What follows belongs to an exercise in optimizing a design on an open flow for small area and a short achievable clock period; a production flow would make more cautious choices.
Function was checked by simulation only, so behaviour that the tests miss may differ from the original.
The series may have gaps, and a smaller design here may also do less where the tests do not look.

==> flow/design.v <==
typedef enum bit [4:0] {
    ARITHMETIC,
    MEMORY,
    BRANCH,
    JUMP
} OP_TYPES;
typedef enum bit [5:0] {
    ADD,
    SUB,
    XOR,
    OR,
    AND,
    SLL,
    SRL,
    SRA,
    SLT,
    SLTU,
    EQ,
    LUI,
    AUIPC,
    MUL,
    MULH,
    MULSU,
    MULU,
    DIV,
    DIVU,
    REM,
    REMU
} ARITHMETIC_TYPES;
typedef enum bit [5:0] {
    LB,
    LH,
    LW,
    LBU,
    LHU,
    SB,
    SH,
    SW
} MEMORY_TYPES;
typedef enum bit [5:0] {
    BEQ,
    BNE,
    BLT,
    BGE,
    BLTU,
    BGEU
} BRANCH_TYPES;
typedef enum bit [5:0] {
    JAL,
    JALR
} JUMP_TYPES;
typedef struct packed {
    logic [31:0] instr_addr;  
    logic [4:0] op_type;  
    logic [6:0] op_spec;  
    logic [4:0] rd_ind;  
    logic [31:0] rs1_dat;  
    logic [31:0] rs2_dat;  
    logic [31:0] imm_val;  
} d_e_WI;
typedef struct packed {
    logic [4:0] op_type;   
    logic [6:0] op_spec;  
    logic [4:0] rd_ind;  
    logic [31:0] reg_dat;  
    logic [31:0] jmp_addr;  
    logic jmp_tk;  
} e_w_WI;
module d_ff #(
    parameter logic rst_val = 0
) (
    input logic clk,
    input logic rst_n,
    input logic en,
    input logic flush,
    input logic din,
    output logic dout
);
    logic din_t, dout_t;
    assign din_t = (~flush & din);
    assign dout = (~flush & dout_t);
    always_ff @(posedge clk) begin
        if (~rst_n) begin
            dout_t <= rst_val;
        end else if (en) begin
            dout_t <= din_t;
        end
    end
endmodule
module d_register #(  
    parameter integer _W = 32,
    parameter logic [_W - 1:0] rst_vect = '0
) (
    input logic clk,
    input logic rst_n,
    input logic en,
    input logic flush,
    input logic [_W - 1:0] din,
    output logic [_W - 1:0] dout
);
    logic [_W - 1:0] din_t, dout_t;
    assign din_t = flush ? '0 : din;
    assign dout = flush ? '0 : dout_t;
    always_ff @(posedge clk) begin
        if (~rst_n) begin
            dout_t <= rst_vect;
        end  else if (en) begin
            dout_t <= din_t;
        end
    end
endmodule
module _add_impl (  
    input logic [31:0] a,
    input logic [31:0] b,
    output logic [31:0] aer
);
    logic [31:0] G, P;
    logic [32:0] C;
    assign C[0] = 0;
    for (genvar i = 0; i < 32; ++i) begin : g_carry
        assign G[i] = a[i] & b[i];
        assign P[i] = a[i] | b[i];
        assign C[i + 1] = G[i] | (P[i] & C[i]);
    end
    for (genvar i = 0; i < 32; ++i) begin : g_sum
        assign aer[i] = a[i] ^ b[i] ^ C[i];
    end
endmodule
module _inv_impl (
    input logic [31:0] a,
    output logic [31:0] aer
);
    for (genvar i = 0; i < 32; ++i) begin : g_inv
        assign aer[i] = ~(a[i]);
    end
endmodule
module _sub_impl (
    input logic [31:0] a,
    input logic [31:0] b,
    output logic [31:0] aer
);
    logic [31:0] b_inv;
    _inv_impl inv(
        .a(b),
        .aer(b_inv)
    );
    logic [31:0] G, P;
    logic [32:0] C;
    assign C[0] = 1;
    for (genvar i = 0; i < 32; ++i) begin : g_carry
        assign G[i] = a[i] & b_inv[i];
        assign P[i] = a[i] | b_inv[i];
        assign C[i + 1] = G[i] | (P[i] & C[i]);
    end
    for (genvar i = 0; i < 32; ++i) begin : g_sum
        assign aer[i] = a[i] ^ b_inv[i] ^ C[i];
    end
endmodule
module _and_impl (
    input logic [31:0] a,
    input logic [31:0] b,
    output logic [31:0] aer
);
    for (genvar i = 0; i < 32; ++i) begin : g_and
        assign aer[i] = a[i] & b[i];
    end
endmodule
module _or_impl (
    input logic [31:0] a,
    input logic [31:0] b,
    output logic [31:0] aer
);
    for (genvar i = 0; i < 32; ++i) begin : g_or
        assign aer[i] = a[i] | b[i];
    end
endmodule
module _xor_impl (
    input logic [31:0] a,
    input logic [31:0] b,
    output logic [31:0] aer
);
    for (genvar i = 0; i < 32; ++i) begin : g_xor
        assign aer[i] = a[i] ^ b[i];
    end
endmodule
module _eq_impl(
    input logic [31:0] a,
    input logic [31:0] b,
    output logic [31:0] aer
);
    logic [31:0] k;
    assign k[0] = ~(a[0] ^ b[0]);
    for (genvar i = 1; i < 32; ++i) begin : g_eq
        assign k[i] = (~(a[i] ^ b[i])) & k[i - 1];
    end
    assign aer = {32{k[31]}};
endmodule
module _slt_impl (  
    input logic [31:0] a,
    input logic [31:0] b,
    output logic [31:0] aer
);
    logic [1:0] neg;  
    assign neg = {a[31], b[31]};
    logic [31:0] k1, k2;  
    assign k1[31] = 0;
    assign k2[31] = 0;
    for (genvar i = 30; i >= 0; --i) begin : g_cmp
        assign k1[i] = (~k2[i + 1]) & ((b[i] & ~a[i]) | k1[i + 1]);  
        assign k2[i] = (~k1[i + 1]) & ((a[i] & ~b[i]) | k2[i + 1]);
    end
    always_comb begin
        case(neg)
            2'b01: aer = {32{1'b0}};  
            2'b10: aer = {32{1'b1}};  
            default: aer = {32{k1[0]}};  
        endcase
    end
endmodule
module _sltu_impl (  
    input logic [31:0] a,
    input logic [31:0] b,
    output logic [31:0] aer
);
    logic [31:0] k1, k2;  
    assign k1[31] = b[31] & ~a[31];
    assign k2[31] = a[31] & ~b[31];
    for (genvar i = 30; i >= 0; --i) begin : g_cmp
        assign k1[i] = (~k2[i + 1]) & ((b[i] & ~a[i]) | k1[i + 1]);  
        assign k2[i] = (~k1[i + 1]) & ((a[i] & ~b[i]) | k2[i + 1]);
    end
    assign aer = {32{k1[0]}};
endmodule
module _sll_impl (
    input logic [31:0] a,
    input logic [31:0] b,
    output logic [31:0] aer
);
    assign aer = a << b[4:0];
endmodule
module _srl_impl (
    input logic [31:0] a,
    input logic [31:0] b,
    output logic [31:0] aer
);
    assign aer = a >> b[4:0];
endmodule
module _sra_impl (
    input logic [31:0] a,
    input logic [31:0] b,
    output logic [31:0] aer
);
    assign aer = $signed(a) >>> b[4:0];
endmodule
module _mul_impl (  
    input logic [31:0] a,
    input logic [31:0] b,
    output logic [31:0] aer
);
    assign aer = a * b;
endmodule
module _div_impl (  
    input logic [31:0] a,
    input logic [31:0] b,
    output logic [31:0] aer
);
    logic [31:0] a_m, b_m, q_m;
    logic neg;
    assign a_m = a[31] ? -a : a;
    assign b_m = b[31] ? -b : b;
    assign neg = a[31] ^ b[31];
    assign q_m = a_m / b_m;
    assign aer = (b == 32'b0) ? {32{1'b1}} : (neg ? -q_m : q_m);
endmodule
module _rem_impl (  
    input logic [31:0] a,
    input logic [31:0] b,
    output logic [31:0] aer
);
    logic [31:0] a_m, b_m, r_m;
    assign a_m = a[31] ? -a : a;
    assign b_m = b[31] ? -b : b;
    assign r_m = a_m % b_m;
    assign aer = (b == 32'b0) ? a : (a[31] ? -r_m : r_m);
endmodule
module _add(
    input logic [31:0] a,
    input logic [31:0] b,
    input logic en,
    output logic [31:0] aer
);
    logic [31:0] rslt;
    _add_impl impl(
        .a(a),
        .b(b),
        .aer(rslt)
    );
    assign aer = rslt & {32{en}};
endmodule
module _sub(
    input logic [31:0] a,
    input logic [31:0] b,
    input logic en,
    output logic [31:0] aer
);
    logic [31:0] rslt;
    _sub_impl impl(
        .a(a),
        .b(b),
        .aer(rslt)
    );
    assign aer = rslt & {32{en}};
endmodule
module _xor(
    input logic [31:0] a,
    input logic [31:0] b,
    input logic en,
    output logic [31:0] aer
);
    logic [31:0] rslt;
    _xor_impl impl(
        .a(a),
        .b(b),
        .aer(rslt)
    );
    assign aer = rslt & {32{en}};
endmodule
module _or(
    input logic [31:0] a,
    input logic [31:0] b,
    input logic en,
    output logic [31:0] aer
);
    logic [31:0] rslt;
    _or_impl impl(
        .a(a),
        .b(b),
        .aer(rslt)
    );
    assign aer = rslt & {32{en}};
endmodule
module _and(
    input logic [31:0] a,
    input logic [31:0] b,
    input logic en,
    output logic [31:0] aer
);
    logic [31:0] rslt;
    _and_impl impl(
        .a(a),
        .b(b),
        .aer(rslt)
    );
    assign aer = rslt & {32{en}};
endmodule
module _sll(
    input logic [31:0] a,
    input logic [31:0] b,
    input logic en,
    output logic [31:0] aer
);
    logic [31:0] rslt;
    _sll_impl impl(
        .a(a),
        .b(b),
        .aer(rslt)
    );
    assign aer = rslt & {32{en}};
endmodule
module _srl(
    input logic [31:0] a,
    input logic [31:0] b,
    input logic en,
    output logic [31:0] aer
);
    logic [31:0] rslt;
    _srl_impl impl(
        .a(a),
        .b(b),
        .aer(rslt)
    );
    assign aer = rslt & {32{en}};
endmodule
module _sra(
    input logic [31:0] a,
    input logic [31:0] b,
    input logic en,
    output logic [31:0] aer
);
    logic [31:0] rslt;
    _sra_impl impl(
        .a(a),
        .b(b),
        .aer(rslt)
    );
    assign aer = rslt & {32{en}};
endmodule
module _slt(
    input logic [31:0] a,
    input logic [31:0] b,
    input logic en,
    output logic [31:0] aer
);
    logic [31:0] rslt;
    _slt_impl impl(
        .a(a),
        .b(b),
        .aer(rslt)
    );
    assign aer = rslt & {32{en}};
endmodule
module _sltu(
    input logic [31:0] a,
    input logic [31:0] b,
    input logic en,
    output logic [31:0] aer
);
    logic [31:0] rslt;
    _sltu_impl impl(
        .a(a),
        .b(b),
        .aer(rslt)
    );
    assign aer = rslt & {32{en}};
endmodule
module _eq(
    input logic [31:0] a,
    input logic [31:0] b,
    input logic en,
    output logic [31:0] aer
);
    logic [31:0] rslt;
    _eq_impl impl(
        .a(a),
        .b(b),
        .aer(rslt)
    );
    assign aer = rslt & {32{en}};
endmodule
module _mul(
    input logic [31:0] a,
    input logic [31:0] b,
    input logic en,
    output logic [31:0] aer
);
    logic [31:0] rslt;
    _mul_impl impl(
        .a(a),
        .b(b),
        .aer(rslt)
    );
    assign aer = rslt & {32{en}};
endmodule
module _div(
    input logic [31:0] a,
    input logic [31:0] b,
    input logic en,
    output logic [31:0] aer
);
    logic [31:0] rslt;
    _div_impl impl(
        .a(a),
        .b(b),
        .aer(rslt)
    );
    assign aer = rslt & {32{en}};
endmodule
module _rem(
    input logic [31:0] a,
    input logic [31:0] b,
    input logic en,
    output logic [31:0] aer
);
    logic [31:0] rslt;
    _rem_impl impl(
        .a(a),
        .b(b),
        .aer(rslt)
    );
    assign aer = rslt & {32{en}};
endmodule
module execute (
    input logic clk,
    input logic rst_n,
    input logic [31:0] instr_addr,  
    input logic [4:0] op_type,  
    input logic [6:0] op_spec,  
    input logic [4:0] rd_ind,  
    input logic [31:0] rs1_dat,  
    input logic [31:0] rs2_dat,  
    input logic [31:0] imm_val,  
    output logic [4:0] e_op_type,
    output logic [6:0] e_op_spec,
    output logic [4:0] e_rd_ind,
    output logic [31:0] e_reg_dat,
    output logic [31:0] e_jmp_addr,
    output logic e_jmp_tk,
    input logic flush,
    output logic [31:0] mem_addr_out,  
    output logic [31:0] mem_dat_out,  
    output logic mem_read_en,  
    output logic mem_write_en,  
    input logic stall_in_bk,  
    input logic stall_in_ft,  
    output logic stall_out_ft  
);
    d_e_WI d_in;
    assign d_in.instr_addr = instr_addr;
    assign d_in.op_type = op_type;
    assign d_in.op_spec = op_spec;
    assign d_in.rd_ind = rd_ind;
    assign d_in.rs1_dat = rs1_dat;
    assign d_in.rs2_dat = rs2_dat;
    assign d_in.imm_val = imm_val;
    e_w_WI e_t, e_out;
    assign e_op_type = e_out.op_type;
    assign e_op_spec = e_out.op_spec;
    assign e_rd_ind = e_out.rd_ind;
    assign e_reg_dat = e_out.reg_dat;
    assign e_jmp_addr = e_out.jmp_addr;
    assign e_jmp_tk = e_out.jmp_tk;
    logic [63:0] op_en1;
    logic op_en2_add;
    logic [31:0] rslt1[64];  
    logic [31:0] rslt2_add;
    logic [31:0] src1[2], src2[2];
    _add add1(.a(src1[0]), .b(src2[0]), .en(op_en1[ADD]), .aer(rslt1[ADD]));
    _add add2(.a(src1[1]), .b(src2[1]), .en(op_en2_add), .aer(rslt2_add));
    _sub sub1(.a(src1[0]), .b(src2[0]), .en(op_en1[SUB]), .aer(rslt1[SUB]));
    _xor xor1(.a(src1[0]), .b(src2[0]), .en(op_en1[XOR]), .aer(rslt1[XOR]));
    _or or1(.a(src1[0]), .b(src2[0]), .en(op_en1[OR]), .aer(rslt1[OR]));
    _and and1(.a(src1[0]), .b(src2[0]), .en(op_en1[AND]), .aer(rslt1[AND]));
    _sll sll1(.a(src1[0]), .b(src2[0]), .en(op_en1[SLL]), .aer(rslt1[SLL]));
    _srl srl1(.a(src1[0]), .b(src2[0]), .en(op_en1[SRL]), .aer(rslt1[SRL]));
    _sra sra1(.a(src1[0]), .b(src2[0]), .en(op_en1[SRA]), .aer(rslt1[SRA]));
    _slt slt1(.a(src1[0]), .b(src2[0]), .en(op_en1[SLT]), .aer(rslt1[SLT]));
    _sltu sltu1(.a(src1[0]), .b(src2[0]), .en(op_en1[SLTU]), .aer(rslt1[SLTU]));
    _eq eq1(.a(src1[0]), .b(src2[0]), .en(op_en1[EQ]), .aer(rslt1[EQ]));
    _mul mul1(.a(src1[0]), .b(src2[0]), .en(op_en1[MUL]), .aer(rslt1[MUL]));
    _div div1(.a(src1[0]), .b(src2[0]), .en(op_en1[DIV]), .aer(rslt1[DIV]));
    _rem rem1(.a(src1[0]), .b(src2[0]), .en(op_en1[REM]), .aer(rslt1[REM]));
    logic r_tk;  
    assign r_tk = d_in.op_spec[6];
    always_comb begin
        for (int i = 0; i < 2; ++i) begin
            src1[i] = 0;
            src2[i] = 0;
        end
        op_en1 = '0;
        op_en2_add = 0;
        mem_addr_out = 0;
        mem_dat_out = 0;
        mem_read_en = 0;  
        mem_write_en = 0;
        e_t.op_type = d_in.op_type;
        e_t.op_spec = d_in.op_spec;
        e_t.rd_ind = d_in.rd_ind;
        e_t.reg_dat = 0;
        e_t.jmp_addr = 0;
        e_t.jmp_tk = 0;
        case (d_in.op_type)
            ARITHMETIC: begin  
                src1[0] = d_in.rs1_dat;
                src2[0] = (~r_tk) ? d_in.rs2_dat : d_in.imm_val;
                case (d_in.op_spec[5:0])
                    ADD: begin
                        op_en1[ADD] = 1;
                        e_t.reg_dat = rslt1[ADD];
                    end
                    SUB: begin
                        op_en1[SUB] = 1;
                        e_t.reg_dat = rslt1[SUB];
                    end
                    XOR: begin
                        op_en1[XOR] = 1;
                        e_t.reg_dat = rslt1[XOR];
                    end
                    OR: begin
                        op_en1[OR] = 1;
                        e_t.reg_dat = rslt1[OR];
                    end
                    AND: begin
                        op_en1[AND] = 1;
                        e_t.reg_dat = rslt1[AND];
                    end
                    SLL: begin
                        op_en1[SLL] = 1;
                        e_t.reg_dat = rslt1[SLL];
                    end
                    SRL: begin
                        op_en1[SRL] = 1;
                        e_t.reg_dat = rslt1[SRL];
                    end
                    SRA: begin
                        op_en1[SRA] = 1;
                        e_t.reg_dat = rslt1[SRA];
                    end
                    SLT: begin
                        op_en1[SLT] = 1;
                        e_t.reg_dat = {31'b0, rslt1[SLT][0]};
                    end
                    SLTU: begin
                        op_en1[SLTU] = 1;
                        e_t.reg_dat = {31'b0, rslt1[SLTU][0]};
                    end
                    MUL: begin
                        op_en1[MUL] = 1;
                        e_t.reg_dat = rslt1[MUL];
                    end
                    DIV: begin
                        op_en1[DIV] = 1;
                        e_t.reg_dat = rslt1[DIV];
                    end
                    REM: begin
                        op_en1[REM] = 1;
                        e_t.reg_dat = rslt1[REM];
                    end
                    LUI: begin  
                        e_t.reg_dat = d_in.imm_val;
                    end
                    AUIPC: begin  
                        src1[1] = d_in.instr_addr;
                        src2[1] = d_in.imm_val;
                        op_en2_add = 1;
                        e_t.reg_dat = rslt2_add;
                    end
                    default: begin
                    end
                endcase
            end
            MEMORY: begin  
                src1[0] = d_in.rs1_dat;
                src2[0] = d_in.imm_val;
                op_en1[ADD] = 1;
                mem_addr_out = rslt1[ADD];
                case (d_in.op_spec)
                    LB, LH, LW, LBU, LHU: begin  
                        mem_read_en = 1;
                        mem_write_en = 0;
                    end
                    SB: begin  
                        mem_read_en = 0;
                        mem_write_en = 1;
                        mem_dat_out = {{24{1'b0}}, d_in.rs2_dat[7:0]};
                    end
                    SH: begin  
                        mem_read_en = 0;
                        mem_write_en = 1;
                        mem_dat_out = {{16{1'b0}}, d_in.rs2_dat[15:0]};
                    end
                    SW: begin  
                        mem_read_en = 0;
                        mem_write_en = 1;
                        mem_dat_out = d_in.rs2_dat;
                    end
                    default: begin
                    end
                endcase
            end
            BRANCH: begin  
                src1[1] = d_in.instr_addr;
                src2[1] = d_in.imm_val;
                op_en2_add = 1;
                e_t.jmp_addr = rslt2_add;
                src1[0] = d_in.rs1_dat;
                src2[0] = d_in.rs2_dat;
                case (d_in.op_spec)
                    BEQ: begin
                        op_en1[EQ] = 1;
                        e_t.jmp_tk = (&rslt1[EQ]);
                    end
                    BNE: begin
                        op_en1[EQ] = 1;
                        e_t.jmp_tk = ~(&rslt1[EQ]);
                    end
                    BLT: begin
                        op_en1[SLT] = 1;
                        e_t.jmp_tk = (&rslt1[SLT]);
                    end
                    BGE: begin
                        op_en1[SLT] = 1;
                        e_t.jmp_tk = ~(&rslt1[SLT]);
                    end
                    BLTU: begin
                        op_en1[SLTU] = 1;
                        e_t.jmp_tk = (&rslt1[SLTU]);
                    end
                    BGEU: begin
                        op_en1[SLTU] = 1;
                        e_t.jmp_tk = ~(&rslt1[SLTU]);
                    end
                    default: begin
                    end
                endcase
            end
            JUMP: begin  
                src1[0] = 32'd4;
                src2[0] = d_in.instr_addr;
                op_en1[ADD] = 1;
                e_t.reg_dat = rslt1[ADD];
                e_t.jmp_tk = 1;
                case (d_in.op_spec)
                    JAL: begin
                        src1[1] = d_in.instr_addr;
                        src2[1] = d_in.imm_val;
                        op_en2_add = 1;
                        e_t.jmp_addr = rslt2_add;
                    end
                    JALR: begin
                        src1[1] = d_in.rs1_dat;
                        src2[1] = d_in.imm_val;
                        op_en2_add = 1;
                        e_t.jmp_addr = {rslt2_add[31:1], 1'b0};
                    end
                    default: begin
                    end
                endcase
            end
            default: begin
            end
        endcase
    end
    d_register #(
        ._W($bits(e_t))
    ) e_out_s (
        .clk(clk),
        .rst_n(rst_n),
        .flush(flush),
        .en(~stall_in_ft),
        .din(e_t),
        .dout(e_out)
    );
    d_ff stall_out_s(
        .clk(clk),
        .rst_n(rst_n),
        .flush(1'b0),
        .en(1'b1),
        .din(stall_in_bk | flush),
        .dout(stall_out_ft)
    );
endmodule
==> flow/run.sh <==
#!/bin/bash
# synth_recipe.tcl (not shown) runs the flow's synth.tcl, then flattens the netlist and writes it again
# the make line also repeats each setting of config.mk as NAME=value (left out here)
make -C /OpenROAD-flow-scripts/flow DESIGN_CONFIG=/design/flow/config.mk WORK_HOME=/design/flow/orfs CLKGATE_MAP_FILE= SYNTH_SCRIPT=/design/flow/synth_recipe.tcl finish
==> flow/config.mk <==
export PLATFORM = sky130hd
export DESIGN_NAME = execute
export DESIGN_NICKNAME = execute
export VERILOG_FILES = /design/flow/design.v
export SDC_FILE = /design/flow/constraint.sdc
export NUM_CORES = 4
export LEC_CHECK = 0
export CAP_MARGIN = 20
export CORE_MARGIN = 2
export CORE_UTILIZATION = 40
export SLEW_MARGIN = 20
==> flow/constraint.sdc <==
create_clock -name core_clock -period 110.0 [get_ports {clk}]
set_input_delay 22.0000 -clock core_clock [delete_from_list [all_inputs] [get_ports {clk}]]
set_output_delay 22.0000 -clock core_clock [all_outputs]
set_load 0.01 [all_outputs]
==> flow_metrics.tcl, run 1 <==
set metrics [dict create \
    status "finished clean" \
    grt_pass1_wl_um 559000 \
    layout_min_cycle_time_ns 105.95 \
    inv_count 816 \
    syn_inst 9195 \
    area_growth_pct 15.2 \
    synth-xor-area-share_pct 6.99 \
    worstHoldPathType "flop to flop" \
    worstSetupEndpointType "flop" \
    tapCellCount 2160 \
    clkCellAreaFrac_pct 0.404 \
    yosys.area.top_type "fa_1" \
    start_util_pct 40.3 \
    synth_simple_gate_area_share_pct 24.3 \
    cts_tree "built" \
    worstSetupPathType "input port to flop" \
    cts_sinks 83 \
    die_area_sq_um 165000 \
    wl_per_cell_um 34.4 \
    grt_max_degree 68 \
    critPathArrivalTime_ns 106.23 \
    final_util_pct 46.4 \
    synth.most_common_cell "nand2_1" \
    syn_avg_cell_area_sq_um 7.04 \
    largest_class "multi-input gates" \
    synthTopCellsByCount "1197 x nand2_1, 899 x nor2_1, 786 x ha_1" \
    cpPeakStageDelay_ns 0.95 \
    worst_slack_ns 4.05 \
    yosysWarnings 9 \
    dp_hpwl_um 325000 \
    worstSetupStartpoint "op_type[3]" \
    min_from "e_out_s.dout_t[54]" \
    yosys.area_share.adder_pct 30.6 \
    synth_nets 10600 \
    pre_cts_slack_ns -1.68 \
    synth_top_area_share_pct 15.4 \
    num_rows 147 \
    skew_ns 0 \
    cts_root_buffer "clkbuf_16" \
    tightest_slew_ns 1.33 \
    fmax_mhz 9.44 \
    finalNetCount 11000 \
]
[run 1: layer usage]
layer	vias up	GRT usage, %	routed length (um)
met2	5423	68.4	165000
met4	29	33.0	35500
li1	33200	-	-
met3	1488	15.4	51300
met5	-	0	268
met1	37700	59.3	154000
[run 1: stage by stage]
step                area, sq um  hold slack [ns]  instances
finish                    74600            0.461      11800
global route              74600            0.493      11800
CTS                       73400            0.467      11700
detailed placement        73000            0.447      11700
global placement          73000            0.437      11700
floorplan                 64800            0.417       9195
[run 1: repair_timing]
action	in CTS	in global routing
endpoints found under the setup margin	26	32
buffers inserted	2	42
hold endpoints to repair	0	0
resized for setup	20	195
cloned	0	2
pin swaps	1	36
[run 1: placed cells by master, fill, tap and decap left out, types with 29 or more instances in the layout]
cell | Yosys | layout
nor2_1 | 899 | 874
nand2b_1 | 60 | 59
o221ai_1 | 36 | 34
mux2i_1 | 65 | 64
mux2_2 | 39 | 39
ha_1 | 786 | 784
or3_1 | 74 | 72
and2_1 | 111 | 110
and3_1 | 103 | 102
nor4_1 | 46 | 38
or2_2 | 56 | 55
nor2b_1 | 191 | 190
a31oi_1 | 117 | 106
a221oi_1 | 52 | 49
o21ai_1 | 25 | 43
dfxtp_1 | 83 | 83
nor3_1 | 264 | 253
nand4_1 | 62 | 62
o21ai_0 | 518 | 495
o21a_1 | 181 | 180
fa_1 | 499 | 499
nor2_2 | 7 | 29
buf_4 | 9 | 549
a211oi_1 | 87 | 74
o31ai_1 | 49 | 42
a21o_1 | 155 | 155
o22ai_1 | 68 | 66
nand3_1 | 181 | 179
nand2_1 | 1197 | 1188
xnor2_1 | 358 | 332
a21oi_1 | 622 | 606
clkdlybuf4s50_1 | 0 | 291
inv_1 | 785 | 782
xor2_1 | 155 | 155
o21bai_1 | 42 | 42
o211ai_1 | 101 | 101
a22oi_1 | 84 | 83
[run 1: final timing paths]
check,slack (ns),end,cells past startpoint
max,4.05,e_out_s.dout_t[59],388
min,0.46,e_out_s.dout_t[54],2
max reg2reg,106.73,e_out_s.dout_t[59],7
min reg2reg,0.46,e_out_s.dout_t[54],2
[run 1: registers in the layout (all words and copies together), names as in the netlist]
register	cells
stall_out_s.dout_t	1
e_out_s.dout_t	82
Figure 1. The metal 1 layer (run 1).
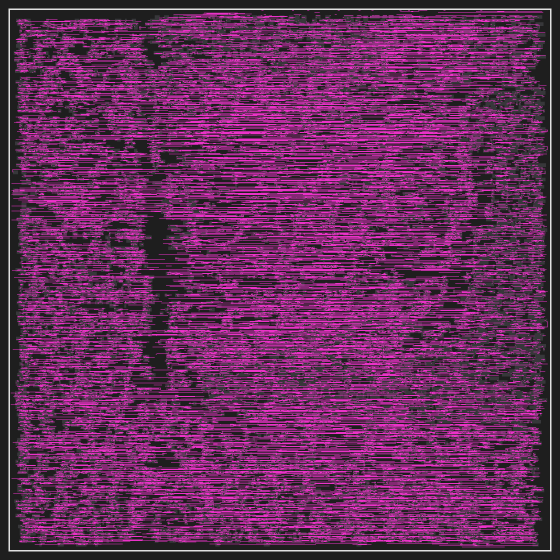
The layer carries 154 mm of wire. The wires run mostly horizontal. The longest straight run is 144 um.

Figure 2. Wires after detailed routing (run 1).
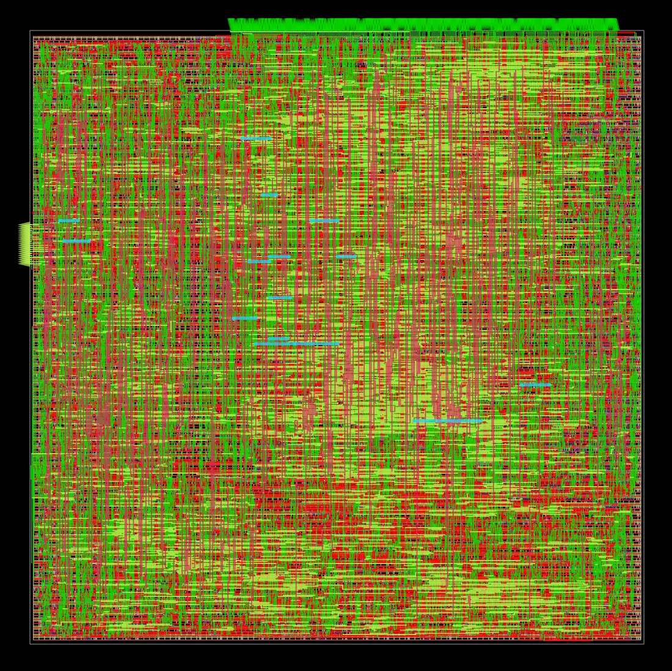
final WL: 406000 um
GRT Total Usage: 47.4%
metal3 WL: 51300 um
Routed met2 length: 165000 um

Figure 3. Local utilization (run 1).
20 x 20 tiles, from dark blue (low) to red (high), 0 to 100% covered.
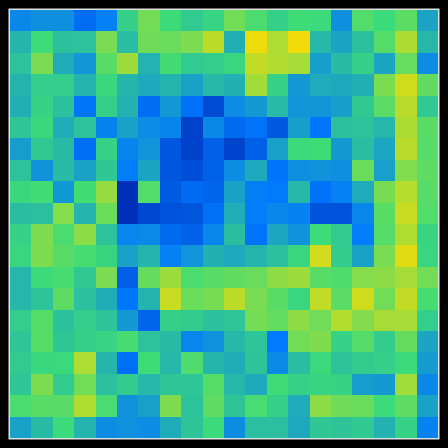
The fullest tile reaches 73%. The mean over all tiles is 44%. The emptiest ninth of the die: center.

Figure 4. Nets reached from selected ports (run 1).
Bar = 100 um.
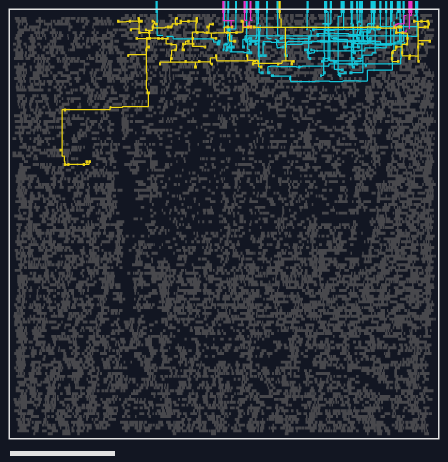

## Run 2: files that changed since run 1, shown whole
==> flow/design.v <==
typedef enum bit [4:0] {
    ARITHMETIC,
    MEMORY,
    BRANCH,
    JUMP
} OP_TYPES;
typedef enum bit [5:0] {
    ADD,
    SUB,
    XOR,
    OR,
    AND,
    SLL,
    SRL,
    SRA,
    SLT,
    SLTU,
    EQ,
    LUI,
    AUIPC,
    MUL,
    MULH,
    MULSU,
    MULU,
    DIV,
    DIVU,
    REM,
    REMU
} ARITHMETIC_TYPES;
typedef enum bit [5:0] {
    LB,
    LH,
    LW,
    LBU,
    LHU,
    SB,
    SH,
    SW
} MEMORY_TYPES;
typedef enum bit [5:0] {
    BEQ,
    BNE,
    BLT,
    BGE,
    BLTU,
    BGEU
} BRANCH_TYPES;
typedef enum bit [5:0] {
    JAL,
    JALR
} JUMP_TYPES;
typedef struct packed {
    logic [31:0] instr_addr;  
    logic [4:0] op_type;  
    logic [6:0] op_spec;  
    logic [4:0] rd_ind;  
    logic [31:0] rs1_dat;  
    logic [31:0] rs2_dat;  
    logic [31:0] imm_val;  
} d_e_WI;
typedef struct packed {
    logic [4:0] op_type;   
    logic [6:0] op_spec;  
    logic [4:0] rd_ind;  
    logic [31:0] reg_dat;  
    logic [31:0] jmp_addr;  
    logic jmp_tk;  
} e_w_WI;
module md_array (
    input  logic        div,       
    input  logic [31:0] acc_in,    
    input  logic [31:0] y,         
    input  logic [31:0] mbits,     
    input  logic [31:0] hz,        
    output logic [31:0] q,         
    output logic [31:0] acc_out
);
    logic [31:0] acc [33];
    assign acc[32] = acc_in;
    for (genvar j = 31; j >= 0; --j) begin : g_row
        localparam int N = 32 - j;
        logic [N:0] s;
        logic sel;
        assign s = {1'b0, acc[j + 1][31:j]} + {1'b0, y[N - 1:0]} + {{N{1'b0}}, div};
        assign sel = div ? (s[N] & hz[j]) : mbits[j];
        assign q[j] = sel;
        if (j > 0) begin : g_lo
            assign acc[j] = {sel ? s[N - 1:0] : acc[j + 1][31:j], acc[j + 1][j - 1:0]};
        end else begin : g_lo0
            assign acc[j] = sel ? s[N - 1:0] : acc[j + 1];
        end
    end
    assign acc_out = acc[0];
endmodule
module execute (
    input logic clk,
    input logic rst_n,
    input logic [31:0] instr_addr,  
    input logic [4:0] op_type,  
    input logic [6:0] op_spec,  
    input logic [4:0] rd_ind,  
    input logic [31:0] rs1_dat,  
    input logic [31:0] rs2_dat,  
    input logic [31:0] imm_val,  
    output logic [4:0] e_op_type,
    output logic [6:0] e_op_spec,
    output logic [4:0] e_rd_ind,
    output logic [31:0] e_reg_dat,
    output logic [31:0] e_jmp_addr,
    output logic e_jmp_tk,
    input logic flush,
    output logic [31:0] mem_addr_out,  
    output logic [31:0] mem_dat_out,  
    output logic mem_read_en,  
    output logic mem_write_en,  
    input logic stall_in_bk,  
    input logic stall_in_ft,  
    output logic stall_out_ft  
);
    logic t_ar, t_mem, t_br, t_jmp;
    assign t_ar  = (op_type == 5'd0);
    assign t_mem = (op_type == 5'd1);
    assign t_br  = (op_type == 5'd2);
    assign t_jmp = (op_type == 5'd3);
    logic [5:0] sp;
    assign sp = op_spec[5:0];
    logic [31:0] a, b;
    assign a = rs1_dat;
    assign b = op_spec[6] ? imm_val : rs2_dat;
    logic do_sub;
    assign do_sub = t_br | (sp != 6'd0);
    logic [31:0] cb;
    assign cb = t_br ? rs2_dat : b;
    logic [32:0] as;
    assign as = {1'b0, a} + {1'b0, do_sub ? ~cb : cb} + {32'b0, do_sub};
    logic ltu, lt, eq;
    assign ltu = ~as[32];
    assign lt  = (a[31] ^ cb[31]) ? a[31] : ltu;
    assign eq  = (a == cb);
    logic [31:0] shl, shr;
    assign shl = a << b[4:0];
    assign shr = $signed({sp[0] & a[31], a}) >>> b[4:0];   
    logic md_div;
    assign md_div = sp[4];   
    logic na, nb;
    assign na = md_div & a[31];
    assign nb = md_div & b[31];
    logic [31:0] a_abs, b_abs;
    assign a_abs = (a ^ {32{na}}) + {31'b0, na};
    assign b_abs = (b ^ {32{nb}}) + {31'b0, nb};
    logic [31:0] hz;
    assign hz[0] = 1'b1;
    for (genvar j = 1; j < 32; ++j) begin : g_hz
        assign hz[j] = ~|b_abs[31:32 - j];
    end
    logic [31:0] md_q, md_r;
    md_array u_md (
        .div(md_div),
        .acc_in(md_div ? a_abs : 32'b0),
        .y(md_div ? ~b_abs : b),
        .mbits(a),
        .hz(hz),
        .q(md_q),
        .acc_out(md_r)
    );
    logic nq;
    assign nq = (a[31] ^ b[31]) & (b != 32'b0);
    logic [31:0] div_res, rem_res;
    assign div_res = (md_q ^ {32{nq}}) + {31'b0, nq};
    assign rem_res = (md_r ^ {32{a[31]}}) + {31'b0, a[31]};
    logic [31:0] pc_imm, rs1_imm, pc4;
    assign pc_imm  = instr_addr + imm_val;
    assign rs1_imm = rs1_dat + imm_val;
    assign pc4     = instr_addr + 32'd4;
    logic [31:0] reg_dat, jmp_addr;
    logic jmp_tk;
    always_comb begin
        reg_dat = 32'b0;
        if (t_ar) begin
            case (sp)
                6'd0, 6'd1: reg_dat = as[31:0];
                6'd2: reg_dat = a ^ b;
                6'd3: reg_dat = a | b;
                6'd4: reg_dat = a & b;
                6'd5: reg_dat = shl;
                6'd6, 6'd7: reg_dat = shr;
                6'd8: reg_dat = {31'b0, lt};
                6'd9: reg_dat = {31'b0, ltu};
                6'd11: reg_dat = imm_val;
                6'd12: reg_dat = pc_imm;
                6'd13: reg_dat = md_r;
                6'd17: reg_dat = div_res;
                6'd19: reg_dat = rem_res;
                default: reg_dat = 32'b0;
            endcase
        end else if (t_jmp) begin
            reg_dat = pc4;
        end
    end
    always_comb begin
        jmp_addr = 32'b0;
        if (t_br) jmp_addr = pc_imm;
        else if (t_jmp) begin
            if (op_spec == 7'd0) jmp_addr = pc_imm;
            else if (op_spec == 7'd1) jmp_addr = {rs1_imm[31:1], 1'b0};
        end
    end
    always_comb begin
        jmp_tk = 1'b0;
        if (t_jmp) jmp_tk = 1'b1;
        else if (t_br) begin
            case (op_spec)
                7'd0: jmp_tk = eq;
                7'd1: jmp_tk = ~eq;
                7'd2: jmp_tk = lt;
                7'd3: jmp_tk = ~lt;
                7'd4: jmp_tk = ltu;
                7'd5: jmp_tk = ~ltu;
                default: jmp_tk = 1'b0;
            endcase
        end
    end
    always_comb begin
        mem_addr_out = t_mem ? rs1_imm : 32'b0;
        mem_read_en  = t_mem & (op_spec <= 7'd4);
        mem_write_en = t_mem & (op_spec >= 7'd5) & (op_spec <= 7'd7);
        case (op_spec)
            7'd5: mem_dat_out = {24'b0, rs2_dat[7:0]};
            7'd6: mem_dat_out = {16'b0, rs2_dat[15:0]};
            7'd7: mem_dat_out = rs2_dat;
            default: mem_dat_out = 32'b0;
        endcase
        if (!t_mem) mem_dat_out = 32'b0;
    end
    logic [81:0] e_d, e_q;
    assign e_d = flush ? 82'b0 : {op_type, op_spec, rd_ind, reg_dat, jmp_addr, jmp_tk};
    always_ff @(posedge clk) begin
        if (~rst_n) e_q <= 82'b0;
        else if (~stall_in_ft) e_q <= e_d;
    end
    assign {e_op_type, e_op_spec, e_rd_ind, e_reg_dat, e_jmp_addr, e_jmp_tk} = flush ? 82'b0 : e_q;
    logic s_q;
    always_ff @(posedge clk) begin
        if (~rst_n) s_q <= 1'b0;
        else s_q <= stall_in_bk | flush;
    end
    assign stall_out_ft = s_q;
endmodule
==> flow/config.mk <==
export PLATFORM = sky130hd
export DESIGN_NAME = execute
export DESIGN_NICKNAME = execute
export VERILOG_FILES = /design/flow/design.v
export SDC_FILE = /design/flow/constraint.sdc
export NUM_CORES = 4
export LEC_CHECK = 0
export ABC_AREA = 1
export CAP_MARGIN = 20
export CORE_MARGIN = 2
export CORE_UTILIZATION = 40
export SLEW_MARGIN = 20
Figure 5. Nets reached from selected ports (run 2).
Bar = 100 um.
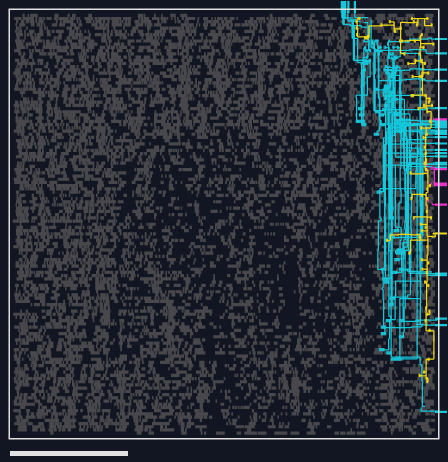
instr_addr: drawn in cyan, direction input, end cells 102, buffers 32, wire 6590 um. e_op_type: drawn in magenta, direction output, end cells 5, buffers 5, wire 51.2 um. flush: drawn in yellow, direction input, end cells 84, buffers 2, wire 775 um.

Figure 6. Signal wires on met4 (run 2).
Bar = 100 um.
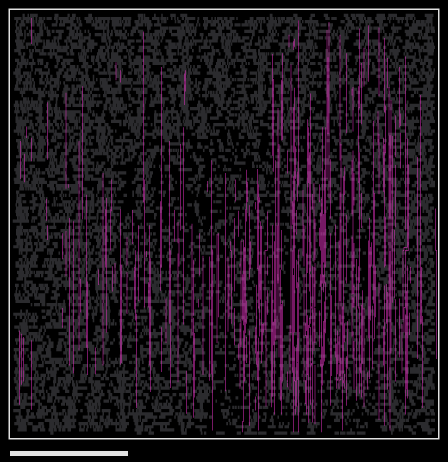
The longest straight run is 227 um. The wires run mostly vertical. 254 nets have wire on it. The layer carries 19900 um of wire.

Figure 7. The clock tree on the layout (run 2).
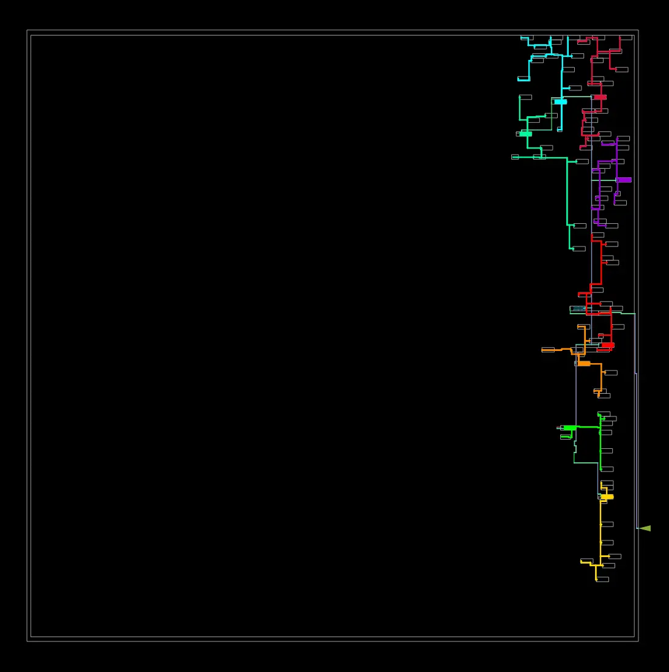
# clock sinks: 83
CTS Root Cell: clkbuf_16
FF+latch count: 83
H-tree depth: 3
CTS Buf Count: 9

Figure 8. The metal 1 layer (run 2).
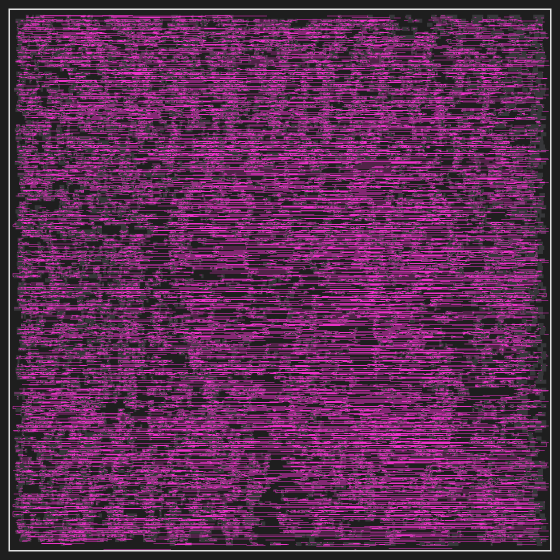
The layer carries 114 mm of wire. The longest straight run is 96.1 um. The wires run mostly horizontal. The layer holds 41% of the routed length.

==> run 2 against run 1 <==
  * Critical endpoint is now e_q[63]
  * Die area is 21% lower
  * Sequential share of layout area up 0.59 points
  * Synthesized area down 21%
  * Wire length is 32% lower
  * Still clean
  * Final area decreased by 21%
  * Utilization shrank 0.13 points
  * Global-route usage shrank 7.1 points
  * Worst setup slack gained 4.0 ns
==> flow_metrics.tcl, run 2 <==
set metrics [dict create \
    yosys.area.top_type "nand2_1" \
    tightest_slew_ns 1.27 \
    yosysWarnings 3 \
    min_delay_path_depth 2 \
    grt_pass1_wl_um 393000 \
    die_area_sq_um 131000 \
    reg2reg_to "e_q[64]" \
    critPathArrivalTime_ns 102.13 \
    num_vias 62900 \
    mostFrequentLayoutCells "2423 x nand2_1, 1191 x inv_1, 761 x a21oi_1" \
    r2r_slack_ns 109.29 \
    cpPeakStageDelay_ns 0.57 \
    status "finished clean" \
    skew_ns 0 \
    grt_usage_pct 40.3 \
    regMostFlops "e_q" \
    final_cells 11100 \
    num_rows 131 \
    crit_top_cell "nand2_1" \
    syn_inst 9019 \
    yosysUniqueCellTypes 79 \
    synth.most_common_cell "nand2_1" \
    min_from "e_q[11]" \
    grt_max_degree 85 \
    worstHoldPathType "flop to flop" \
    start_util_pct 40.3 \
    finalNetCount 10300 \
    worstRegToRegCells 2 \
    final_util_pct 46.3 \
    final_common_cell "nand2_1" \
    layout_min_cycle_time_ns 101.90 \
    worstSetupStartpoint "imm_val[6]" \
    synth_top_area_share_pct 17.8 \
    crit_cells 589 \
    reg_top3 "e_q x82, s_q x1" \
    routed_wl_um 276000 \
    dp_hpwl_um 229000 \
    fmax_mhz 9.81 \
    syn_avg_cell_area_sq_um 5.69 \
]
==> run 2: cell count changes in the layout (fill, tap and decap cells not counted), moves of 155 or more <==
cell     delta
a21oi_1   +155
buf_4     -221
fa_1      -434
inv_1     +409
nand2_1  +1235
nand3_1   +450
nor2_1    -205
nor2b_1   -190
nor3_1    -180
o21a_1    -165
xnor2_1   -178
xor2_1    +224
==> run 2: metrics by stage <==
stage / area, sq um / setup slack (ns) / TNS (ns) / hold slack (ns)
after floorplan: 51300 / 12.49 / 0 / 0.436
after global placement: 57500 / 0.990 / 0 / 0.447
after detailed placement: 57500 / -0.953 / -6.60 / 0.456
after CTS: 57800 / 0.184 / 0 / 0.467
after global routing: 59000 / -0.440 / -1.95 / 0.477
final: 59000 / 8.10 / 0 / 0.464
==> run 2: area by class of cell <==
cell class              count  area share (%)
repair buffers            643            9.66
inverters                1256            8.09
clock buffers               9           0.382
flip-flops and latches     83            2.82
well taps                1662            3.53
multi-input cells        7403            75.3
clock inverters             7           0.123
diodes                      6          0.0255
repair inverters            4          0.0446
==> run 2: how the worst max path moves through the flow <==
stage / start / to
after floorplan: op_spec[4] / e_q[61]
after global placement: imm_val[31] / e_q[58]
==> run 2: per-layer routing <==
layer  routed length [um]  vias to the layer above  global-route usage, %
met5                   84                        -                      0
met4                19900                        8                   24.8
met2               120000                     2785                   65.0
met1               114000                    29100                   50.1
met3                22500                      654                   6.38
li1                     -                    30400                      -
==> run 2: repair_timing <==
item                       4_1_cts  5_1_grt
resized for setup                7      209
setup endpoints to repair       14       32
pin swaps                        0       39
setup buffers                    0       46
cloned                           0       13
==> run 2: logic make-up (layout without fill, tap and decap cells) <==
group           Yosys count  in the layout  share of synthesized area (%)
fa+ha+maj               724            724                           18.6
compound gates         1825           1829                           20.4
simple gates           4268           4272                           35.7
flops                    83             83                           3.24
buf+inv                1541           1919                           12.0
mux                      39             39                          0.785
other cells               0              6                              0
xor+xnor                539            539                           9.25
Figure 9. Wires after detailed routing (run 2).
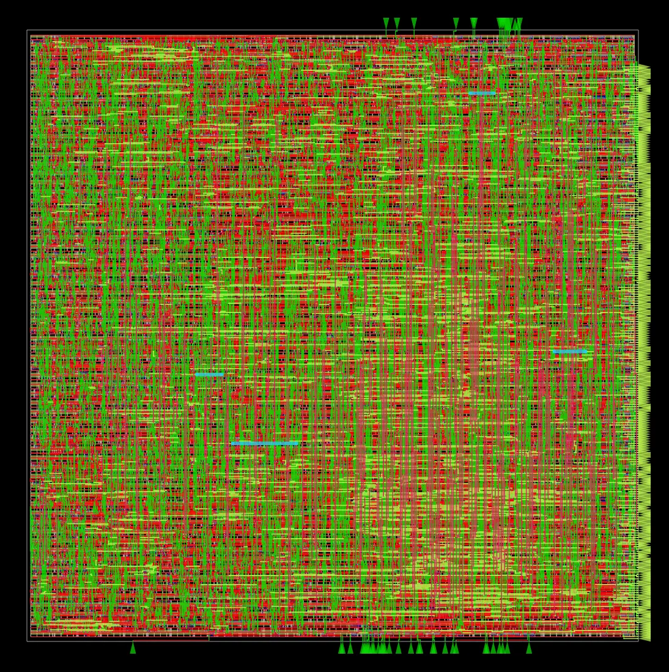

## Run 3: files that changed since run 2, shown whole
==> flow/design.v <==
typedef enum bit [4:0] {
    ARITHMETIC,
    MEMORY,
    BRANCH,
    JUMP
} OP_TYPES;
typedef enum bit [5:0] {
    ADD,
    SUB,
    XOR,
    OR,
    AND,
    SLL,
    SRL,
    SRA,
    SLT,
    SLTU,
    EQ,
    LUI,
    AUIPC,
    MUL,
    MULH,
    MULSU,
    MULU,
    DIV,
    DIVU,
    REM,
    REMU
} ARITHMETIC_TYPES;
typedef enum bit [5:0] {
    LB,
    LH,
    LW,
    LBU,
    LHU,
    SB,
    SH,
    SW
} MEMORY_TYPES;
typedef enum bit [5:0] {
    BEQ,
    BNE,
    BLT,
    BGE,
    BLTU,
    BGEU
} BRANCH_TYPES;
typedef enum bit [5:0] {
    JAL,
    JALR
} JUMP_TYPES;
typedef struct packed {
    logic [31:0] instr_addr;  
    logic [4:0] op_type;  
    logic [6:0] op_spec;  
    logic [4:0] rd_ind;  
    logic [31:0] rs1_dat;  
    logic [31:0] rs2_dat;  
    logic [31:0] imm_val;  
} d_e_WI;
typedef struct packed {
    logic [4:0] op_type;   
    logic [6:0] op_spec;  
    logic [4:0] rd_ind;  
    logic [31:0] reg_dat;  
    logic [31:0] jmp_addr;  
    logic jmp_tk;  
} e_w_WI;
module pfx #(
    parameter int N = 8,
    parameter int STYLE = 0
) (
    input  logic [N-1:0] g,
    input  logic [N-1:0] p,
    output logic [N-1:0] c
);
    function automatic integer lg2(input integer n);
        begin
            lg2 = 0;
            while ((1 << lg2) < n) lg2 = lg2 + 1;
        end
    endfunction
    localparam int L = (N <= 1) ? 1 : lg2(N);
    localparam int M = 1 << L;
    if (STYLE == 1 || N == 1) begin : g_rip
        assign c[0] = g[0];
        for (genvar i = 1; i < N; ++i) begin : g_b
            assign c[i] = g[i] | (p[i] & c[i - 1]);
        end
    end else if (STYLE == 2) begin : g_blk
        localparam int NB = (N + 3) / 4;
        logic [4 * NB - 1:0] gg, pp, cc;
        assign gg = {{(4 * NB - N){1'b0}}, g};
        assign pp = {{(4 * NB - N){1'b0}}, p};
        logic [NB-1:0] bg, bp, bc;
        for (genvar k = 0; k < NB; ++k) begin : g_k
            logic [3:0] lg, lp;
            logic cin;
            assign lg = gg[4 * k + 3:4 * k];
            assign lp = pp[4 * k + 3:4 * k];
            assign bg[k] = lg[3] | (lp[3] & lg[2]) | (lp[3] & lp[2] & lg[1])
                         | (lp[3] & lp[2] & lp[1] & lg[0]);
            assign bp[k] = &lp;
            if (k == 0) begin : g_c0
                assign cin = 1'b0;
                assign bc[k] = bg[k];
            end else begin : g_cn
                assign cin = bc[k - 1];
                assign bc[k] = bg[k] | (bp[k] & bc[k - 1]);
            end
            assign cc[4 * k]     = lg[0] | (lp[0] & cin);
            assign cc[4 * k + 1] = lg[1] | (lp[1] & cc[4 * k]);
            assign cc[4 * k + 2] = lg[2] | (lp[2] & cc[4 * k + 1]);
            assign cc[4 * k + 3] = bc[k];
        end
        assign c = cc[N-1:0];
    end else if (STYLE == 3) begin : g_bk
        logic [M-1:0] G [2 * L];
        logic [M-1:0] P [2 * L];
        assign G[0] = {{(M - N){1'b0}}, g};
        assign P[0] = {{(M - N){1'b0}}, p};
        for (genvar l = 0; l < L; ++l) begin : g_up
            for (genvar i = 0; i < M; ++i) begin : g_b
                if (((i + 1) % (1 << (l + 1))) == 0) begin : g_m
                    assign G[l + 1][i] = G[l][i] | (P[l][i] & G[l][i - (1 << l)]);
                    assign P[l + 1][i] = P[l][i] & P[l][i - (1 << l)];
                end else begin : g_p
                    assign G[l + 1][i] = G[l][i];
                    assign P[l + 1][i] = P[l][i];
                end
            end
        end
        for (genvar d = 0; d < L - 1; ++d) begin : g_dn
            localparam int LL = L - 2 - d;
            for (genvar i = 0; i < M; ++i) begin : g_b
                if (((i + 1) % (1 << (LL + 1))) == (1 << LL) && i >= (1 << (LL + 1))) begin : g_m
                    assign G[L + d + 1][i] = G[L + d][i] | (P[L + d][i] & G[L + d][i - (1 << LL)]);
                    assign P[L + d + 1][i] = P[L + d][i] & P[L + d][i - (1 << LL)];
                end else begin : g_p
                    assign G[L + d + 1][i] = G[L + d][i];
                    assign P[L + d + 1][i] = P[L + d][i];
                end
            end
        end
        assign c = G[2 * L - 1][N-1:0];
    end else begin : g_skl
        logic [N-1:0] G [L + 1];
        logic [N-1:0] P [L + 1];
        assign G[0] = g;
        assign P[0] = p;
        for (genvar l = 0; l < L; ++l) begin : g_l
            for (genvar i = 0; i < N; ++i) begin : g_b
                if (((i >> l) & 1) == 1) begin : g_m
                    localparam int K = ((i >> l) << l) - 1;
                    assign G[l + 1][i] = G[l][i] | (P[l][i] & G[l][K]);
                    assign P[l + 1][i] = P[l][i] & P[l][K];
                end else begin : g_p
                    assign G[l + 1][i] = G[l][i];
                    assign P[l + 1][i] = P[l][i];
                end
            end
        end
        assign c = G[L];
    end
endmodule
module prow #(
    parameter int N = 8,
    parameter int STYLE = 0
) (
    input  logic [N-1:0] x,
    input  logic [N-1:0] y,
    input  logic         ci,
    input  logic         sel,
    output logic         co,
    output logic [N-1:0] acc_o
);
    logic [N-1:0] g, p, c, cin, yc;
    assign g = (x & y) | {{(N - 1){1'b0}}, ci & (x[0] | y[0])};
    assign p = x | y;
    pfx #(.N(N), .STYLE(STYLE)) u_c (.g(g), .p(p), .c(c));
    if (N > 1) begin : g_s
        assign cin = {c[N-2:0], ci};
    end else begin : g_s1
        assign cin = ci;
    end
    assign yc = y ^ cin;
    assign acc_o = x ^ ({N{sel}} & yc);
    assign co = c[N-1];
endmodule
module radd #(
    parameter int N = 32
) (
    input  logic [N-1:0] x,
    input  logic [N-1:0] y,
    input  logic         ci,
    output logic [N-1:0] s,
    output logic         co
);
    logic [N:0] c;
    assign c[0] = ci;
    for (genvar i = 0; i < N; ++i) begin : g_fa
        assign s[i] = x[i] ^ y[i] ^ c[i];
        assign c[i + 1] = (x[i] & y[i]) | (c[i] & (x[i] ^ y[i]));
    end
    assign co = c[N];
endmodule
module md_rows #(
    parameter int JH = 31,
    parameter int JL = 0,
    parameter int STYLE = 0
) (
    input  logic           div,
    input  logic [31:0]    acc_in,
    input  logic [31:0]    y,
    input  logic           ci,
    input  logic [JH:JL]   ssel,
    output logic [JH:JL]   q,
    output logic [31:0]    acc_out
);
    logic [31:0] acc [JL:JH + 1];
    assign acc[JH + 1] = acc_in;
    for (genvar j = JH; j >= JL; --j) begin : g_row
        localparam int N = 32 - j;
        logic [N-1:0] r;
        logic co, sel;
        prow #(.N(N), .STYLE(STYLE)) u_row (
            .x(acc[j + 1][31:j]), .y(y[N-1:0]), .ci(ci), .sel(sel), .co(co), .acc_o(r)
        );
        assign sel = div ? (co & ssel[j]) : ssel[j];
        assign q[j] = sel;
        if (j > 0) begin : g_lo
            assign acc[j] = {r, acc[j + 1][j-1:0]};
        end else begin : g_lo0
            assign acc[j] = r;
        end
    end
    assign acc_out = acc[JL];
endmodule
module fadd #(
    parameter int N = 32
) (
    input  logic [N-1:0] x,
    input  logic [N-1:0] y,
    input  logic         ci,
    output logic [N-1:0] s,
    output logic         co
);
    logic [N-1:0] g, p, c;
    assign g = (x & y) | {{(N - 1){1'b0}}, ci & (x[0] | y[0])};
    assign p = x | y;
    pfx #(.N(N), .STYLE(0)) u_c (.g(g), .p(p), .c(c));
    assign s = x ^ y ^ {c[N-2:0], ci};
    assign co = c[N-1];
endmodule
module execute (
    input logic clk,
    input logic rst_n,
    input logic [31:0] instr_addr,  
    input logic [4:0] op_type,  
    input logic [6:0] op_spec,  
    input logic [4:0] rd_ind,  
    input logic [31:0] rs1_dat,  
    input logic [31:0] rs2_dat,  
    input logic [31:0] imm_val,  
    output logic [4:0] e_op_type,
    output logic [6:0] e_op_spec,
    output logic [4:0] e_rd_ind,
    output logic [31:0] e_reg_dat,
    output logic [31:0] e_jmp_addr,
    output logic e_jmp_tk,
    input logic flush,
    output logic [31:0] mem_addr_out,  
    output logic [31:0] mem_dat_out,  
    output logic mem_read_en,  
    output logic mem_write_en,  
    input logic stall_in_bk,  
    input logic stall_in_ft,  
    output logic stall_out_ft  
);
    localparam int K = 14;
    logic t_ar, t_mem, t_br, t_jmp;
    assign t_ar  = (op_type == 5'd0);
    assign t_mem = (op_type == 5'd1);
    assign t_br  = (op_type == 5'd2);
    assign t_jmp = (op_type == 5'd3);
    logic [5:0] sp;
    assign sp = op_spec[5:0];
    logic [31:0] a, b;
    assign a = rs1_dat;
    assign b = op_spec[6] ? imm_val : rs2_dat;
    logic do_sub;
    assign do_sub = t_br | (t_ar & (sp != 6'd0));
    logic [31:0] cb;
    assign cb = t_ar ? b : (t_br ? rs2_dat : imm_val);
    logic [31:0] as;
    logic as_co;
    fadd #(.N(32)) u_as (.x(a), .y(cb ^ {32{do_sub}}), .ci(do_sub), .s(as), .co(as_co));
    logic ltu, lt, eq;
    assign ltu = ~as_co;
    assign lt  = (a[31] ^ cb[31]) ? a[31] : ltu;
    assign eq  = (as == 32'b0);
    logic [31:0] pc_imm, pc4;
    logic unused_co1, unused_co2;
    radd #(.N(32)) u_pci (.x(instr_addr), .y(imm_val), .ci(1'b0), .s(pc_imm), .co(unused_co1));
    radd #(.N(30)) u_pc4 (.x(instr_addr[31:2]), .y(30'b0), .ci(1'b1), .s(pc4[31:2]), .co(unused_co2));
    assign pc4[1:0] = instr_addr[1:0];
    logic md_op, md_div, md_shr, md_sra, md_sh;
    assign md_op  = t_ar & ((sp == 6'd5) | (sp == 6'd6) | (sp == 6'd7) | (sp == 6'd13)
                          | (sp == 6'd17) | (sp == 6'd19));
    assign md_div = sp[4];                    
    assign md_sh  = ~sp[3] & ~sp[4];          
    assign md_shr = sp[1];                    
    assign md_sra = sp[1] & sp[0] & a[31];    
    logic [31:0] a_rev;
    for (genvar i = 0; i < 32; ++i) begin : g_rev
        assign a_rev[i] = a[31 - i];
    end
    logic [31:0] shx;
    assign shx = (md_shr ? a_rev : a) ^ {32{md_sra}};
    logic [31:0] sdec;
    for (genvar i = 0; i < 32; ++i) begin : g_dec
        assign sdec[i] = (b[4:0] == i);
    end
    logic [31:0] hz;
    assign hz[0] = 1'b1;
    for (genvar j = 1; j < 32; ++j) begin : g_hz
        assign hz[j] = b[31] ? ((&b[31:32 - j]) & (|b[31 - j:0])) : ~|b[31:32 - j];
    end
    logic [31:0] md_y, md_ssel;
    logic md_ci;
    assign md_y    = md_div ? (b ^ {32{~b[31]}}) : (md_sh ? shx : b);
    assign md_ci   = md_div & ~b[31];
    assign md_ssel = md_div ? hz : (md_sh ? sdec : a);
    logic [31:K] q_hi;
    logic [31:0] acc_mid;
    md_rows #(.JH(31), .JL(K), .STYLE(3)) u_md_hi (
        .div(md_div),
        .acc_in(md_div ? (a ^ {32{a[31]}}) : 32'b0),
        .y(md_y),
        .ci(md_ci),
        .ssel(md_ssel[31:K]),
        .q(q_hi),
        .acc_out(acc_mid)
    );
    logic nq;
    assign nq = (a[31] ^ b[31]) & (b != 32'b0);
    logic [31:0] reg_dat, jmp_addr;
    logic jmp_tk;
    always_comb begin
        reg_dat = 32'b0;
        if (t_ar) begin
            case (sp)
                6'd0, 6'd1: reg_dat = as;
                6'd2: reg_dat = a ^ b;
                6'd3: reg_dat = a | b;
                6'd4: reg_dat = a & b;
                6'd8: reg_dat = {31'b0, lt};
                6'd9: reg_dat = {31'b0, ltu};
                6'd11: reg_dat = imm_val;
                6'd12: reg_dat = pc_imm;
                default: reg_dat = 32'b0;
            endcase
        end else if (t_jmp) begin
            reg_dat = pc4;
        end
    end
    always_comb begin
        jmp_addr = 32'b0;
        if (t_br) jmp_addr = pc_imm;
        else if (t_jmp) begin
            if (op_spec == 7'd0) jmp_addr = pc_imm;
            else if (op_spec == 7'd1) jmp_addr = {as[31:1], 1'b0};
        end
    end
    always_comb begin
        jmp_tk = 1'b0;
        if (t_jmp) jmp_tk = 1'b1;
        else if (t_br) begin
            case (op_spec)
                7'd0: jmp_tk = eq;
                7'd1: jmp_tk = ~eq;
                7'd2: jmp_tk = lt;
                7'd3: jmp_tk = ~lt;
                7'd4: jmp_tk = ltu;
                7'd5: jmp_tk = ~ltu;
                default: jmp_tk = 1'b0;
            endcase
        end
    end
    always_comb begin
        mem_addr_out = t_mem ? as : 32'b0;
        mem_read_en  = t_mem & (op_spec <= 7'd4);
        mem_write_en = t_mem & (op_spec >= 7'd5) & (op_spec <= 7'd7);
        case (op_spec)
            7'd5: mem_dat_out = {24'b0, rs2_dat[7:0]};
            7'd6: mem_dat_out = {16'b0, rs2_dat[15:0]};
            7'd7: mem_dat_out = rs2_dat;
            default: mem_dat_out = 32'b0;
        endcase
        if (!t_mem) mem_dat_out = 32'b0;
    end
    localparam int W = 17 + 32 + 32 + 1 + 1 + (32 - K) + K + 7;
    logic [W-1:0] e_d, e_q;
    assign e_d = flush ? '0 : {
        op_type, op_spec, rd_ind,
        md_op ? acc_mid : reg_dat,
        md_op ? md_y : jmp_addr,
        jmp_tk,
        md_op,
        q_hi,
        md_ssel[K-1:0],
        md_div, md_shr, md_sh, md_sra, a[31], nq, md_ci
    };
    always_ff @(posedge clk) begin
        if (~rst_n) e_q <= '0;
        else if (~stall_in_ft) e_q <= e_d;
    end
    logic [4:0] r_op_type, r_rd_ind;
    logic [6:0] r_op_spec;
    logic [31:0] r_f1, r_f2;
    logic r_jmp_tk, r_md;
    logic [31:K] r_q;
    logic [K-1:0] r_ss;
    logic r_div, r_shr, r_sh, r_sra, r_a31, r_nq, r_ci;
    assign {r_op_type, r_op_spec, r_rd_ind, r_f1, r_f2, r_jmp_tk, r_md, r_q, r_ss,
            r_div, r_shr, r_sh, r_sra, r_a31, r_nq, r_ci} = e_q;
    logic [K-1:0] q_lo;
    logic [31:0] md_r;
    md_rows #(.JH(K - 1), .JL(0), .STYLE(3)) u_md_lo (
        .div(r_div),
        .acc_in(r_f1),
        .y(r_f2),
        .ci(r_ci),
        .ssel(r_ss),
        .q(q_lo),
        .acc_out(md_r)
    );
    logic [31:0] md_q;
    assign md_q = {r_q, q_lo};
    logic [31:0] ex, ey, en;
    assign ex = ~md_r;
    assign ey = ~r_f2;
    assign en[0] = (ex[0] ^ ey[0]) ~^ ~r_ci;
    for (genvar i = 1; i < 32; ++i) begin : g_e
        assign en[i] = (ex[i] ^ ey[i]) ~^ (ex[i - 1] | ey[i - 1]);
    end
    logic e;
    assign e = r_a31 & (&en);
    logic [31:0] qx, qc, div_res, rem_res, md_rrev, md_res;
    logic qci;
    assign qx = md_q ^ {32{r_nq}};
    assign qci = r_nq ^ e;
    pfx #(.N(32), .STYLE(0)) u_qc (.g({31'b0, qx[0] & qci}), .p(qx), .c(qc));
    assign div_res = qx ^ {qc[30:0], qci};
    assign rem_res = r_a31 ? (e ? 32'b0 : ~md_r) : md_r;
    for (genvar i = 0; i < 32; ++i) begin : g_rrev
        assign md_rrev[i] = md_r[31 - i] ^ r_sra;
    end
    always_comb begin
        if (r_div) md_res = r_shr ? rem_res : div_res;
        else if (r_sh & r_shr) md_res = md_rrev;
        else md_res = md_r;
    end
    assign e_op_type  = flush ? 5'b0 : r_op_type;
    assign e_op_spec  = flush ? 7'b0 : r_op_spec;
    assign e_rd_ind   = flush ? 5'b0 : r_rd_ind;
    assign e_reg_dat  = flush ? 32'b0 : (r_md ? md_res : r_f1);
    assign e_jmp_addr = (flush | r_md) ? 32'b0 : r_f2;
    assign e_jmp_tk   = flush ? 1'b0 : r_jmp_tk;
    logic s_q;
    always_ff @(posedge clk) begin
        if (~rst_n) s_q <= 1'b0;
        else s_q <= stall_in_bk | flush;
    end
    assign stall_out_ft = s_q;
endmodule
Figure 10. Wires after detailed routing (run 3).
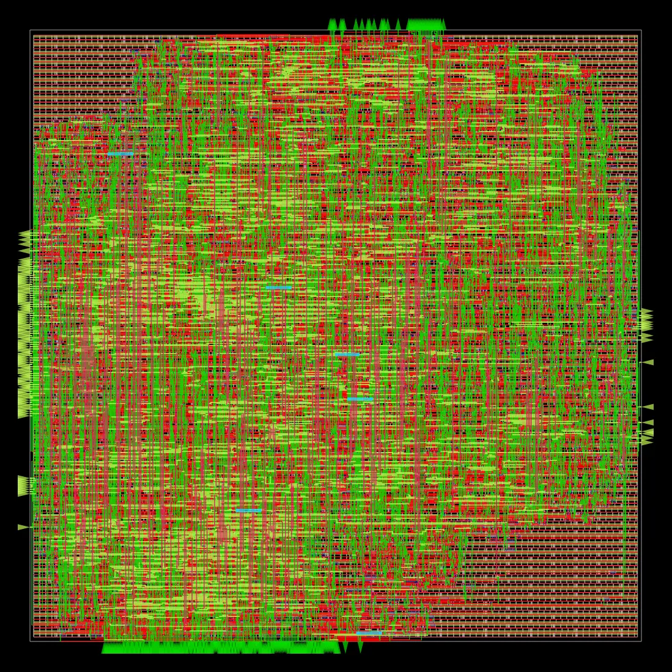
GRT Total Usage: 38.5%
routed len/inst: 23.6 um
M1 WL: 115000 um
metal3 WL: 30500 um
Routed met2 length: 116000 um

Figure 11. The metal 1 layer (run 3).
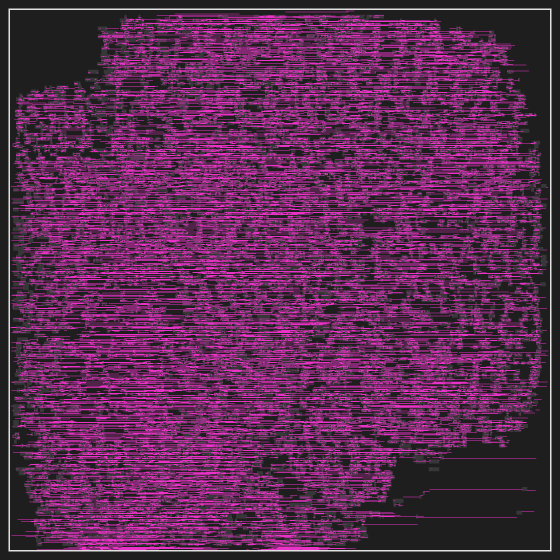
The layer holds 41% of the routed length. The longest straight run is 115 um.

Figure 12. Nets reached from selected ports (run 3).
Bar = 100 um.
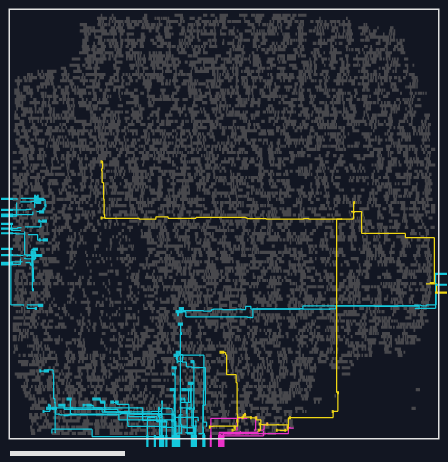
e_op_type: drawn in magenta, direction output, end cells 5, buffers 5, wire 258 um. instr_addr: drawn in cyan, direction input, end cells 63, buffers 32, wire 2860 um. flush: drawn in yellow, direction input, end cells 21, buffers 2, wire 871 um.

Figure 13. Local utilization (run 3).
37 x 37 tiles, from dark blue (low) to red (high), 0 to 100% covered.
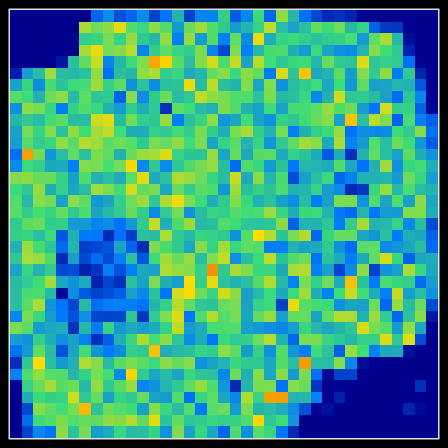
The emptiest ninth of the die: south-east. The fullest tile reaches 83%. 9.0% of the tiles are nearly empty.

==> run 3 against run 2 <==
  * First-iteration DRC count is 49% higher
  * Clock skew stayed put
  * Synthesized cell count is 12% higher
  * Global-route usage is 1.7 points lower
  * Final cell count is 7.7% higher
  * Via count is 9.1% higher
  * Count of clock-buffer cells in the layout is 9 higher
  * Critical path depth is 360 lower
  * Worst setup slack better by 45 ns
==> flow_metrics.tcl, run 3 <==
set metrics [dict create \
    status "finished clean" \
    syn_inst 10100 \
    synth-xor-area-share_pct 9.17 \
    yosys.area_share.adder_pct 5.73 \
    numCtsBuffers 17 \
    synth_edf_count 0 \
    finalNetCount 10500 \
    whs_ns 0.462 \
    routed_wl_um 281000 \
    cpPeakStageDelay_ns 0.76 \
    fmax_mhz 17.5 \
    syn_avg_cell_area_sq_um 5.38 \
    setup_tns_ns 0 \
    worstRegToRegCells 6 \
    mostFrequentLayoutCells "3269 x nand2_1, 1221 x inv_1, 986 x nand3_1" \
    layout_min_cycle_time_ns 57.27 \
    ctsResizeCount 0 \
    critPathArrivalTime_ns 35.27 \
    yosysUniqueCellTypes 92 \
    num_vias 68600 \
    worstHoldPathType "flop to flop" \
    reg_top3 "e_q x120, s_q x1" \
    grt_pass1_wl_um 404000 \
    dp_hpwl_um 223000 \
    crit_top_cell "nand2_2" \
    synth_top_area_share_pct 22.5 \
    synth_simple_gate_area_share_pct 49.9 \
    num_rows 135 \
    regMostFlops "e_q" \
    final_cells 11900 \
    cts_sinks 121 \
    synthMuxAreaShare_pct 0 \
    start_util_pct 40.3 \
    post_cts_buffers 0 \
    grt_max_degree 77 \
    synth_compound_area_share_pct 14.3 \
    tightest_slew_ns 1.16 \
    skew_ns 0 \
    htree_levels 4 \
    final_common_cell "nand2_1" \
    synth.most_common_cell "nand2_1" \
    die_area_sq_um 139000 \
]
-- run 3: changes by cell type in the layout (fill, tap and decap cells not counted), sizes merged, moves of 38 or more --
cell    previous run  this run
nand4             55       238
o211ai            76        35
dfxtp             83       121
clkinv             9        55
inv             1247      1324
nand3            678      1081
nand2           2527      3581
a21oi            782       474
o221ai            15        54
nor2             711       865
o21bai            86        11
mux2i             39         0
ha               659       193
buf              349       173
-- run 3: worst max-delay path, delay by kind of cell (launching register included) --
family | cells | cell delay, ns
xor gates and xnor gates | 6 | 2.26
and+or+nand+nor | 182 | 22.77
AOI/OAI and AO/OA | 13 | 4.39
buffers and inverters | 25 | 4.14
DFF | 1 | 0.31
adders and majority gates | 3 | 0.71
-- run 3: worst paths after layout --
path	from	end	slack, ns
worst max register to register	e_q[44]	e_q[44]	108.38
worst min register to register	e_q[120]	e_q[120]	0.46
worst min-delay path	e_q[120]	e_q[120]	0.46
worst max-delay path	e_q[51]	e_reg_dat[30]	52.73
-- run 3: per-layer routing --
layer	vias to the layer above	wire [um]	global-route usage, %
met5	-	81	0
met4	12	19500	21.9
met3	761	30500	6.91
met2	3863	116000	58.3
met1	31700	115000	51.3
li1	32300	-	-
-- run 3: metrics by stage --
stage	cell area [sq um]	setup WS (ns)	util (%)
after detailed placement	57200	53.98	42.3
after floorplan	54500	59.01	-
after CTS	57900	53.32	42.8
after global routing	57900	49.26	42.8
after global placement	57200	54.48	42.3
final	57900	52.73	42.8
-- run 3: cell type report --
cell class / instances / share of cell area, %
well taps: 1781 / 3.85
clock inverters: 14 / 0.378
inverters: 1373 / 8.94
clock buffers: 18 / 0.741
multi-input cells: 8146 / 74.5
diodes: 3 / 0.0130
repair buffers: 471 / 7.35
flip-flops and latches: 121 / 4.19
Figure 14. The clock tree on the layout (run 3).
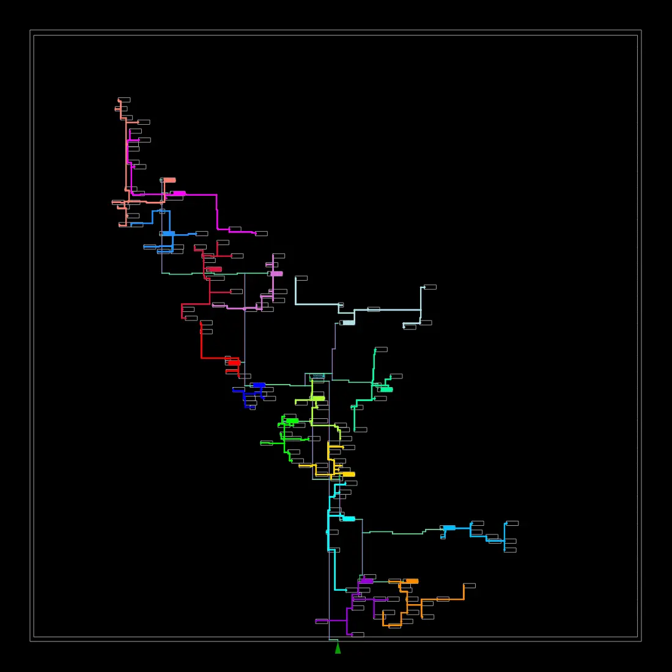

==> run 3 -> run 4 <==
--- a/flow/design.v
+++ b/flow/design.v
@@ -278,5 +278,5 @@
     output logic stall_out_ft  
 );
-    localparam int K = 14;
+    localparam int K = 13;
     logic t_ar, t_mem, t_br, t_jmp;
     assign t_ar  = (op_type == 5'd0);
@@ -322,12 +322,32 @@
         assign sdec[i] = (b[4:0] == i);
     end
+    logic [31:0] yd, ryd;
+    assign yd = b ^ {32{~b[31]}};
+    for (genvar i = 0; i < 32; ++i) begin : g_ryd
+        assign ryd[i] = yd[31 - i];
+    end
+    logic [31:0] PA [6];
+    logic [31:0] PO [6];
+    assign PA[0] = ryd;
+    assign PO[0] = b;
+    for (genvar l = 0; l < 5; ++l) begin : g_pl
+        for (genvar i = 0; i < 32; ++i) begin : g_pb
+            if (((i >> l) & 1) == 1) begin : g_m
+                assign PA[l + 1][i] = PA[l][i] & PA[l][((i >> l) << l) - 1];
+                assign PO[l + 1][i] = PO[l][i] | PO[l][((i >> l) << l) - 1];
+            end else begin : g_p
+                assign PA[l + 1][i] = PA[l][i];
+                assign PO[l + 1][i] = PO[l][i];
+            end
+        end
+    end
     logic [31:0] hz;
     assign hz[0] = 1'b1;
     for (genvar j = 1; j < 32; ++j) begin : g_hz
-        assign hz[j] = b[31] ? ((&b[31:32 - j]) & (|b[31 - j:0])) : ~|b[31:32 - j];
+        assign hz[j] = PA[5][j - 1] & (~b[31] | PO[5][31 - j]);
     end
     logic [31:0] md_y, md_ssel;
     logic md_ci;
-    assign md_y    = md_div ? (b ^ {32{~b[31]}}) : (md_sh ? shx : b);
+    assign md_y    = md_div ? yd : (md_sh ? shx : b);
     assign md_ci   = md_div & ~b[31];
     assign md_ssel = md_div ? hz : (md_sh ? sdec : a);
@@ -344,5 +364,5 @@
     );
     logic nq;
-    assign nq = (a[31] ^ b[31]) & (b != 32'b0);
+    assign nq = (a[31] ^ b[31]) & PO[5][31];
     logic [31:0] reg_dat, jmp_addr;
     logic jmp_tk;
@@ -402,5 +422,5 @@
     localparam int W = 17 + 32 + 32 + 1 + 1 + (32 - K) + K + 7;
     logic [W-1:0] e_d, e_q;
-    assign e_d = flush ? '0 : {
+    assign e_d = {
         op_type, op_spec, rd_ind,
         md_op ? acc_mid : reg_dat,
@@ -413,5 +433,5 @@
     };
     always_ff @(posedge clk) begin
-        if (~rst_n) e_q <= '0;
+        if (~rst_n | (flush & ~stall_in_ft)) e_q <= '0;
         else if (~stall_in_ft) e_q <= e_d;
     end
@@ -451,6 +471,8 @@
     assign qx = md_q ^ {32{r_nq}};
     assign qci = r_nq ^ e;
-    pfx #(.N(32), .STYLE(0)) u_qc (.g({31'b0, qx[0] & qci}), .p(qx), .c(qc));
-    assign div_res = qx ^ {qc[30:0], qci};
+    logic [31:0] qx1;
+    pfx #(.N(32), .STYLE(0)) u_qc (.g({31'b0, qx[0]}), .p(qx), .c(qc));
+    assign qx1 = qx ^ {qc[30:0], 1'b1};
+    assign div_res = qci ? qx1 : qx;
     assign rem_res = r_a31 ? (e ? 32'b0 : ~md_r) : md_r;
     for (genvar i = 0; i < 32; ++i) begin : g_rrev
Figure 15. The clock tree on the layout (run 4).
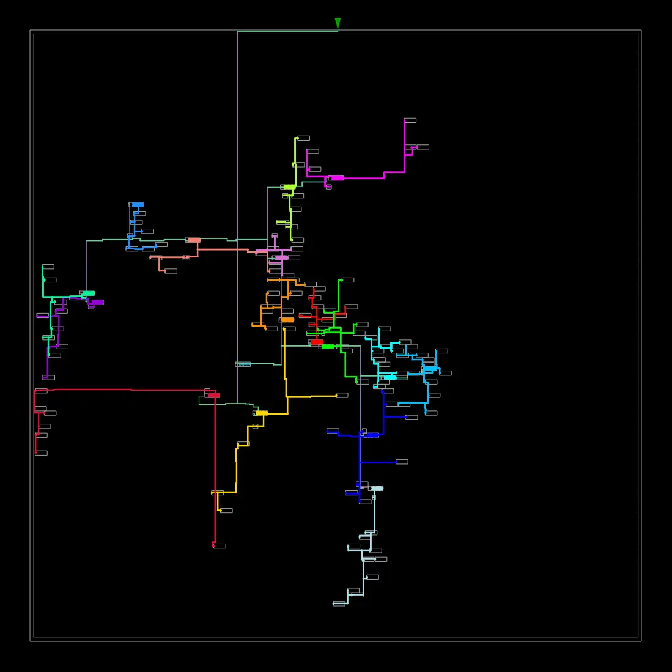
CTS Buf Count: 17
FF+latch count: 121
# clock sinks: 121

Figure 16. The metal 1 layer (run 4).
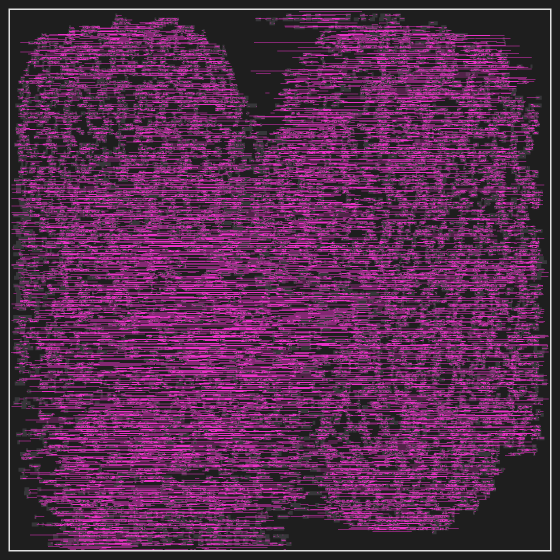
The wires run mostly horizontal. The layer carries 108 mm of wire. The longest straight run is 102 um. The layer holds 39% of the routed length.

Figure 17. Local utilization (run 4).
38 x 38 tiles, from dark blue (low) to red (high), 0 to 100% covered.
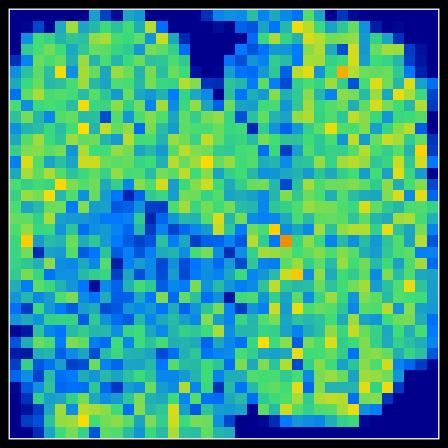
0.60% of the tiles are over 75% full. 7.7% of the tiles are nearly empty. The densest ninth of the die: east.

Figure 18. Signal wires on met4 (run 4).
Bar = 100 um.
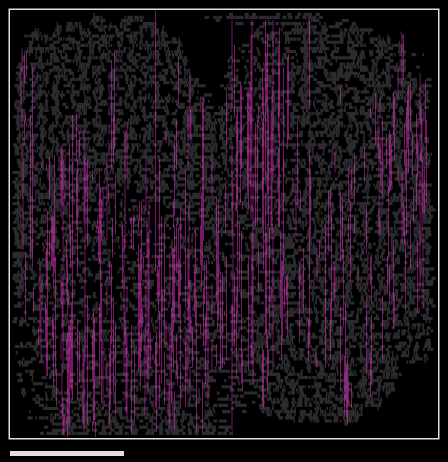
The layer holds 7.9% of the routed length. The layer carries 21.5 mm of wire. 291 nets have wire on it. The wires run mostly vertical. The longest straight run is 202 um.

==> run 4 against run 3 <==
  * Still clean on timing, DRC and antenna
  * Wire length is 2.4% lower
  * Non-clock buffer count is 6 lower
  * First-iteration DRC count is 26% lower
  * Clock skew stayed put
  * Maximum frequency is 4.8% higher
  * Synthesized area is 1.0% higher
  * Count of clock-buffer cells in the layout is 1 higher
  * Final area hardly changed
  * Critical path type unchanged
  * Highest routed layer unchanged
==> flow_metrics.tcl, run 4 <==
set metrics [dict create \
    crit_top_cell "nand2_2" \
    r2r_slack_ns 107.61 \
    final_common_cell "nand2_1" \
    reg_top3 "e_q x120, s_q x1" \
    worstHoldPathType "flop to flop" \
    layout_min_cycle_time_ns 54.67 \
    finalNetCount 10600 \
    final_cells 12000 \
    synth.most_common_cell "nand2_1" \
    place_area_sq_um 57300 \
    grt_max_degree 73 \
    syn_inst 10200 \
    post_cts_buffers 0 \
    num_vias 67500 \
    whs_ns 0.467 \
    synth_edf_count 0 \
    skew_ns 0 \
    syn_avg_cell_area_sq_um 5.41 \
    final_util_pct 42.2 \
    postLayoutCellArea_sq_um 57900 \
    setup_tns_ns 0 \
    routed_wl_um 274000 \
    ctsResizeCount 0 \
    pre_cts_slack_ns 56.59 \
    tightest_slew_ns 1.22 \
    status "finished clean" \
    grt_pass1_wl_um 398000 \
    mostFrequentLayoutCells "3280 x nand2_1, 1263 x inv_1, 1064 x nand3_1" \
    grt_usage_pct 37.7 \
    synth_top_area_share_pct 22.4 \
    htree_levels 4 \
    wl_per_cell_um 22.9 \
    regMostFlops "e_q" \
    cpPeakStageDelay_ns 1.05 \
    fmax_mhz 18.3 \
]
run 4: cell count changes in the layout (fill, tap and decap cells not counted), moves of 33 or more:
| cell | before | now |
|---|---|---|
| a21oi_1 | 443 | 371 |
| inv_1 | 1221 | 1263 |
| o22ai_1 | 13 | 54 |
| nand3_1 | 986 | 1064 |
| nand4_1 | 220 | 187 |
| inv_2 | 96 | 60 |
| nor2_1 | 808 | 841 |
run 4: final timing paths:
path,startpoint,to,cells after the start
worst max-delay path,e_q[43],e_reg_dat[4],192
worst min-delay path,e_q[105],e_q[105],2
worst max register to register,e_q[57],e_q[57],6
worst min register to register,e_q[105],e_q[105],2
run 4: kinds of logic (layout without fill, tap and decap cells):
| group | after synthesis | in the layout | share of synthesized area, % |
|---|---|---|---|
| adder cells (fa/ha/maj) | 228 | 228 | 5.65 |
| AO/OA/AOI/OAI | 1317 | 1317 | 14.0 |
| flip-flops | 121 | 121 | 4.40 |
| AND/OR/NAND/NOR | 6115 | 6115 | 49.7 |
| other | 0 | 9 | 0 |
| XOR/XNOR | 538 | 538 | 8.84 |
| buffers and inverters | 1864 | 1876 | 17.4 |
run 4: final cells by class:
type,count,area (sq um)
clock inverter,13,108
multi-input combinational,8198,43200
fill,15400,79200
clock buffer,19,443
timing repair buffer,465,4250
inverter,1379,5210
tap,1794,2240
sequential,121,2420
antenna,9,22.5
run 4: worst max-delay path: cells and delay by family (launching register included):
| family | cells | cell delay (ns) |
|---|---|---|
| simple gates | 156 | 20.47 |
| xor+xnor | 5 | 2.25 |
| compound gates | 11 | 3.81 |
| flops | 1 | 1.05 |
| buf+inv | 19 | 4.02 |
| fa+ha+maj | 1 | 0.38 |
run 4: layer usage:
layer / vias up / wire length [um] / track usage, %
li1: 32500 / - / -
met4: 18 / 21500 / 25.9
met3: 831 / 22900 / 6.29
met5: - / 125 / 0
met2: 3015 / 122000 / 61.3
met1: 31100 / 108000 / 45.3
Figure 19. Nets reached from selected ports (run 4).
Bar = 100 um.
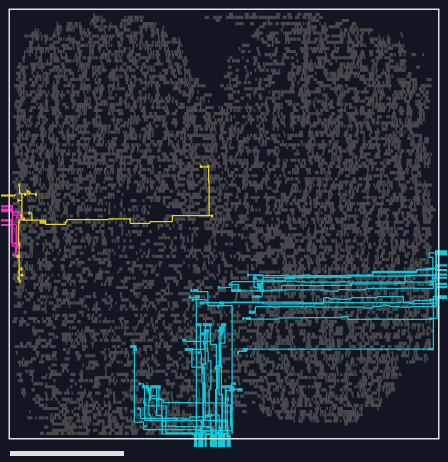

==> run 4 -> run 5 <==
--- a/flow/design.v
+++ b/flow/design.v
@@ -278,5 +278,5 @@
     output logic stall_out_ft  
 );
-    localparam int K = 13;
+    localparam int K = 12;
     logic t_ar, t_mem, t_br, t_jmp;
     assign t_ar  = (op_type == 5'd0);
--- a/flow/config.mk
+++ b/flow/config.mk
@@ -9,4 +9,5 @@
 export CAP_MARGIN = 20
 export CORE_MARGIN = 2
-export CORE_UTILIZATION = 40
+export CORE_UTILIZATION = 50
+export PLACE_DENSITY = 0.65
 export SLEW_MARGIN = 20
Figure 20. Nets reached from selected ports (run 5).
Bar = 100 um.
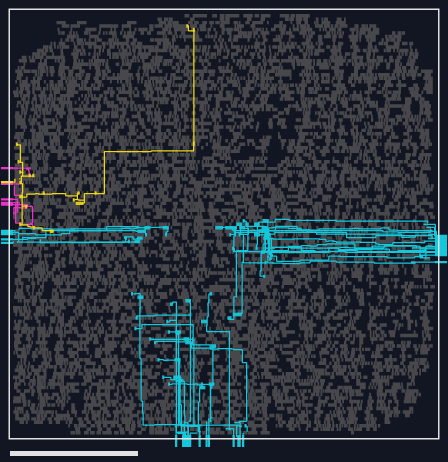
flush: drawn in yellow, direction input, end cells 21, buffers 2, wire 425 um. instr_addr: drawn in cyan, direction input, end cells 64, buffers 32, wire 4600 um. e_op_type: drawn in magenta, direction output, end cells 5, buffers 5, wire 138 um.

Figure 21. Local utilization (run 5).
33 x 33 tiles, from dark blue (low) to red (high), 0 to 100% covered.
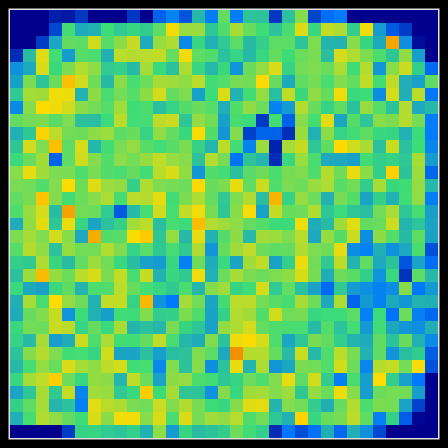
The fullest tile reaches 84%. 3.3% of the tiles are nearly empty. 2.0% of the tiles are over 75% full.

==> run 5 against run 4 <==
  * Count of clock-buffer cells in the layout fell by 2
  * Worst hold slack barely moved
  * Maximum frequency fell by 2.0%
  * Critical path depth rose by 4
  * Sequential share of layout area barely moved
  * Worst setup slack got worse by 1.1 ns
  * Sequential cell count did not move
  * First-iteration DRC count rose by 21%
  * Clock skew did not move
  * Critical endpoint is now e_reg_dat[16]
  * Via count rose by 2.0%
  * Synthesized cell count fell by 0.69%
==> flow_metrics.tcl, run 5 <==
set metrics [dict create \
    setup_tns_ns 0 \
    cts_sinks 121 \
    fmax_mhz 17.9 \
    synth_top_family_by_area "simple AND/OR/NAND/NOR gates" \
    grt_max_degree 67 \
    synth_compound_area_share_pct 13.7 \
    layout_min_cycle_time_ns 55.81 \
    regMostFlops "e_q" \
    ctsResizeCount 0 \
    mostFrequentLayoutCells "3114 x nand2_1, 1175 x inv_1, 1136 x nand3_1" \
    skew_ns 0 \
    fillCellCount 11700 \
    routed_wl_um 261000 \
    postLayoutCellArea_sq_um 57500 \
    synth_edf_count 0 \
    worstHoldPathType "flop to flop" \
    synth_top_area_share_pct 21.4 \
    grt_pass1_wl_um 382000 \
    cpPeakStageDelay_ns 0.85 \
    status "finished clean" \
    syn_inst 10100 \
    wl_per_cell_um 22.6 \
    synth_simple_gate_area_share_pct 50.9 \
    numCtsBuffers 17 \
    grt_usage_pct 45.1 \
    yosys.area_share.adder_pct 5.70 \
    min_delay_path_depth 2 \
    tightest_slew_ns 1.37 \
    post_cts_buffers 0 \
    place_area_sq_um 56800 \
    final_common_cell "nand2_1" \
    finalNetCount 10500 \
    synthMuxAreaShare_pct 0 \
    synth.most_common_cell "nand2_1" \
]
Figure 22. The clock tree on the layout (run 5).
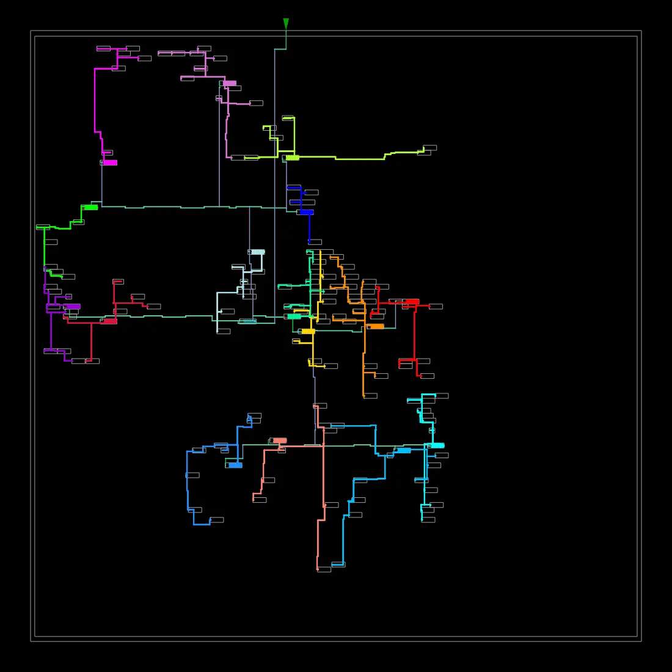
H-tree depth: 4

Figure 23. Wires after detailed routing (run 5).
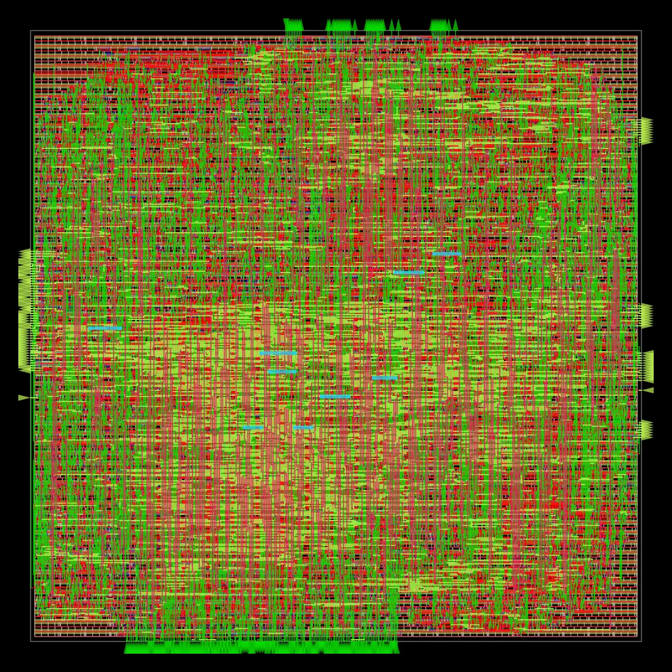
M1 WL: 92300 um
metal3 WL: 30200 um

[run 5: layout make-up]
class / count / area, sq um / area share [%]
multi-input cells: 8154 / 43400 / 75.5
clock inverters: 15 / 179 / 0.311
diodes: 9 / 22.5 / 0.0392
flip-flops and latches: 121 / 2420 / 4.22
inverters: 1344 / 5130 / 8.92
clock buffers: 17 / 425 / 0.740
repair buffers: 451 / 4120 / 7.17
well taps: 1414 / 1770 / 3.08
[run 5: path summary, 6_finish.rpt]
kind / start / end / slack, ns
worst min-delay path: e_q[105] / e_q[105] / 0.47
worst min register to register: e_q[105] / e_q[105] / 0.47
worst max register to register: e_q[67] / e_q[67] / 107.86
worst max-delay path: e_q[41] / e_reg_dat[16] / 54.19
[run 5: critical path, delay by kind of cell, from the launching register on]
kind / cells / cell delay [ns]
adders and majority gates: 2 / 0.57
DFF: 1 / 0.47
xor gates and xnor gates: 6 / 2.25
buffers and inverters: 11 / 2.41
and+or+nand+nor: 153 / 21.04
AOI/OAI and AO/OA: 24 / 6.39
[run 5: cell families after synthesis]
kind of cell | count (synthesis)
flops | 121
fa+ha+maj | 229
buf+inv | 1838
compound gates | 1295
simple gates | 6091
xor+xnor | 539
[run 5: through the flow]
step	utilization, %	std cells	worst slack [ns]	hold slack, ns
floorplan	-	10100	58.76	0.445
global placement	52.2	11500	55.95	0.452
detailed placement	52.2	11500	55.33	0.457
CTS	52.8	11500	54.72	0.467
global route	52.9	11500	51.25	0.479
finish	52.9	11500	54.19	0.467
[run 5: layer usage]
layer | share of wire [%] | up-vias | track usage (%)
met5 | 0.047 | - | 0
met4 | 11 | 18 | 39.4
met3 | 12 | 1273 | 13.9
met2 | 42 | 4064 | 70.5
met1 | 35 | 31100 | 49.4
li1 | - | 32400 | -
Figure 24. Signal wires on met4 (run 5).
Bar = 100 um.
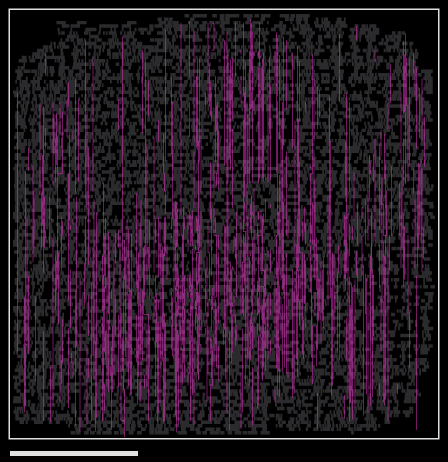

==> run 5 -> run 6 <==
==> flow/flow/run.sh (new file) <==
#!/bin/bash
# The standard layout, except that the port buffers (one per input and output
# port, as standard) use buf_1 cells.
set -euo pipefail
W=$(pwd)
bash "$W/standard.sh" "BUFFER_PORTS_ARGS=-buffer_cell sky130_fd_sc_hd__buf_1" finish > "$W/flow_make.log" 2>&1
==> flow/standard.sh (new file) <==
#!/bin/bash
# synth_recipe.tcl (not shown) runs the flow's synth.tcl, then flattens the netlist and writes it again
# the make line also repeats each setting of config.mk as NAME=value (left out here)
make -C /OpenROAD-flow-scripts/flow DESIGN_CONFIG=/design/flow/config.mk WORK_HOME=/design/flow/orfs CLKGATE_MAP_FILE= SYNTH_SCRIPT=/design/flow/synth_recipe.tcl "${@:-finish}"
--- a/flow/config.mk
+++ b/flow/config.mk
@@ -9,5 +9,4 @@
 export CAP_MARGIN = 20
 export CORE_MARGIN = 2
-export CORE_UTILIZATION = 50
-export PLACE_DENSITY = 0.65
+export CORE_UTILIZATION = 40
 export SLEW_MARGIN = 20
removed: flow/run.sh
Figure 25. Signal wires on met4 (run 6).
Bar = 100 um.
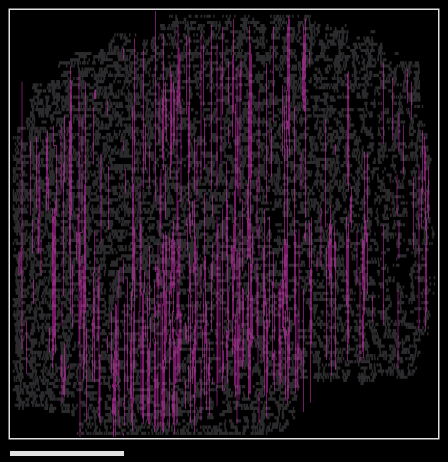
The wires run mostly vertical. 312 nets have wire on it.

Figure 26. Wires after detailed routing (run 6).
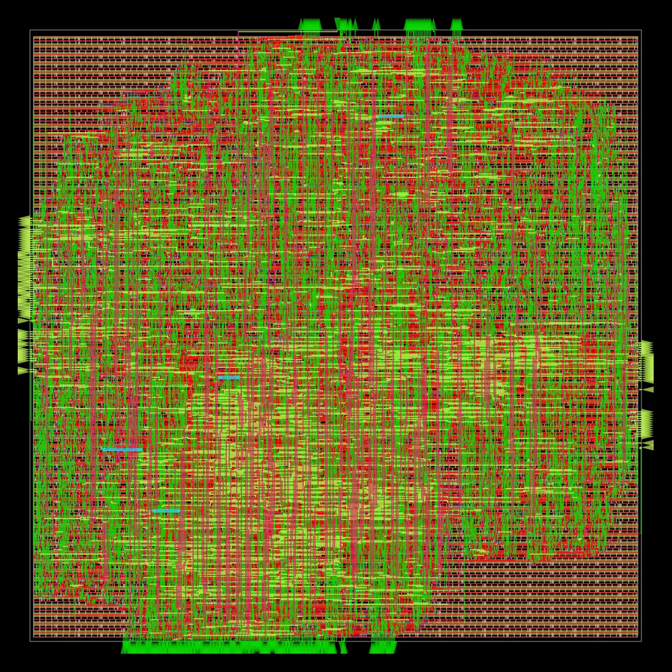
final WL: 271000 um
M1 WL: 105000 um
top sig layer: met5
GRT Total Usage: 37.3%

Figure 27. Local utilization (run 6).
37 x 37 tiles, from dark blue (low) to red (high), 0 to 100% covered.
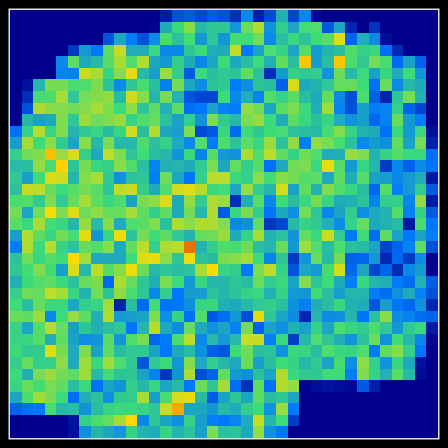
0.50% of the tiles are over 75% full. 11% of the tiles are nearly empty. The densest ninth of the die: west.

Figure 28. Nets reached from selected ports (run 6).
Bar = 100 um.
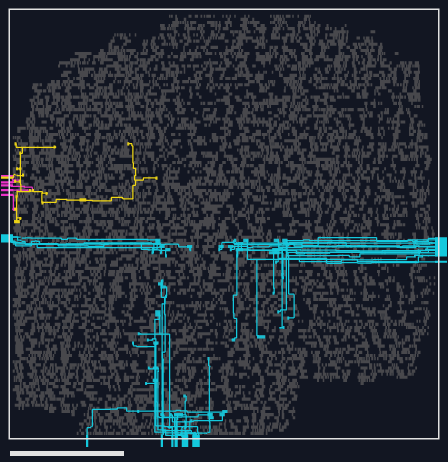
flush: drawn in yellow, direction input, end cells 21, buffers 2, wire 344 um. e_op_type: drawn in magenta, direction output, end cells 5, buffers 5, wire 77.8 um. instr_addr: drawn in cyan, direction input, end cells 64, buffers 32, wire 4870 um.

==> run 6 against run 5 <==
  * Still clean on timing, DRC and antenna
  * Sequential cell count stayed put
  * Count of clock-buffer cells in the layout stayed put
  * Worst setup slack better by 0.23 ns
  * Synthesized area stayed put
  * Final cell count is 3.3% higher
  * Highest routed layer unchanged
  * Synthesized cell count stayed put
  * First-iteration DRC count is 12% lower
  * Final area is 2.2% lower
  * Clock skew stayed put
==> flow_metrics.tcl, run 6 <==
set metrics [dict create \
    grt_max_degree 63 \
    fillCellCount 15300 \
    worst_r2r_startpoint "e_q[57]" \
    regMostFlops "e_q" \
    cpPeakStageDelay_ns 1.01 \
    synth.most_common_cell "nand2_1" \
    status "finished clean" \
    fmax_mhz 18.0 \
    cp.buffers_inverters 18 \
    final_cells 11900 \
    grt_pass1_wl_um 394000 \
    holdPathEnd "e_q[117]" \
    synthFlopType "dfxtp_1" \
    reg2reg_to "e_q[57]" \
    r2r_slack_ns 108.10 \
    wl_per_cell_um 22.8 \
    min_from "e_q[117]" \
    final_common_cell "nand2_1" \
    mostFrequentLayoutCells "3114 x nand2_1, 1173 x inv_1, 1137 x nand3_1" \
    tightest_slew_ns 1.14 \
    cts_sinks 121 \
    clock_latency_ns 0.51 \
    skew_ns 0 \
    htree_levels 4 \
    dp.cells 11900 \
    synth_edf_count 0 \
    yosys.area.top_type "nand2_1" \
    syn_inst 10100 \
    post_cts_buffers 0 \
    ctsResizeCount 0 \
    setup_tns_ns 0 \
    crit_family "simple AND/OR/NAND/NOR gates" \
    synthTopCellsByCount "3116 x nand2_1, 1179 x inv_1, 1138 x nand3_1" \
    min_delay_path_depth 2 \
]
-- run 6: metal layers --
layer | GRT usage (%) | vias up | wire length, um
met4 | 28.0 | 8 | 23600
met5 | 0 | - | 61
met3 | 6.87 | 834 | 24700
li1 | - | 32400 | -
met2 | 59.3 | 3166 | 117000
met1 | 44.6 | 31300 | 105000
-- run 6: metrics by stage --
stage / setup slack [ns] / area [sq um] / hold slack (ns)
global route: 50.76 / 56200 / 0.485
CTS: 54.37 / 56200 / 0.471
finish: 54.42 / 56200 / 0.469
floorplan: 58.76 / 54800 / 0.445
detailed placement: 54.99 / 55600 / 0.460
global placement: 54.99 / 55600 / 0.455
-- run 6: final cells by class --
cell class                      instances  area (sq um)  share of cell area, %
Clock inverter                         15           161                  0.287
Sequential cell                       121          2430                   4.31
Multi-Input combinational cell       8154         43400                   77.2
Clock buffer                           17           425                  0.757
Inverter                             1344          5130                   9.12
Antenna cell                           11          27.5                 0.0490
Timing Repair Buffer                  467          2420                   4.30
Tap cell                             1781          2230                   3.96
-- run 6: cells by family after synthesis --
kind of cell    share of synthesized area (%)
xor+xnor                                 8.72
flops                                    4.42
fa+ha+maj                                5.70
simple gates                             50.9
compound gates                           13.7
buf+inv                                  16.6
-- run 6: tightest hold or removal path, delay by kind of cell (launching register included) --
family | cells | cell delay, ns
and+or+nand+nor | 1 | 0.06
DFF | 1 | 0.31
AOI/OAI and AO/OA | 1 | 0.05
-- run 6: how the worst max path moves through the flow --
stage / from / to / slack [ns] / cells past startpoint
finish: e_q[42] / e_reg_dat[27] / 54.42 / 208
floorplan: op_spec[1] / mem_addr_out[31] / 58.76 / 56
CTS: e_q[42] / e_reg_dat[1] / 54.37 / 194
detailed placement: e_q[42] / e_reg_dat[1] / 54.99 / 197
global route: e_q[42] / e_reg_dat[27] / 50.76 / 212
global placement: e_q[42] / e_reg_dat[1] / 54.99 / 198
Figure 29. The clock tree on the layout (run 6).
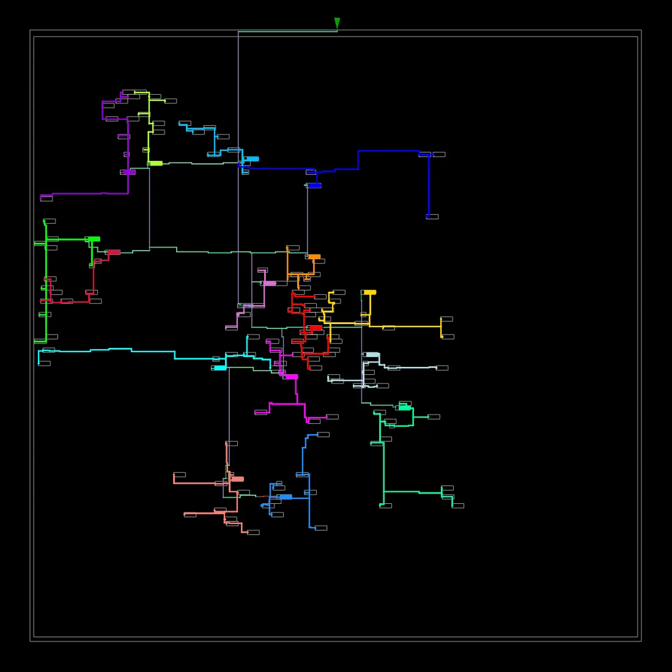

==> run 6 -> run 7 <==
--- a/flow/design.v
+++ b/flow/design.v
@@ -278,5 +278,5 @@
     output logic stall_out_ft  
 );
-    localparam int K = 12;
+    localparam int K = 13;
     logic t_ar, t_mem, t_br, t_jmp;
     assign t_ar  = (op_type == 5'd0);
Figure 30. The clock tree on the layout (run 7).
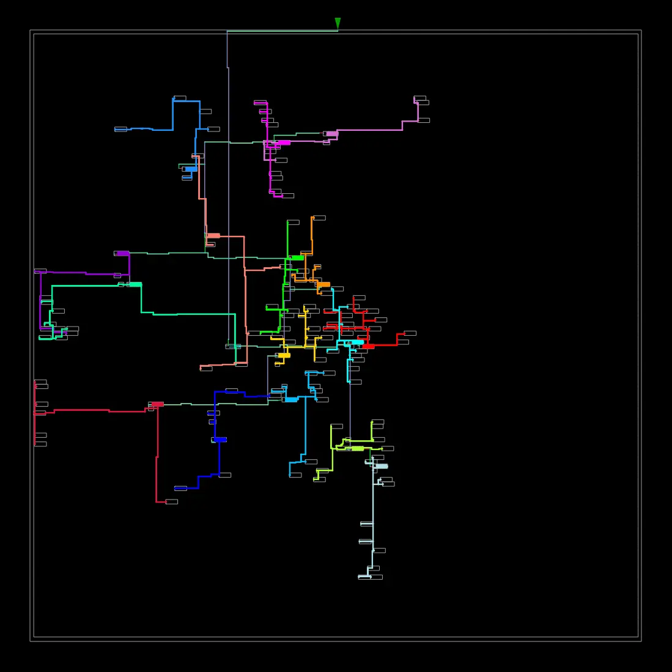

Figure 31. Wires after detailed routing (run 7).
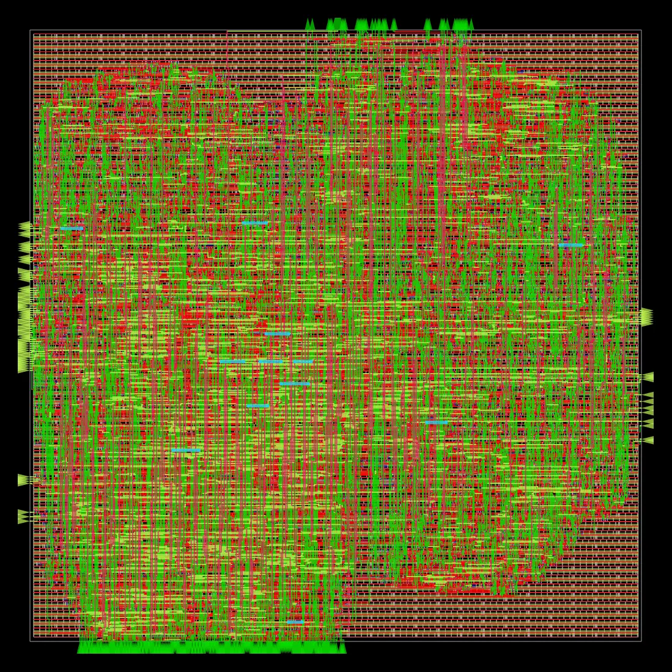
metal3 WL: 23700 um
total vias in the final route: 67300

==> run 7 against run 6 <==
  * Register-to-register slack worse by 0.53 ns
  * Clock skew unchanged
  * Via count down 0.60%
  * Critical path type unchanged
  * Largest cell class unchanged
==> flow_metrics.tcl, run 7 <==
set metrics [dict create \
    routed_wl_um 267000 \
    synth.most_common_cell "nand2_1" \
    ctsResizeCount 0 \
    status "finished clean" \
    htree_levels 4 \
    grt_usage_pct 36.7 \
    cpPeakStageDelay_ns 0.95 \
    synthFlopType "dfxtp_1" \
    mostFrequentLayoutCells "3280 x nand2_1, 1264 x inv_1, 1064 x nand3_1" \
    post_cts_buffers 0 \
    grt_max_degree 86 \
    synthTopCellsByCount "3281 x nand2_1, 1268 x inv_1, 1065 x nand3_1" \
    pre_cts_slack_ns 56.65 \
    use_met2_pct 59.4 \
    clock_latency_ns 0.50 \
    grt-busiest-layer "met2" \
    regMostFlops "e_q" \
    skew_ns 0 \
    setup_tns_ns 0 \
    cts_sinks 121 \
    yosys.area.top_type "nand2_1" \
]
Figure 32. The metal 1 layer (run 7).
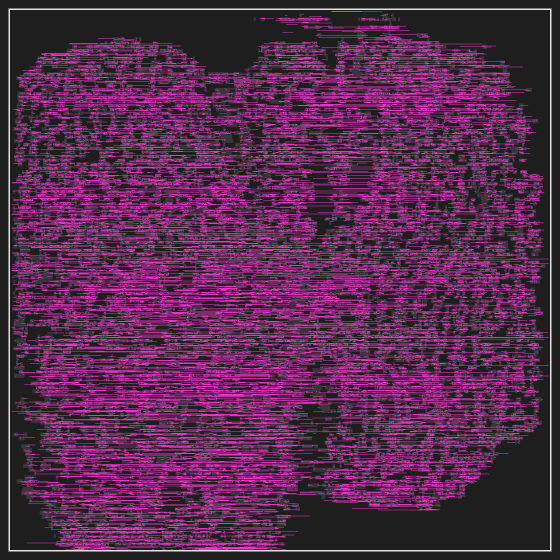
The layer holds 39% of the routed length. The wires run mostly horizontal.

Figure 33. Nets reached from selected ports (run 7).
Bar = 100 um.
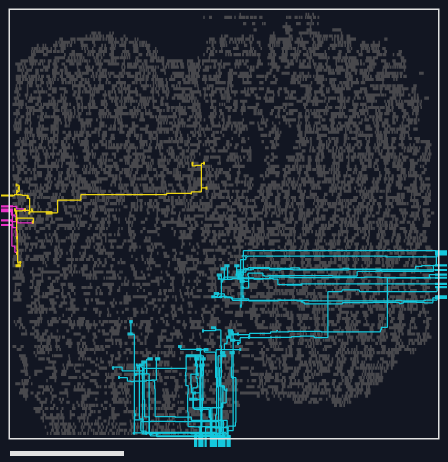
flush: drawn in yellow, direction input, end cells 21, buffers 2, wire 354 um. instr_addr: drawn in cyan, direction input, end cells 63, buffers 32, wire 4920 um. e_op_type: drawn in magenta, direction output, end cells 5, buffers 5, wire 108 um.

run 7: final cells by class:
cell class                 count  area [sq um]  area share [%]
sequential                   121          2420            4.32
tap                         1794          2240            4.01
clock buffer                  17           425           0.759
antenna                        8          20.0          0.0357
multi-input combinational   8198         43200            77.1
clock inverter                15           153           0.272
inverter                    1379          5210            9.29
timing repair buffer         465          2380            4.25
run 7: final timing paths:
path | to | depth (start not counted) | slack (ns) | start
worst min register to register | e_q[120] | 2 | 0.47 | e_q[120]
worst max-delay path | e_reg_dat[4] | 198 | 55.72 | e_q[42]
worst max register to register | e_q[58] | 6 | 107.57 | e_q[58]
worst min-delay path | e_q[120] | 2 | 0.47 | e_q[120]
run 7: logic make-up (layout without fill, tap and decap cells):
family	after synthesis	after routing	share of synthesized area, %
simple gates	6115	6115	49.7
buf+inv	1864	1876	17.4
compound gates	1317	1317	14.0
xor+xnor	538	538	8.84
fa+ha+maj	228	228	5.65
flops	121	121	4.40
other cells	0	8	0
run 7: per-stage QoR:
step | cells | instance area (sq um) | utilization [%]
after floorplan | 10200 | 55100 | -
after global placement | 12000 | 55400 | 40.4
after detailed placement | 12000 | 55400 | 40.4
after CTS | 12000 | 56000 | 40.8
after global routing | 12000 | 56000 | 40.8
final | 12000 | 56000 | 40.9
run 7: per-layer routing:
metal,vias to the layer above,wire [um]
met1,30900,103000
met4,24,22000
met2,3048,118000
met3,844,23700
li1,32500,-
met5,-,153
run 7: worst max-delay path: cells and delay by family (launching register included):
kind,cells,cell delay (ns)
and+or+nand+nor,164,21.27
AOI/OAI and AO/OA,12,4.11
buffers and inverters,17,3.43
xor gates and xnor gates,4,1.40
DFF,1,0.93
adders and majority gates,1,0.32
Figure 34. Local utilization (run 7).
38 x 38 tiles, from dark blue (low) to red (high), 0 to 100% covered.
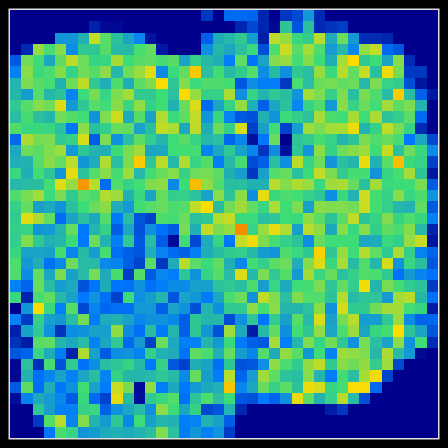

==> run 7 -> run 8 <==
--- a/flow/design.v
+++ b/flow/design.v
@@ -216,4 +216,5 @@
     input  logic [JH:JL]   ssel,
     output logic [JH:JL]   q,
+    output logic [31:0]    acc_last,    
     output logic [31:0]    acc_out
 );
@@ -235,4 +236,5 @@
         end
     end
+    assign acc_last = acc[JL + 1];
     assign acc_out = acc[JL];
 endmodule
@@ -278,5 +280,5 @@
     output logic stall_out_ft  
 );
-    localparam int K = 13;
+    localparam int K = 12;
     logic t_ar, t_mem, t_br, t_jmp;
     assign t_ar  = (op_type == 5'd0);
@@ -361,4 +363,5 @@
         .ssel(md_ssel[31:K]),
         .q(q_hi),
+        .acc_last(),
         .acc_out(acc_mid)
     );
@@ -446,4 +449,5 @@
             r_div, r_shr, r_sh, r_sra, r_a31, r_nq, r_ci} = e_q;
     logic [K-1:0] q_lo;
+    logic [31:0] md_x0;
     logic [31:0] md_r;
     md_rows #(.JH(K - 1), .JL(0), .STYLE(3)) u_md_lo (
@@ -454,24 +458,39 @@
         .ssel(r_ss),
         .q(q_lo),
+        .acc_last(md_x0),
         .acc_out(md_r)
     );
     logic [31:0] md_q;
     assign md_q = {r_q, q_lo};
-    logic [31:0] ex, ey, en;
-    assign ex = ~md_r;
-    assign ey = ~r_f2;
-    assign en[0] = (ex[0] ^ ey[0]) ~^ ~r_ci;
+    logic [31:0] eb1, eb2, et1, et2;
+    assign eb1 = r_f2;
+    assign eb2 = {r_f2[30:0], r_ci};
+    assign et1[0] = md_x0[0] ^ eb1[0] ^ r_ci;
+    assign et2[0] = md_x0[0] ^ eb2[0] ^ r_ci;
     for (genvar i = 1; i < 32; ++i) begin : g_e
-        assign en[i] = (ex[i] ^ ey[i]) ~^ (ex[i - 1] | ey[i - 1]);
+        assign et1[i] = md_x0[i] ^ eb1[i] ^ (md_x0[i - 1] & eb1[i - 1]);
+        assign et2[i] = md_x0[i] ^ eb2[i] ^ (md_x0[i - 1] & eb2[i - 1]);
     end
     logic e;
-    assign e = r_a31 & (&en);
-    logic [31:0] qx, qc, div_res, rem_res, md_rrev, md_res;
+    assign e = r_a31 & (q_lo[0] ? (&et2) : (&et1));
+    logic [31:0] qx, qx1, div_res, rem_res, md_rrev, md_res;
     logic qci;
     assign qx = md_q ^ {32{r_nq}};
     assign qci = r_nq ^ e;
-    logic [31:0] qx1;
-    pfx #(.N(32), .STYLE(0)) u_qc (.g({31'b0, qx[0]}), .p(qx), .c(qc));
-    assign qx1 = qx ^ {qc[30:0], 1'b1};
+    logic [31:0] QA [6];
+    assign QA[0] = {qx[30:1], 2'b11};    
+    for (genvar l = 0; l < 5; ++l) begin : g_ql
+        for (genvar i = 0; i < 32; ++i) begin : g_qb
+            if (((i >> l) & 1) == 1 && i > 0) begin : g_m
+                assign QA[l + 1][i] = QA[l][i] & QA[l][((i >> l) << l) - 1];
+            end else begin : g_p
+                assign QA[l + 1][i] = QA[l][i];
+            end
+        end
+    end
+    assign qx1[0] = ~qx[0];
+    for (genvar i = 1; i < 32; ++i) begin : g_qi
+        assign qx1[i] = qx[i] ^ (qx[0] & QA[5][i]);
+    end
     assign div_res = qci ? qx1 : qx;
     assign rem_res = r_a31 ? (e ? 32'b0 : ~md_r) : md_r;
==> flow/run.sh (new file) <==
#!/bin/bash
# synth_recipe.tcl (not shown) runs the flow's synth.tcl, then flattens the netlist and writes it again
# the make line also repeats each setting of config.mk as NAME=value (left out here)
make -C /OpenROAD-flow-scripts/flow DESIGN_CONFIG=/design/flow/config.mk WORK_HOME=/design/flow/orfs CLKGATE_MAP_FILE= SYNTH_SCRIPT=/design/flow/synth_recipe.tcl finish
--- a/flow/config.mk
+++ b/flow/config.mk
@@ -9,4 +9,5 @@
 export CAP_MARGIN = 20
 export CORE_MARGIN = 2
-export CORE_UTILIZATION = 40
+export CORE_UTILIZATION = 50
+export PLACE_DENSITY = 0.65
 export SLEW_MARGIN = 20
removed: flow/flow/run.sh
removed: flow/standard.sh
Figure 35. Local utilization (run 8).
34 x 34 tiles, from dark blue (low) to red (high), 0 to 100% covered.
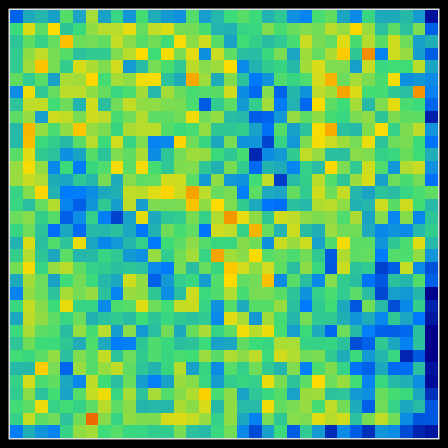
0.30% of the tiles are nearly empty. 2.8% of the tiles are over 75% full. The emptiest ninth of the die: south-east. The mean over all tiles is 49%.

Figure 36. The metal 1 layer (run 8).
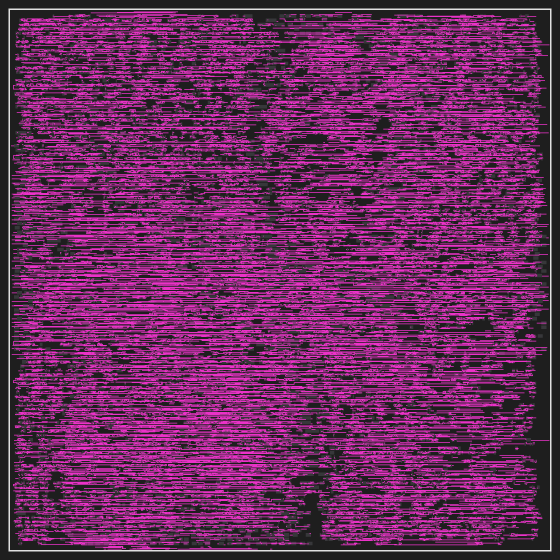
The longest straight run is 98.3 um. The layer carries 99.0 mm of wire.

Figure 37. The clock tree on the layout (run 8).
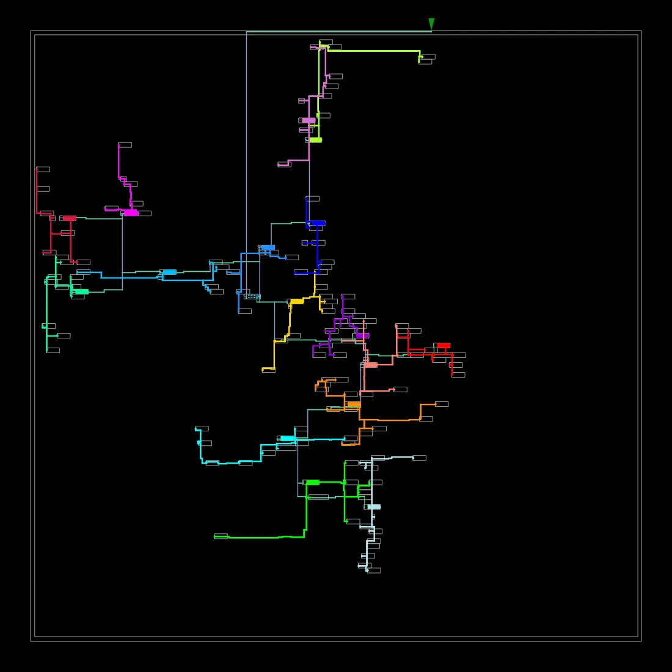

Figure 38. Nets reached from selected ports (run 8).
Bar = 100 um.
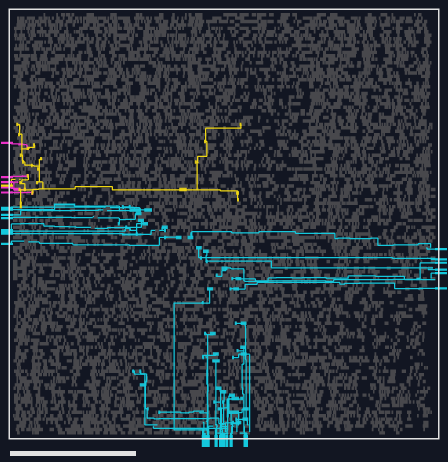
flush: drawn in yellow, direction input, end cells 23, buffers 2, wire 419 um. e_op_type: drawn in magenta, direction output, end cells 5, buffers 5, wire 90.5 um. instr_addr: drawn in cyan, direction input, end cells 64, buffers 32, wire 3460 um.

==> run 8 against run 7 <==
  * Still clean on timing, DRC and antenna
  * Global-route usage up 7.7 points
  * First-iteration DRC count increased by 7.7%
  * Die area down 18%
  * Wire length decreased by 0.39%
  * Critical endpoint is now e_reg_dat[11]
  * Highest routed layer unchanged
==> flow_metrics.tcl, run 8 <==
set metrics [dict create \
    yosysWarnings 106 \
    start_kind "flop" \
    post_cts_buffers 0 \
    htree_levels 4 \
    regMostFlops "e_q" \
    syn_avg_cell_area_sq_um 5.58 \
    synth_edf_count 0 \
    synth.area.top_cells "nand2_1 21%, nand3_1 9.2%, inv_1 8.1%" \
    postLayoutCellArea_sq_um 58600 \
    antenna_found_initial 20 \
    grt_usage_pct 44.3 \
    synth.most_common_cell "nand2_1" \
    yosys.area.top_type "nand2_1" \
    num_vias 67600 \
    synth_nets 10500 \
    setup_tns_ns 0 \
    cts_sinks 121 \
    num_rows 123 \
    numCtsBuffers 17 \
    timing.final.crit_share_pct 53.5 \
    finalNetCount 10500 \
    first_iter_violations 7766 \
    routed_wl_um 266000 \
    cpPeakStageDelay_ns 1.08 \
    mostFrequentLayoutCells "3094 x nand2_1, 1219 x inv_1, 1030 x nand3_1" \
    final_cells 11600 \
    status "finished clean" \
    pre_cts_slack_ns 52.70 \
    clock_latency_ns 0.48 \
    drive_above_1_share_pct 11.6 \
    cts_buffer_depth 2 \
    synth_top_area_share_pct 20.6 \
    die_h_um 340 \
    place_area_sq_um 58000 \
    skew_ns 0 \
    grt_max_degree 64 \
    synthTopCellsByCount "3097 x nand2_1, 1220 x inv_1, 1030 x nand3_1" \
    ctsResizeCount 0 \
    cts_hold_buf 0 \
    dp.cells 11600 \
    netlist_area_sq_um 56300 \
    synthFlopType "dfxtp_1" \
]
run 8: per-layer routing:
metal,vias to the layer above,track usage (%),wire [um]
met5,-,0,123
met2,3649,70.5,115000
met4,18,34.0,24200
met3,989,8.70,27200
li1,32100,-,-
met1,30900,52.6,99000
run 8: area by class of cell:
cell class | count | area [sq um]
well taps | 1500 | 1880
repair buffers | 454 | 4130
clock inverters | 12 | 165
fillers | 12000 | 53500
flip-flops and latches | 121 | 2420
clock buffers | 20 | 447
diodes | 6 | 15.0
inverters | 1398 | 5420
multi-input cells | 8095 | 44200
run 8: final timing paths:
check	from	endpoint	slack, ns	cells past startpoint
hold / removal	e_q[107]	e_q[107]	0.47	2
setup reg to reg	e_q[51]	e_q[51]	107.26	4
setup / recovery	e_q[46]	e_reg_dat[11]	51.15	213
hold reg to reg	e_q[107]	e_q[107]	0.47	2
run 8: cell families after synthesis:
group | Yosys count | synth area share, %
XOR/XNOR | 588 | 9.35
adder cells (fa/ha/maj) | 303 | 7.41
AND/OR/NAND/NOR | 5978 | 48.6
flip-flops | 121 | 4.30
buffers and inverters | 1872 | 17.5
AO/OA/AOI/OAI | 1226 | 12.8
run 8: worst max-delay path, delay by kind of cell, from the launching register on:
kind | cells | cell delay, ns
adders and majority gates | 2 | 0.54
and+or+nand+nor | 141 | 17.47
DFF | 1 | 1.08
buffers and inverters | 21 | 4.18
xor gates and xnor gates | 7 | 2.60
AOI/OAI and AO/OA | 42 | 10.37
run 8: per-stage QoR:
stage	hold slack, ns	util [%]
3_3_place_gp	0.453	51.7
4_1_cts	0.466	52.3
6_report	0.465	52.3
5_1_grt	0.486	52.3
2_1_floorplan	0.445	-
3_5_place_dp	0.457	51.7

==> gallery <==
Signal wires on met4.
Bar = 100 um.
image #1
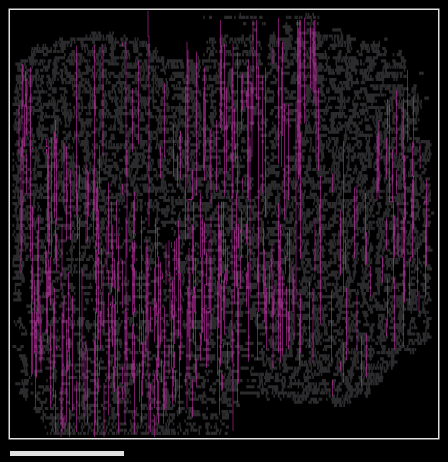
image #2
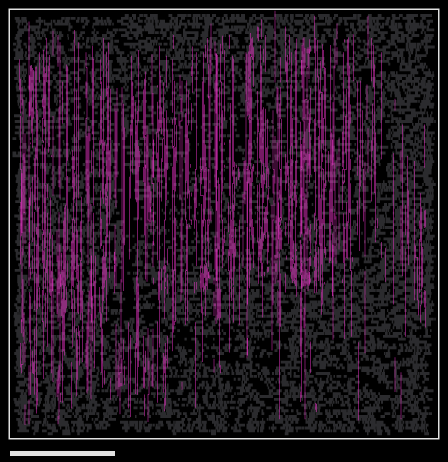
run 1: image #2
run 7: image #1
Of these, largest die: image #2

Key to image #1:
The layer carries 22.0 mm of wire. The longest straight run is 180 um. 304 nets have wire on it. The layer holds 8.2% of the routed length.

re-timing with driven ports:
The results above use ideal ports. As a check the final layouts listed here were re-extracted and re-timed, cells and wires unchanged. Step 1, drivers: a clkbuf_16 drives clk and a buf_2 each remaining input, both assumed. Step 2 adds t to the input delays and takes it off the output delays; t is the mean of the earliest and latest rising clock arrival at the registers after step 1. Input paths then give back, and output paths get back, about the clock's delay inside the block. Slacks: ideal ports / drivers / drivers and shift; pairs: ideal ports / drivers.
run | shift t [ns] | setup slack, ns | slew at the worst register clock pin (ns) | cell pins on the clock port's net
run 1 | 0.438 | 4.054 / 3.939 / 3.502 | 0.09 / 0.09 | 1
run 2 | 0.427 | 8.101 / 8.128 / 7.701 | 0.08 / 0.08 | 1
run 3 | 0.530 | 52.729 / 52.673 / 53.203 | 0.07 / 0.07 | 1
run 4 | 0.556 | 55.332 / 55.265 / 55.822 | 0.09 / 0.09 | 1
run 5 | 0.568 | 54.192 / 54.133 / 54.701 | 0.09 / 0.09 | 1
run 6 | 0.567 | 54.423 / 54.361 / 54.928 | 0.09 / 0.09 | 1
run 7 | 0.567 | 55.720 / 55.657 / 56.223 | 0.09 / 0.09 | 1
run 8 | 0.555 | 51.145 / 51.081 / 51.636 | 0.07 / 0.07 | 1
After both steps every run listed still meets setup and hold. The setup slack of run 1, which loses most, moves by -0.115 ns with the drivers and by -0.552 ns with both steps.
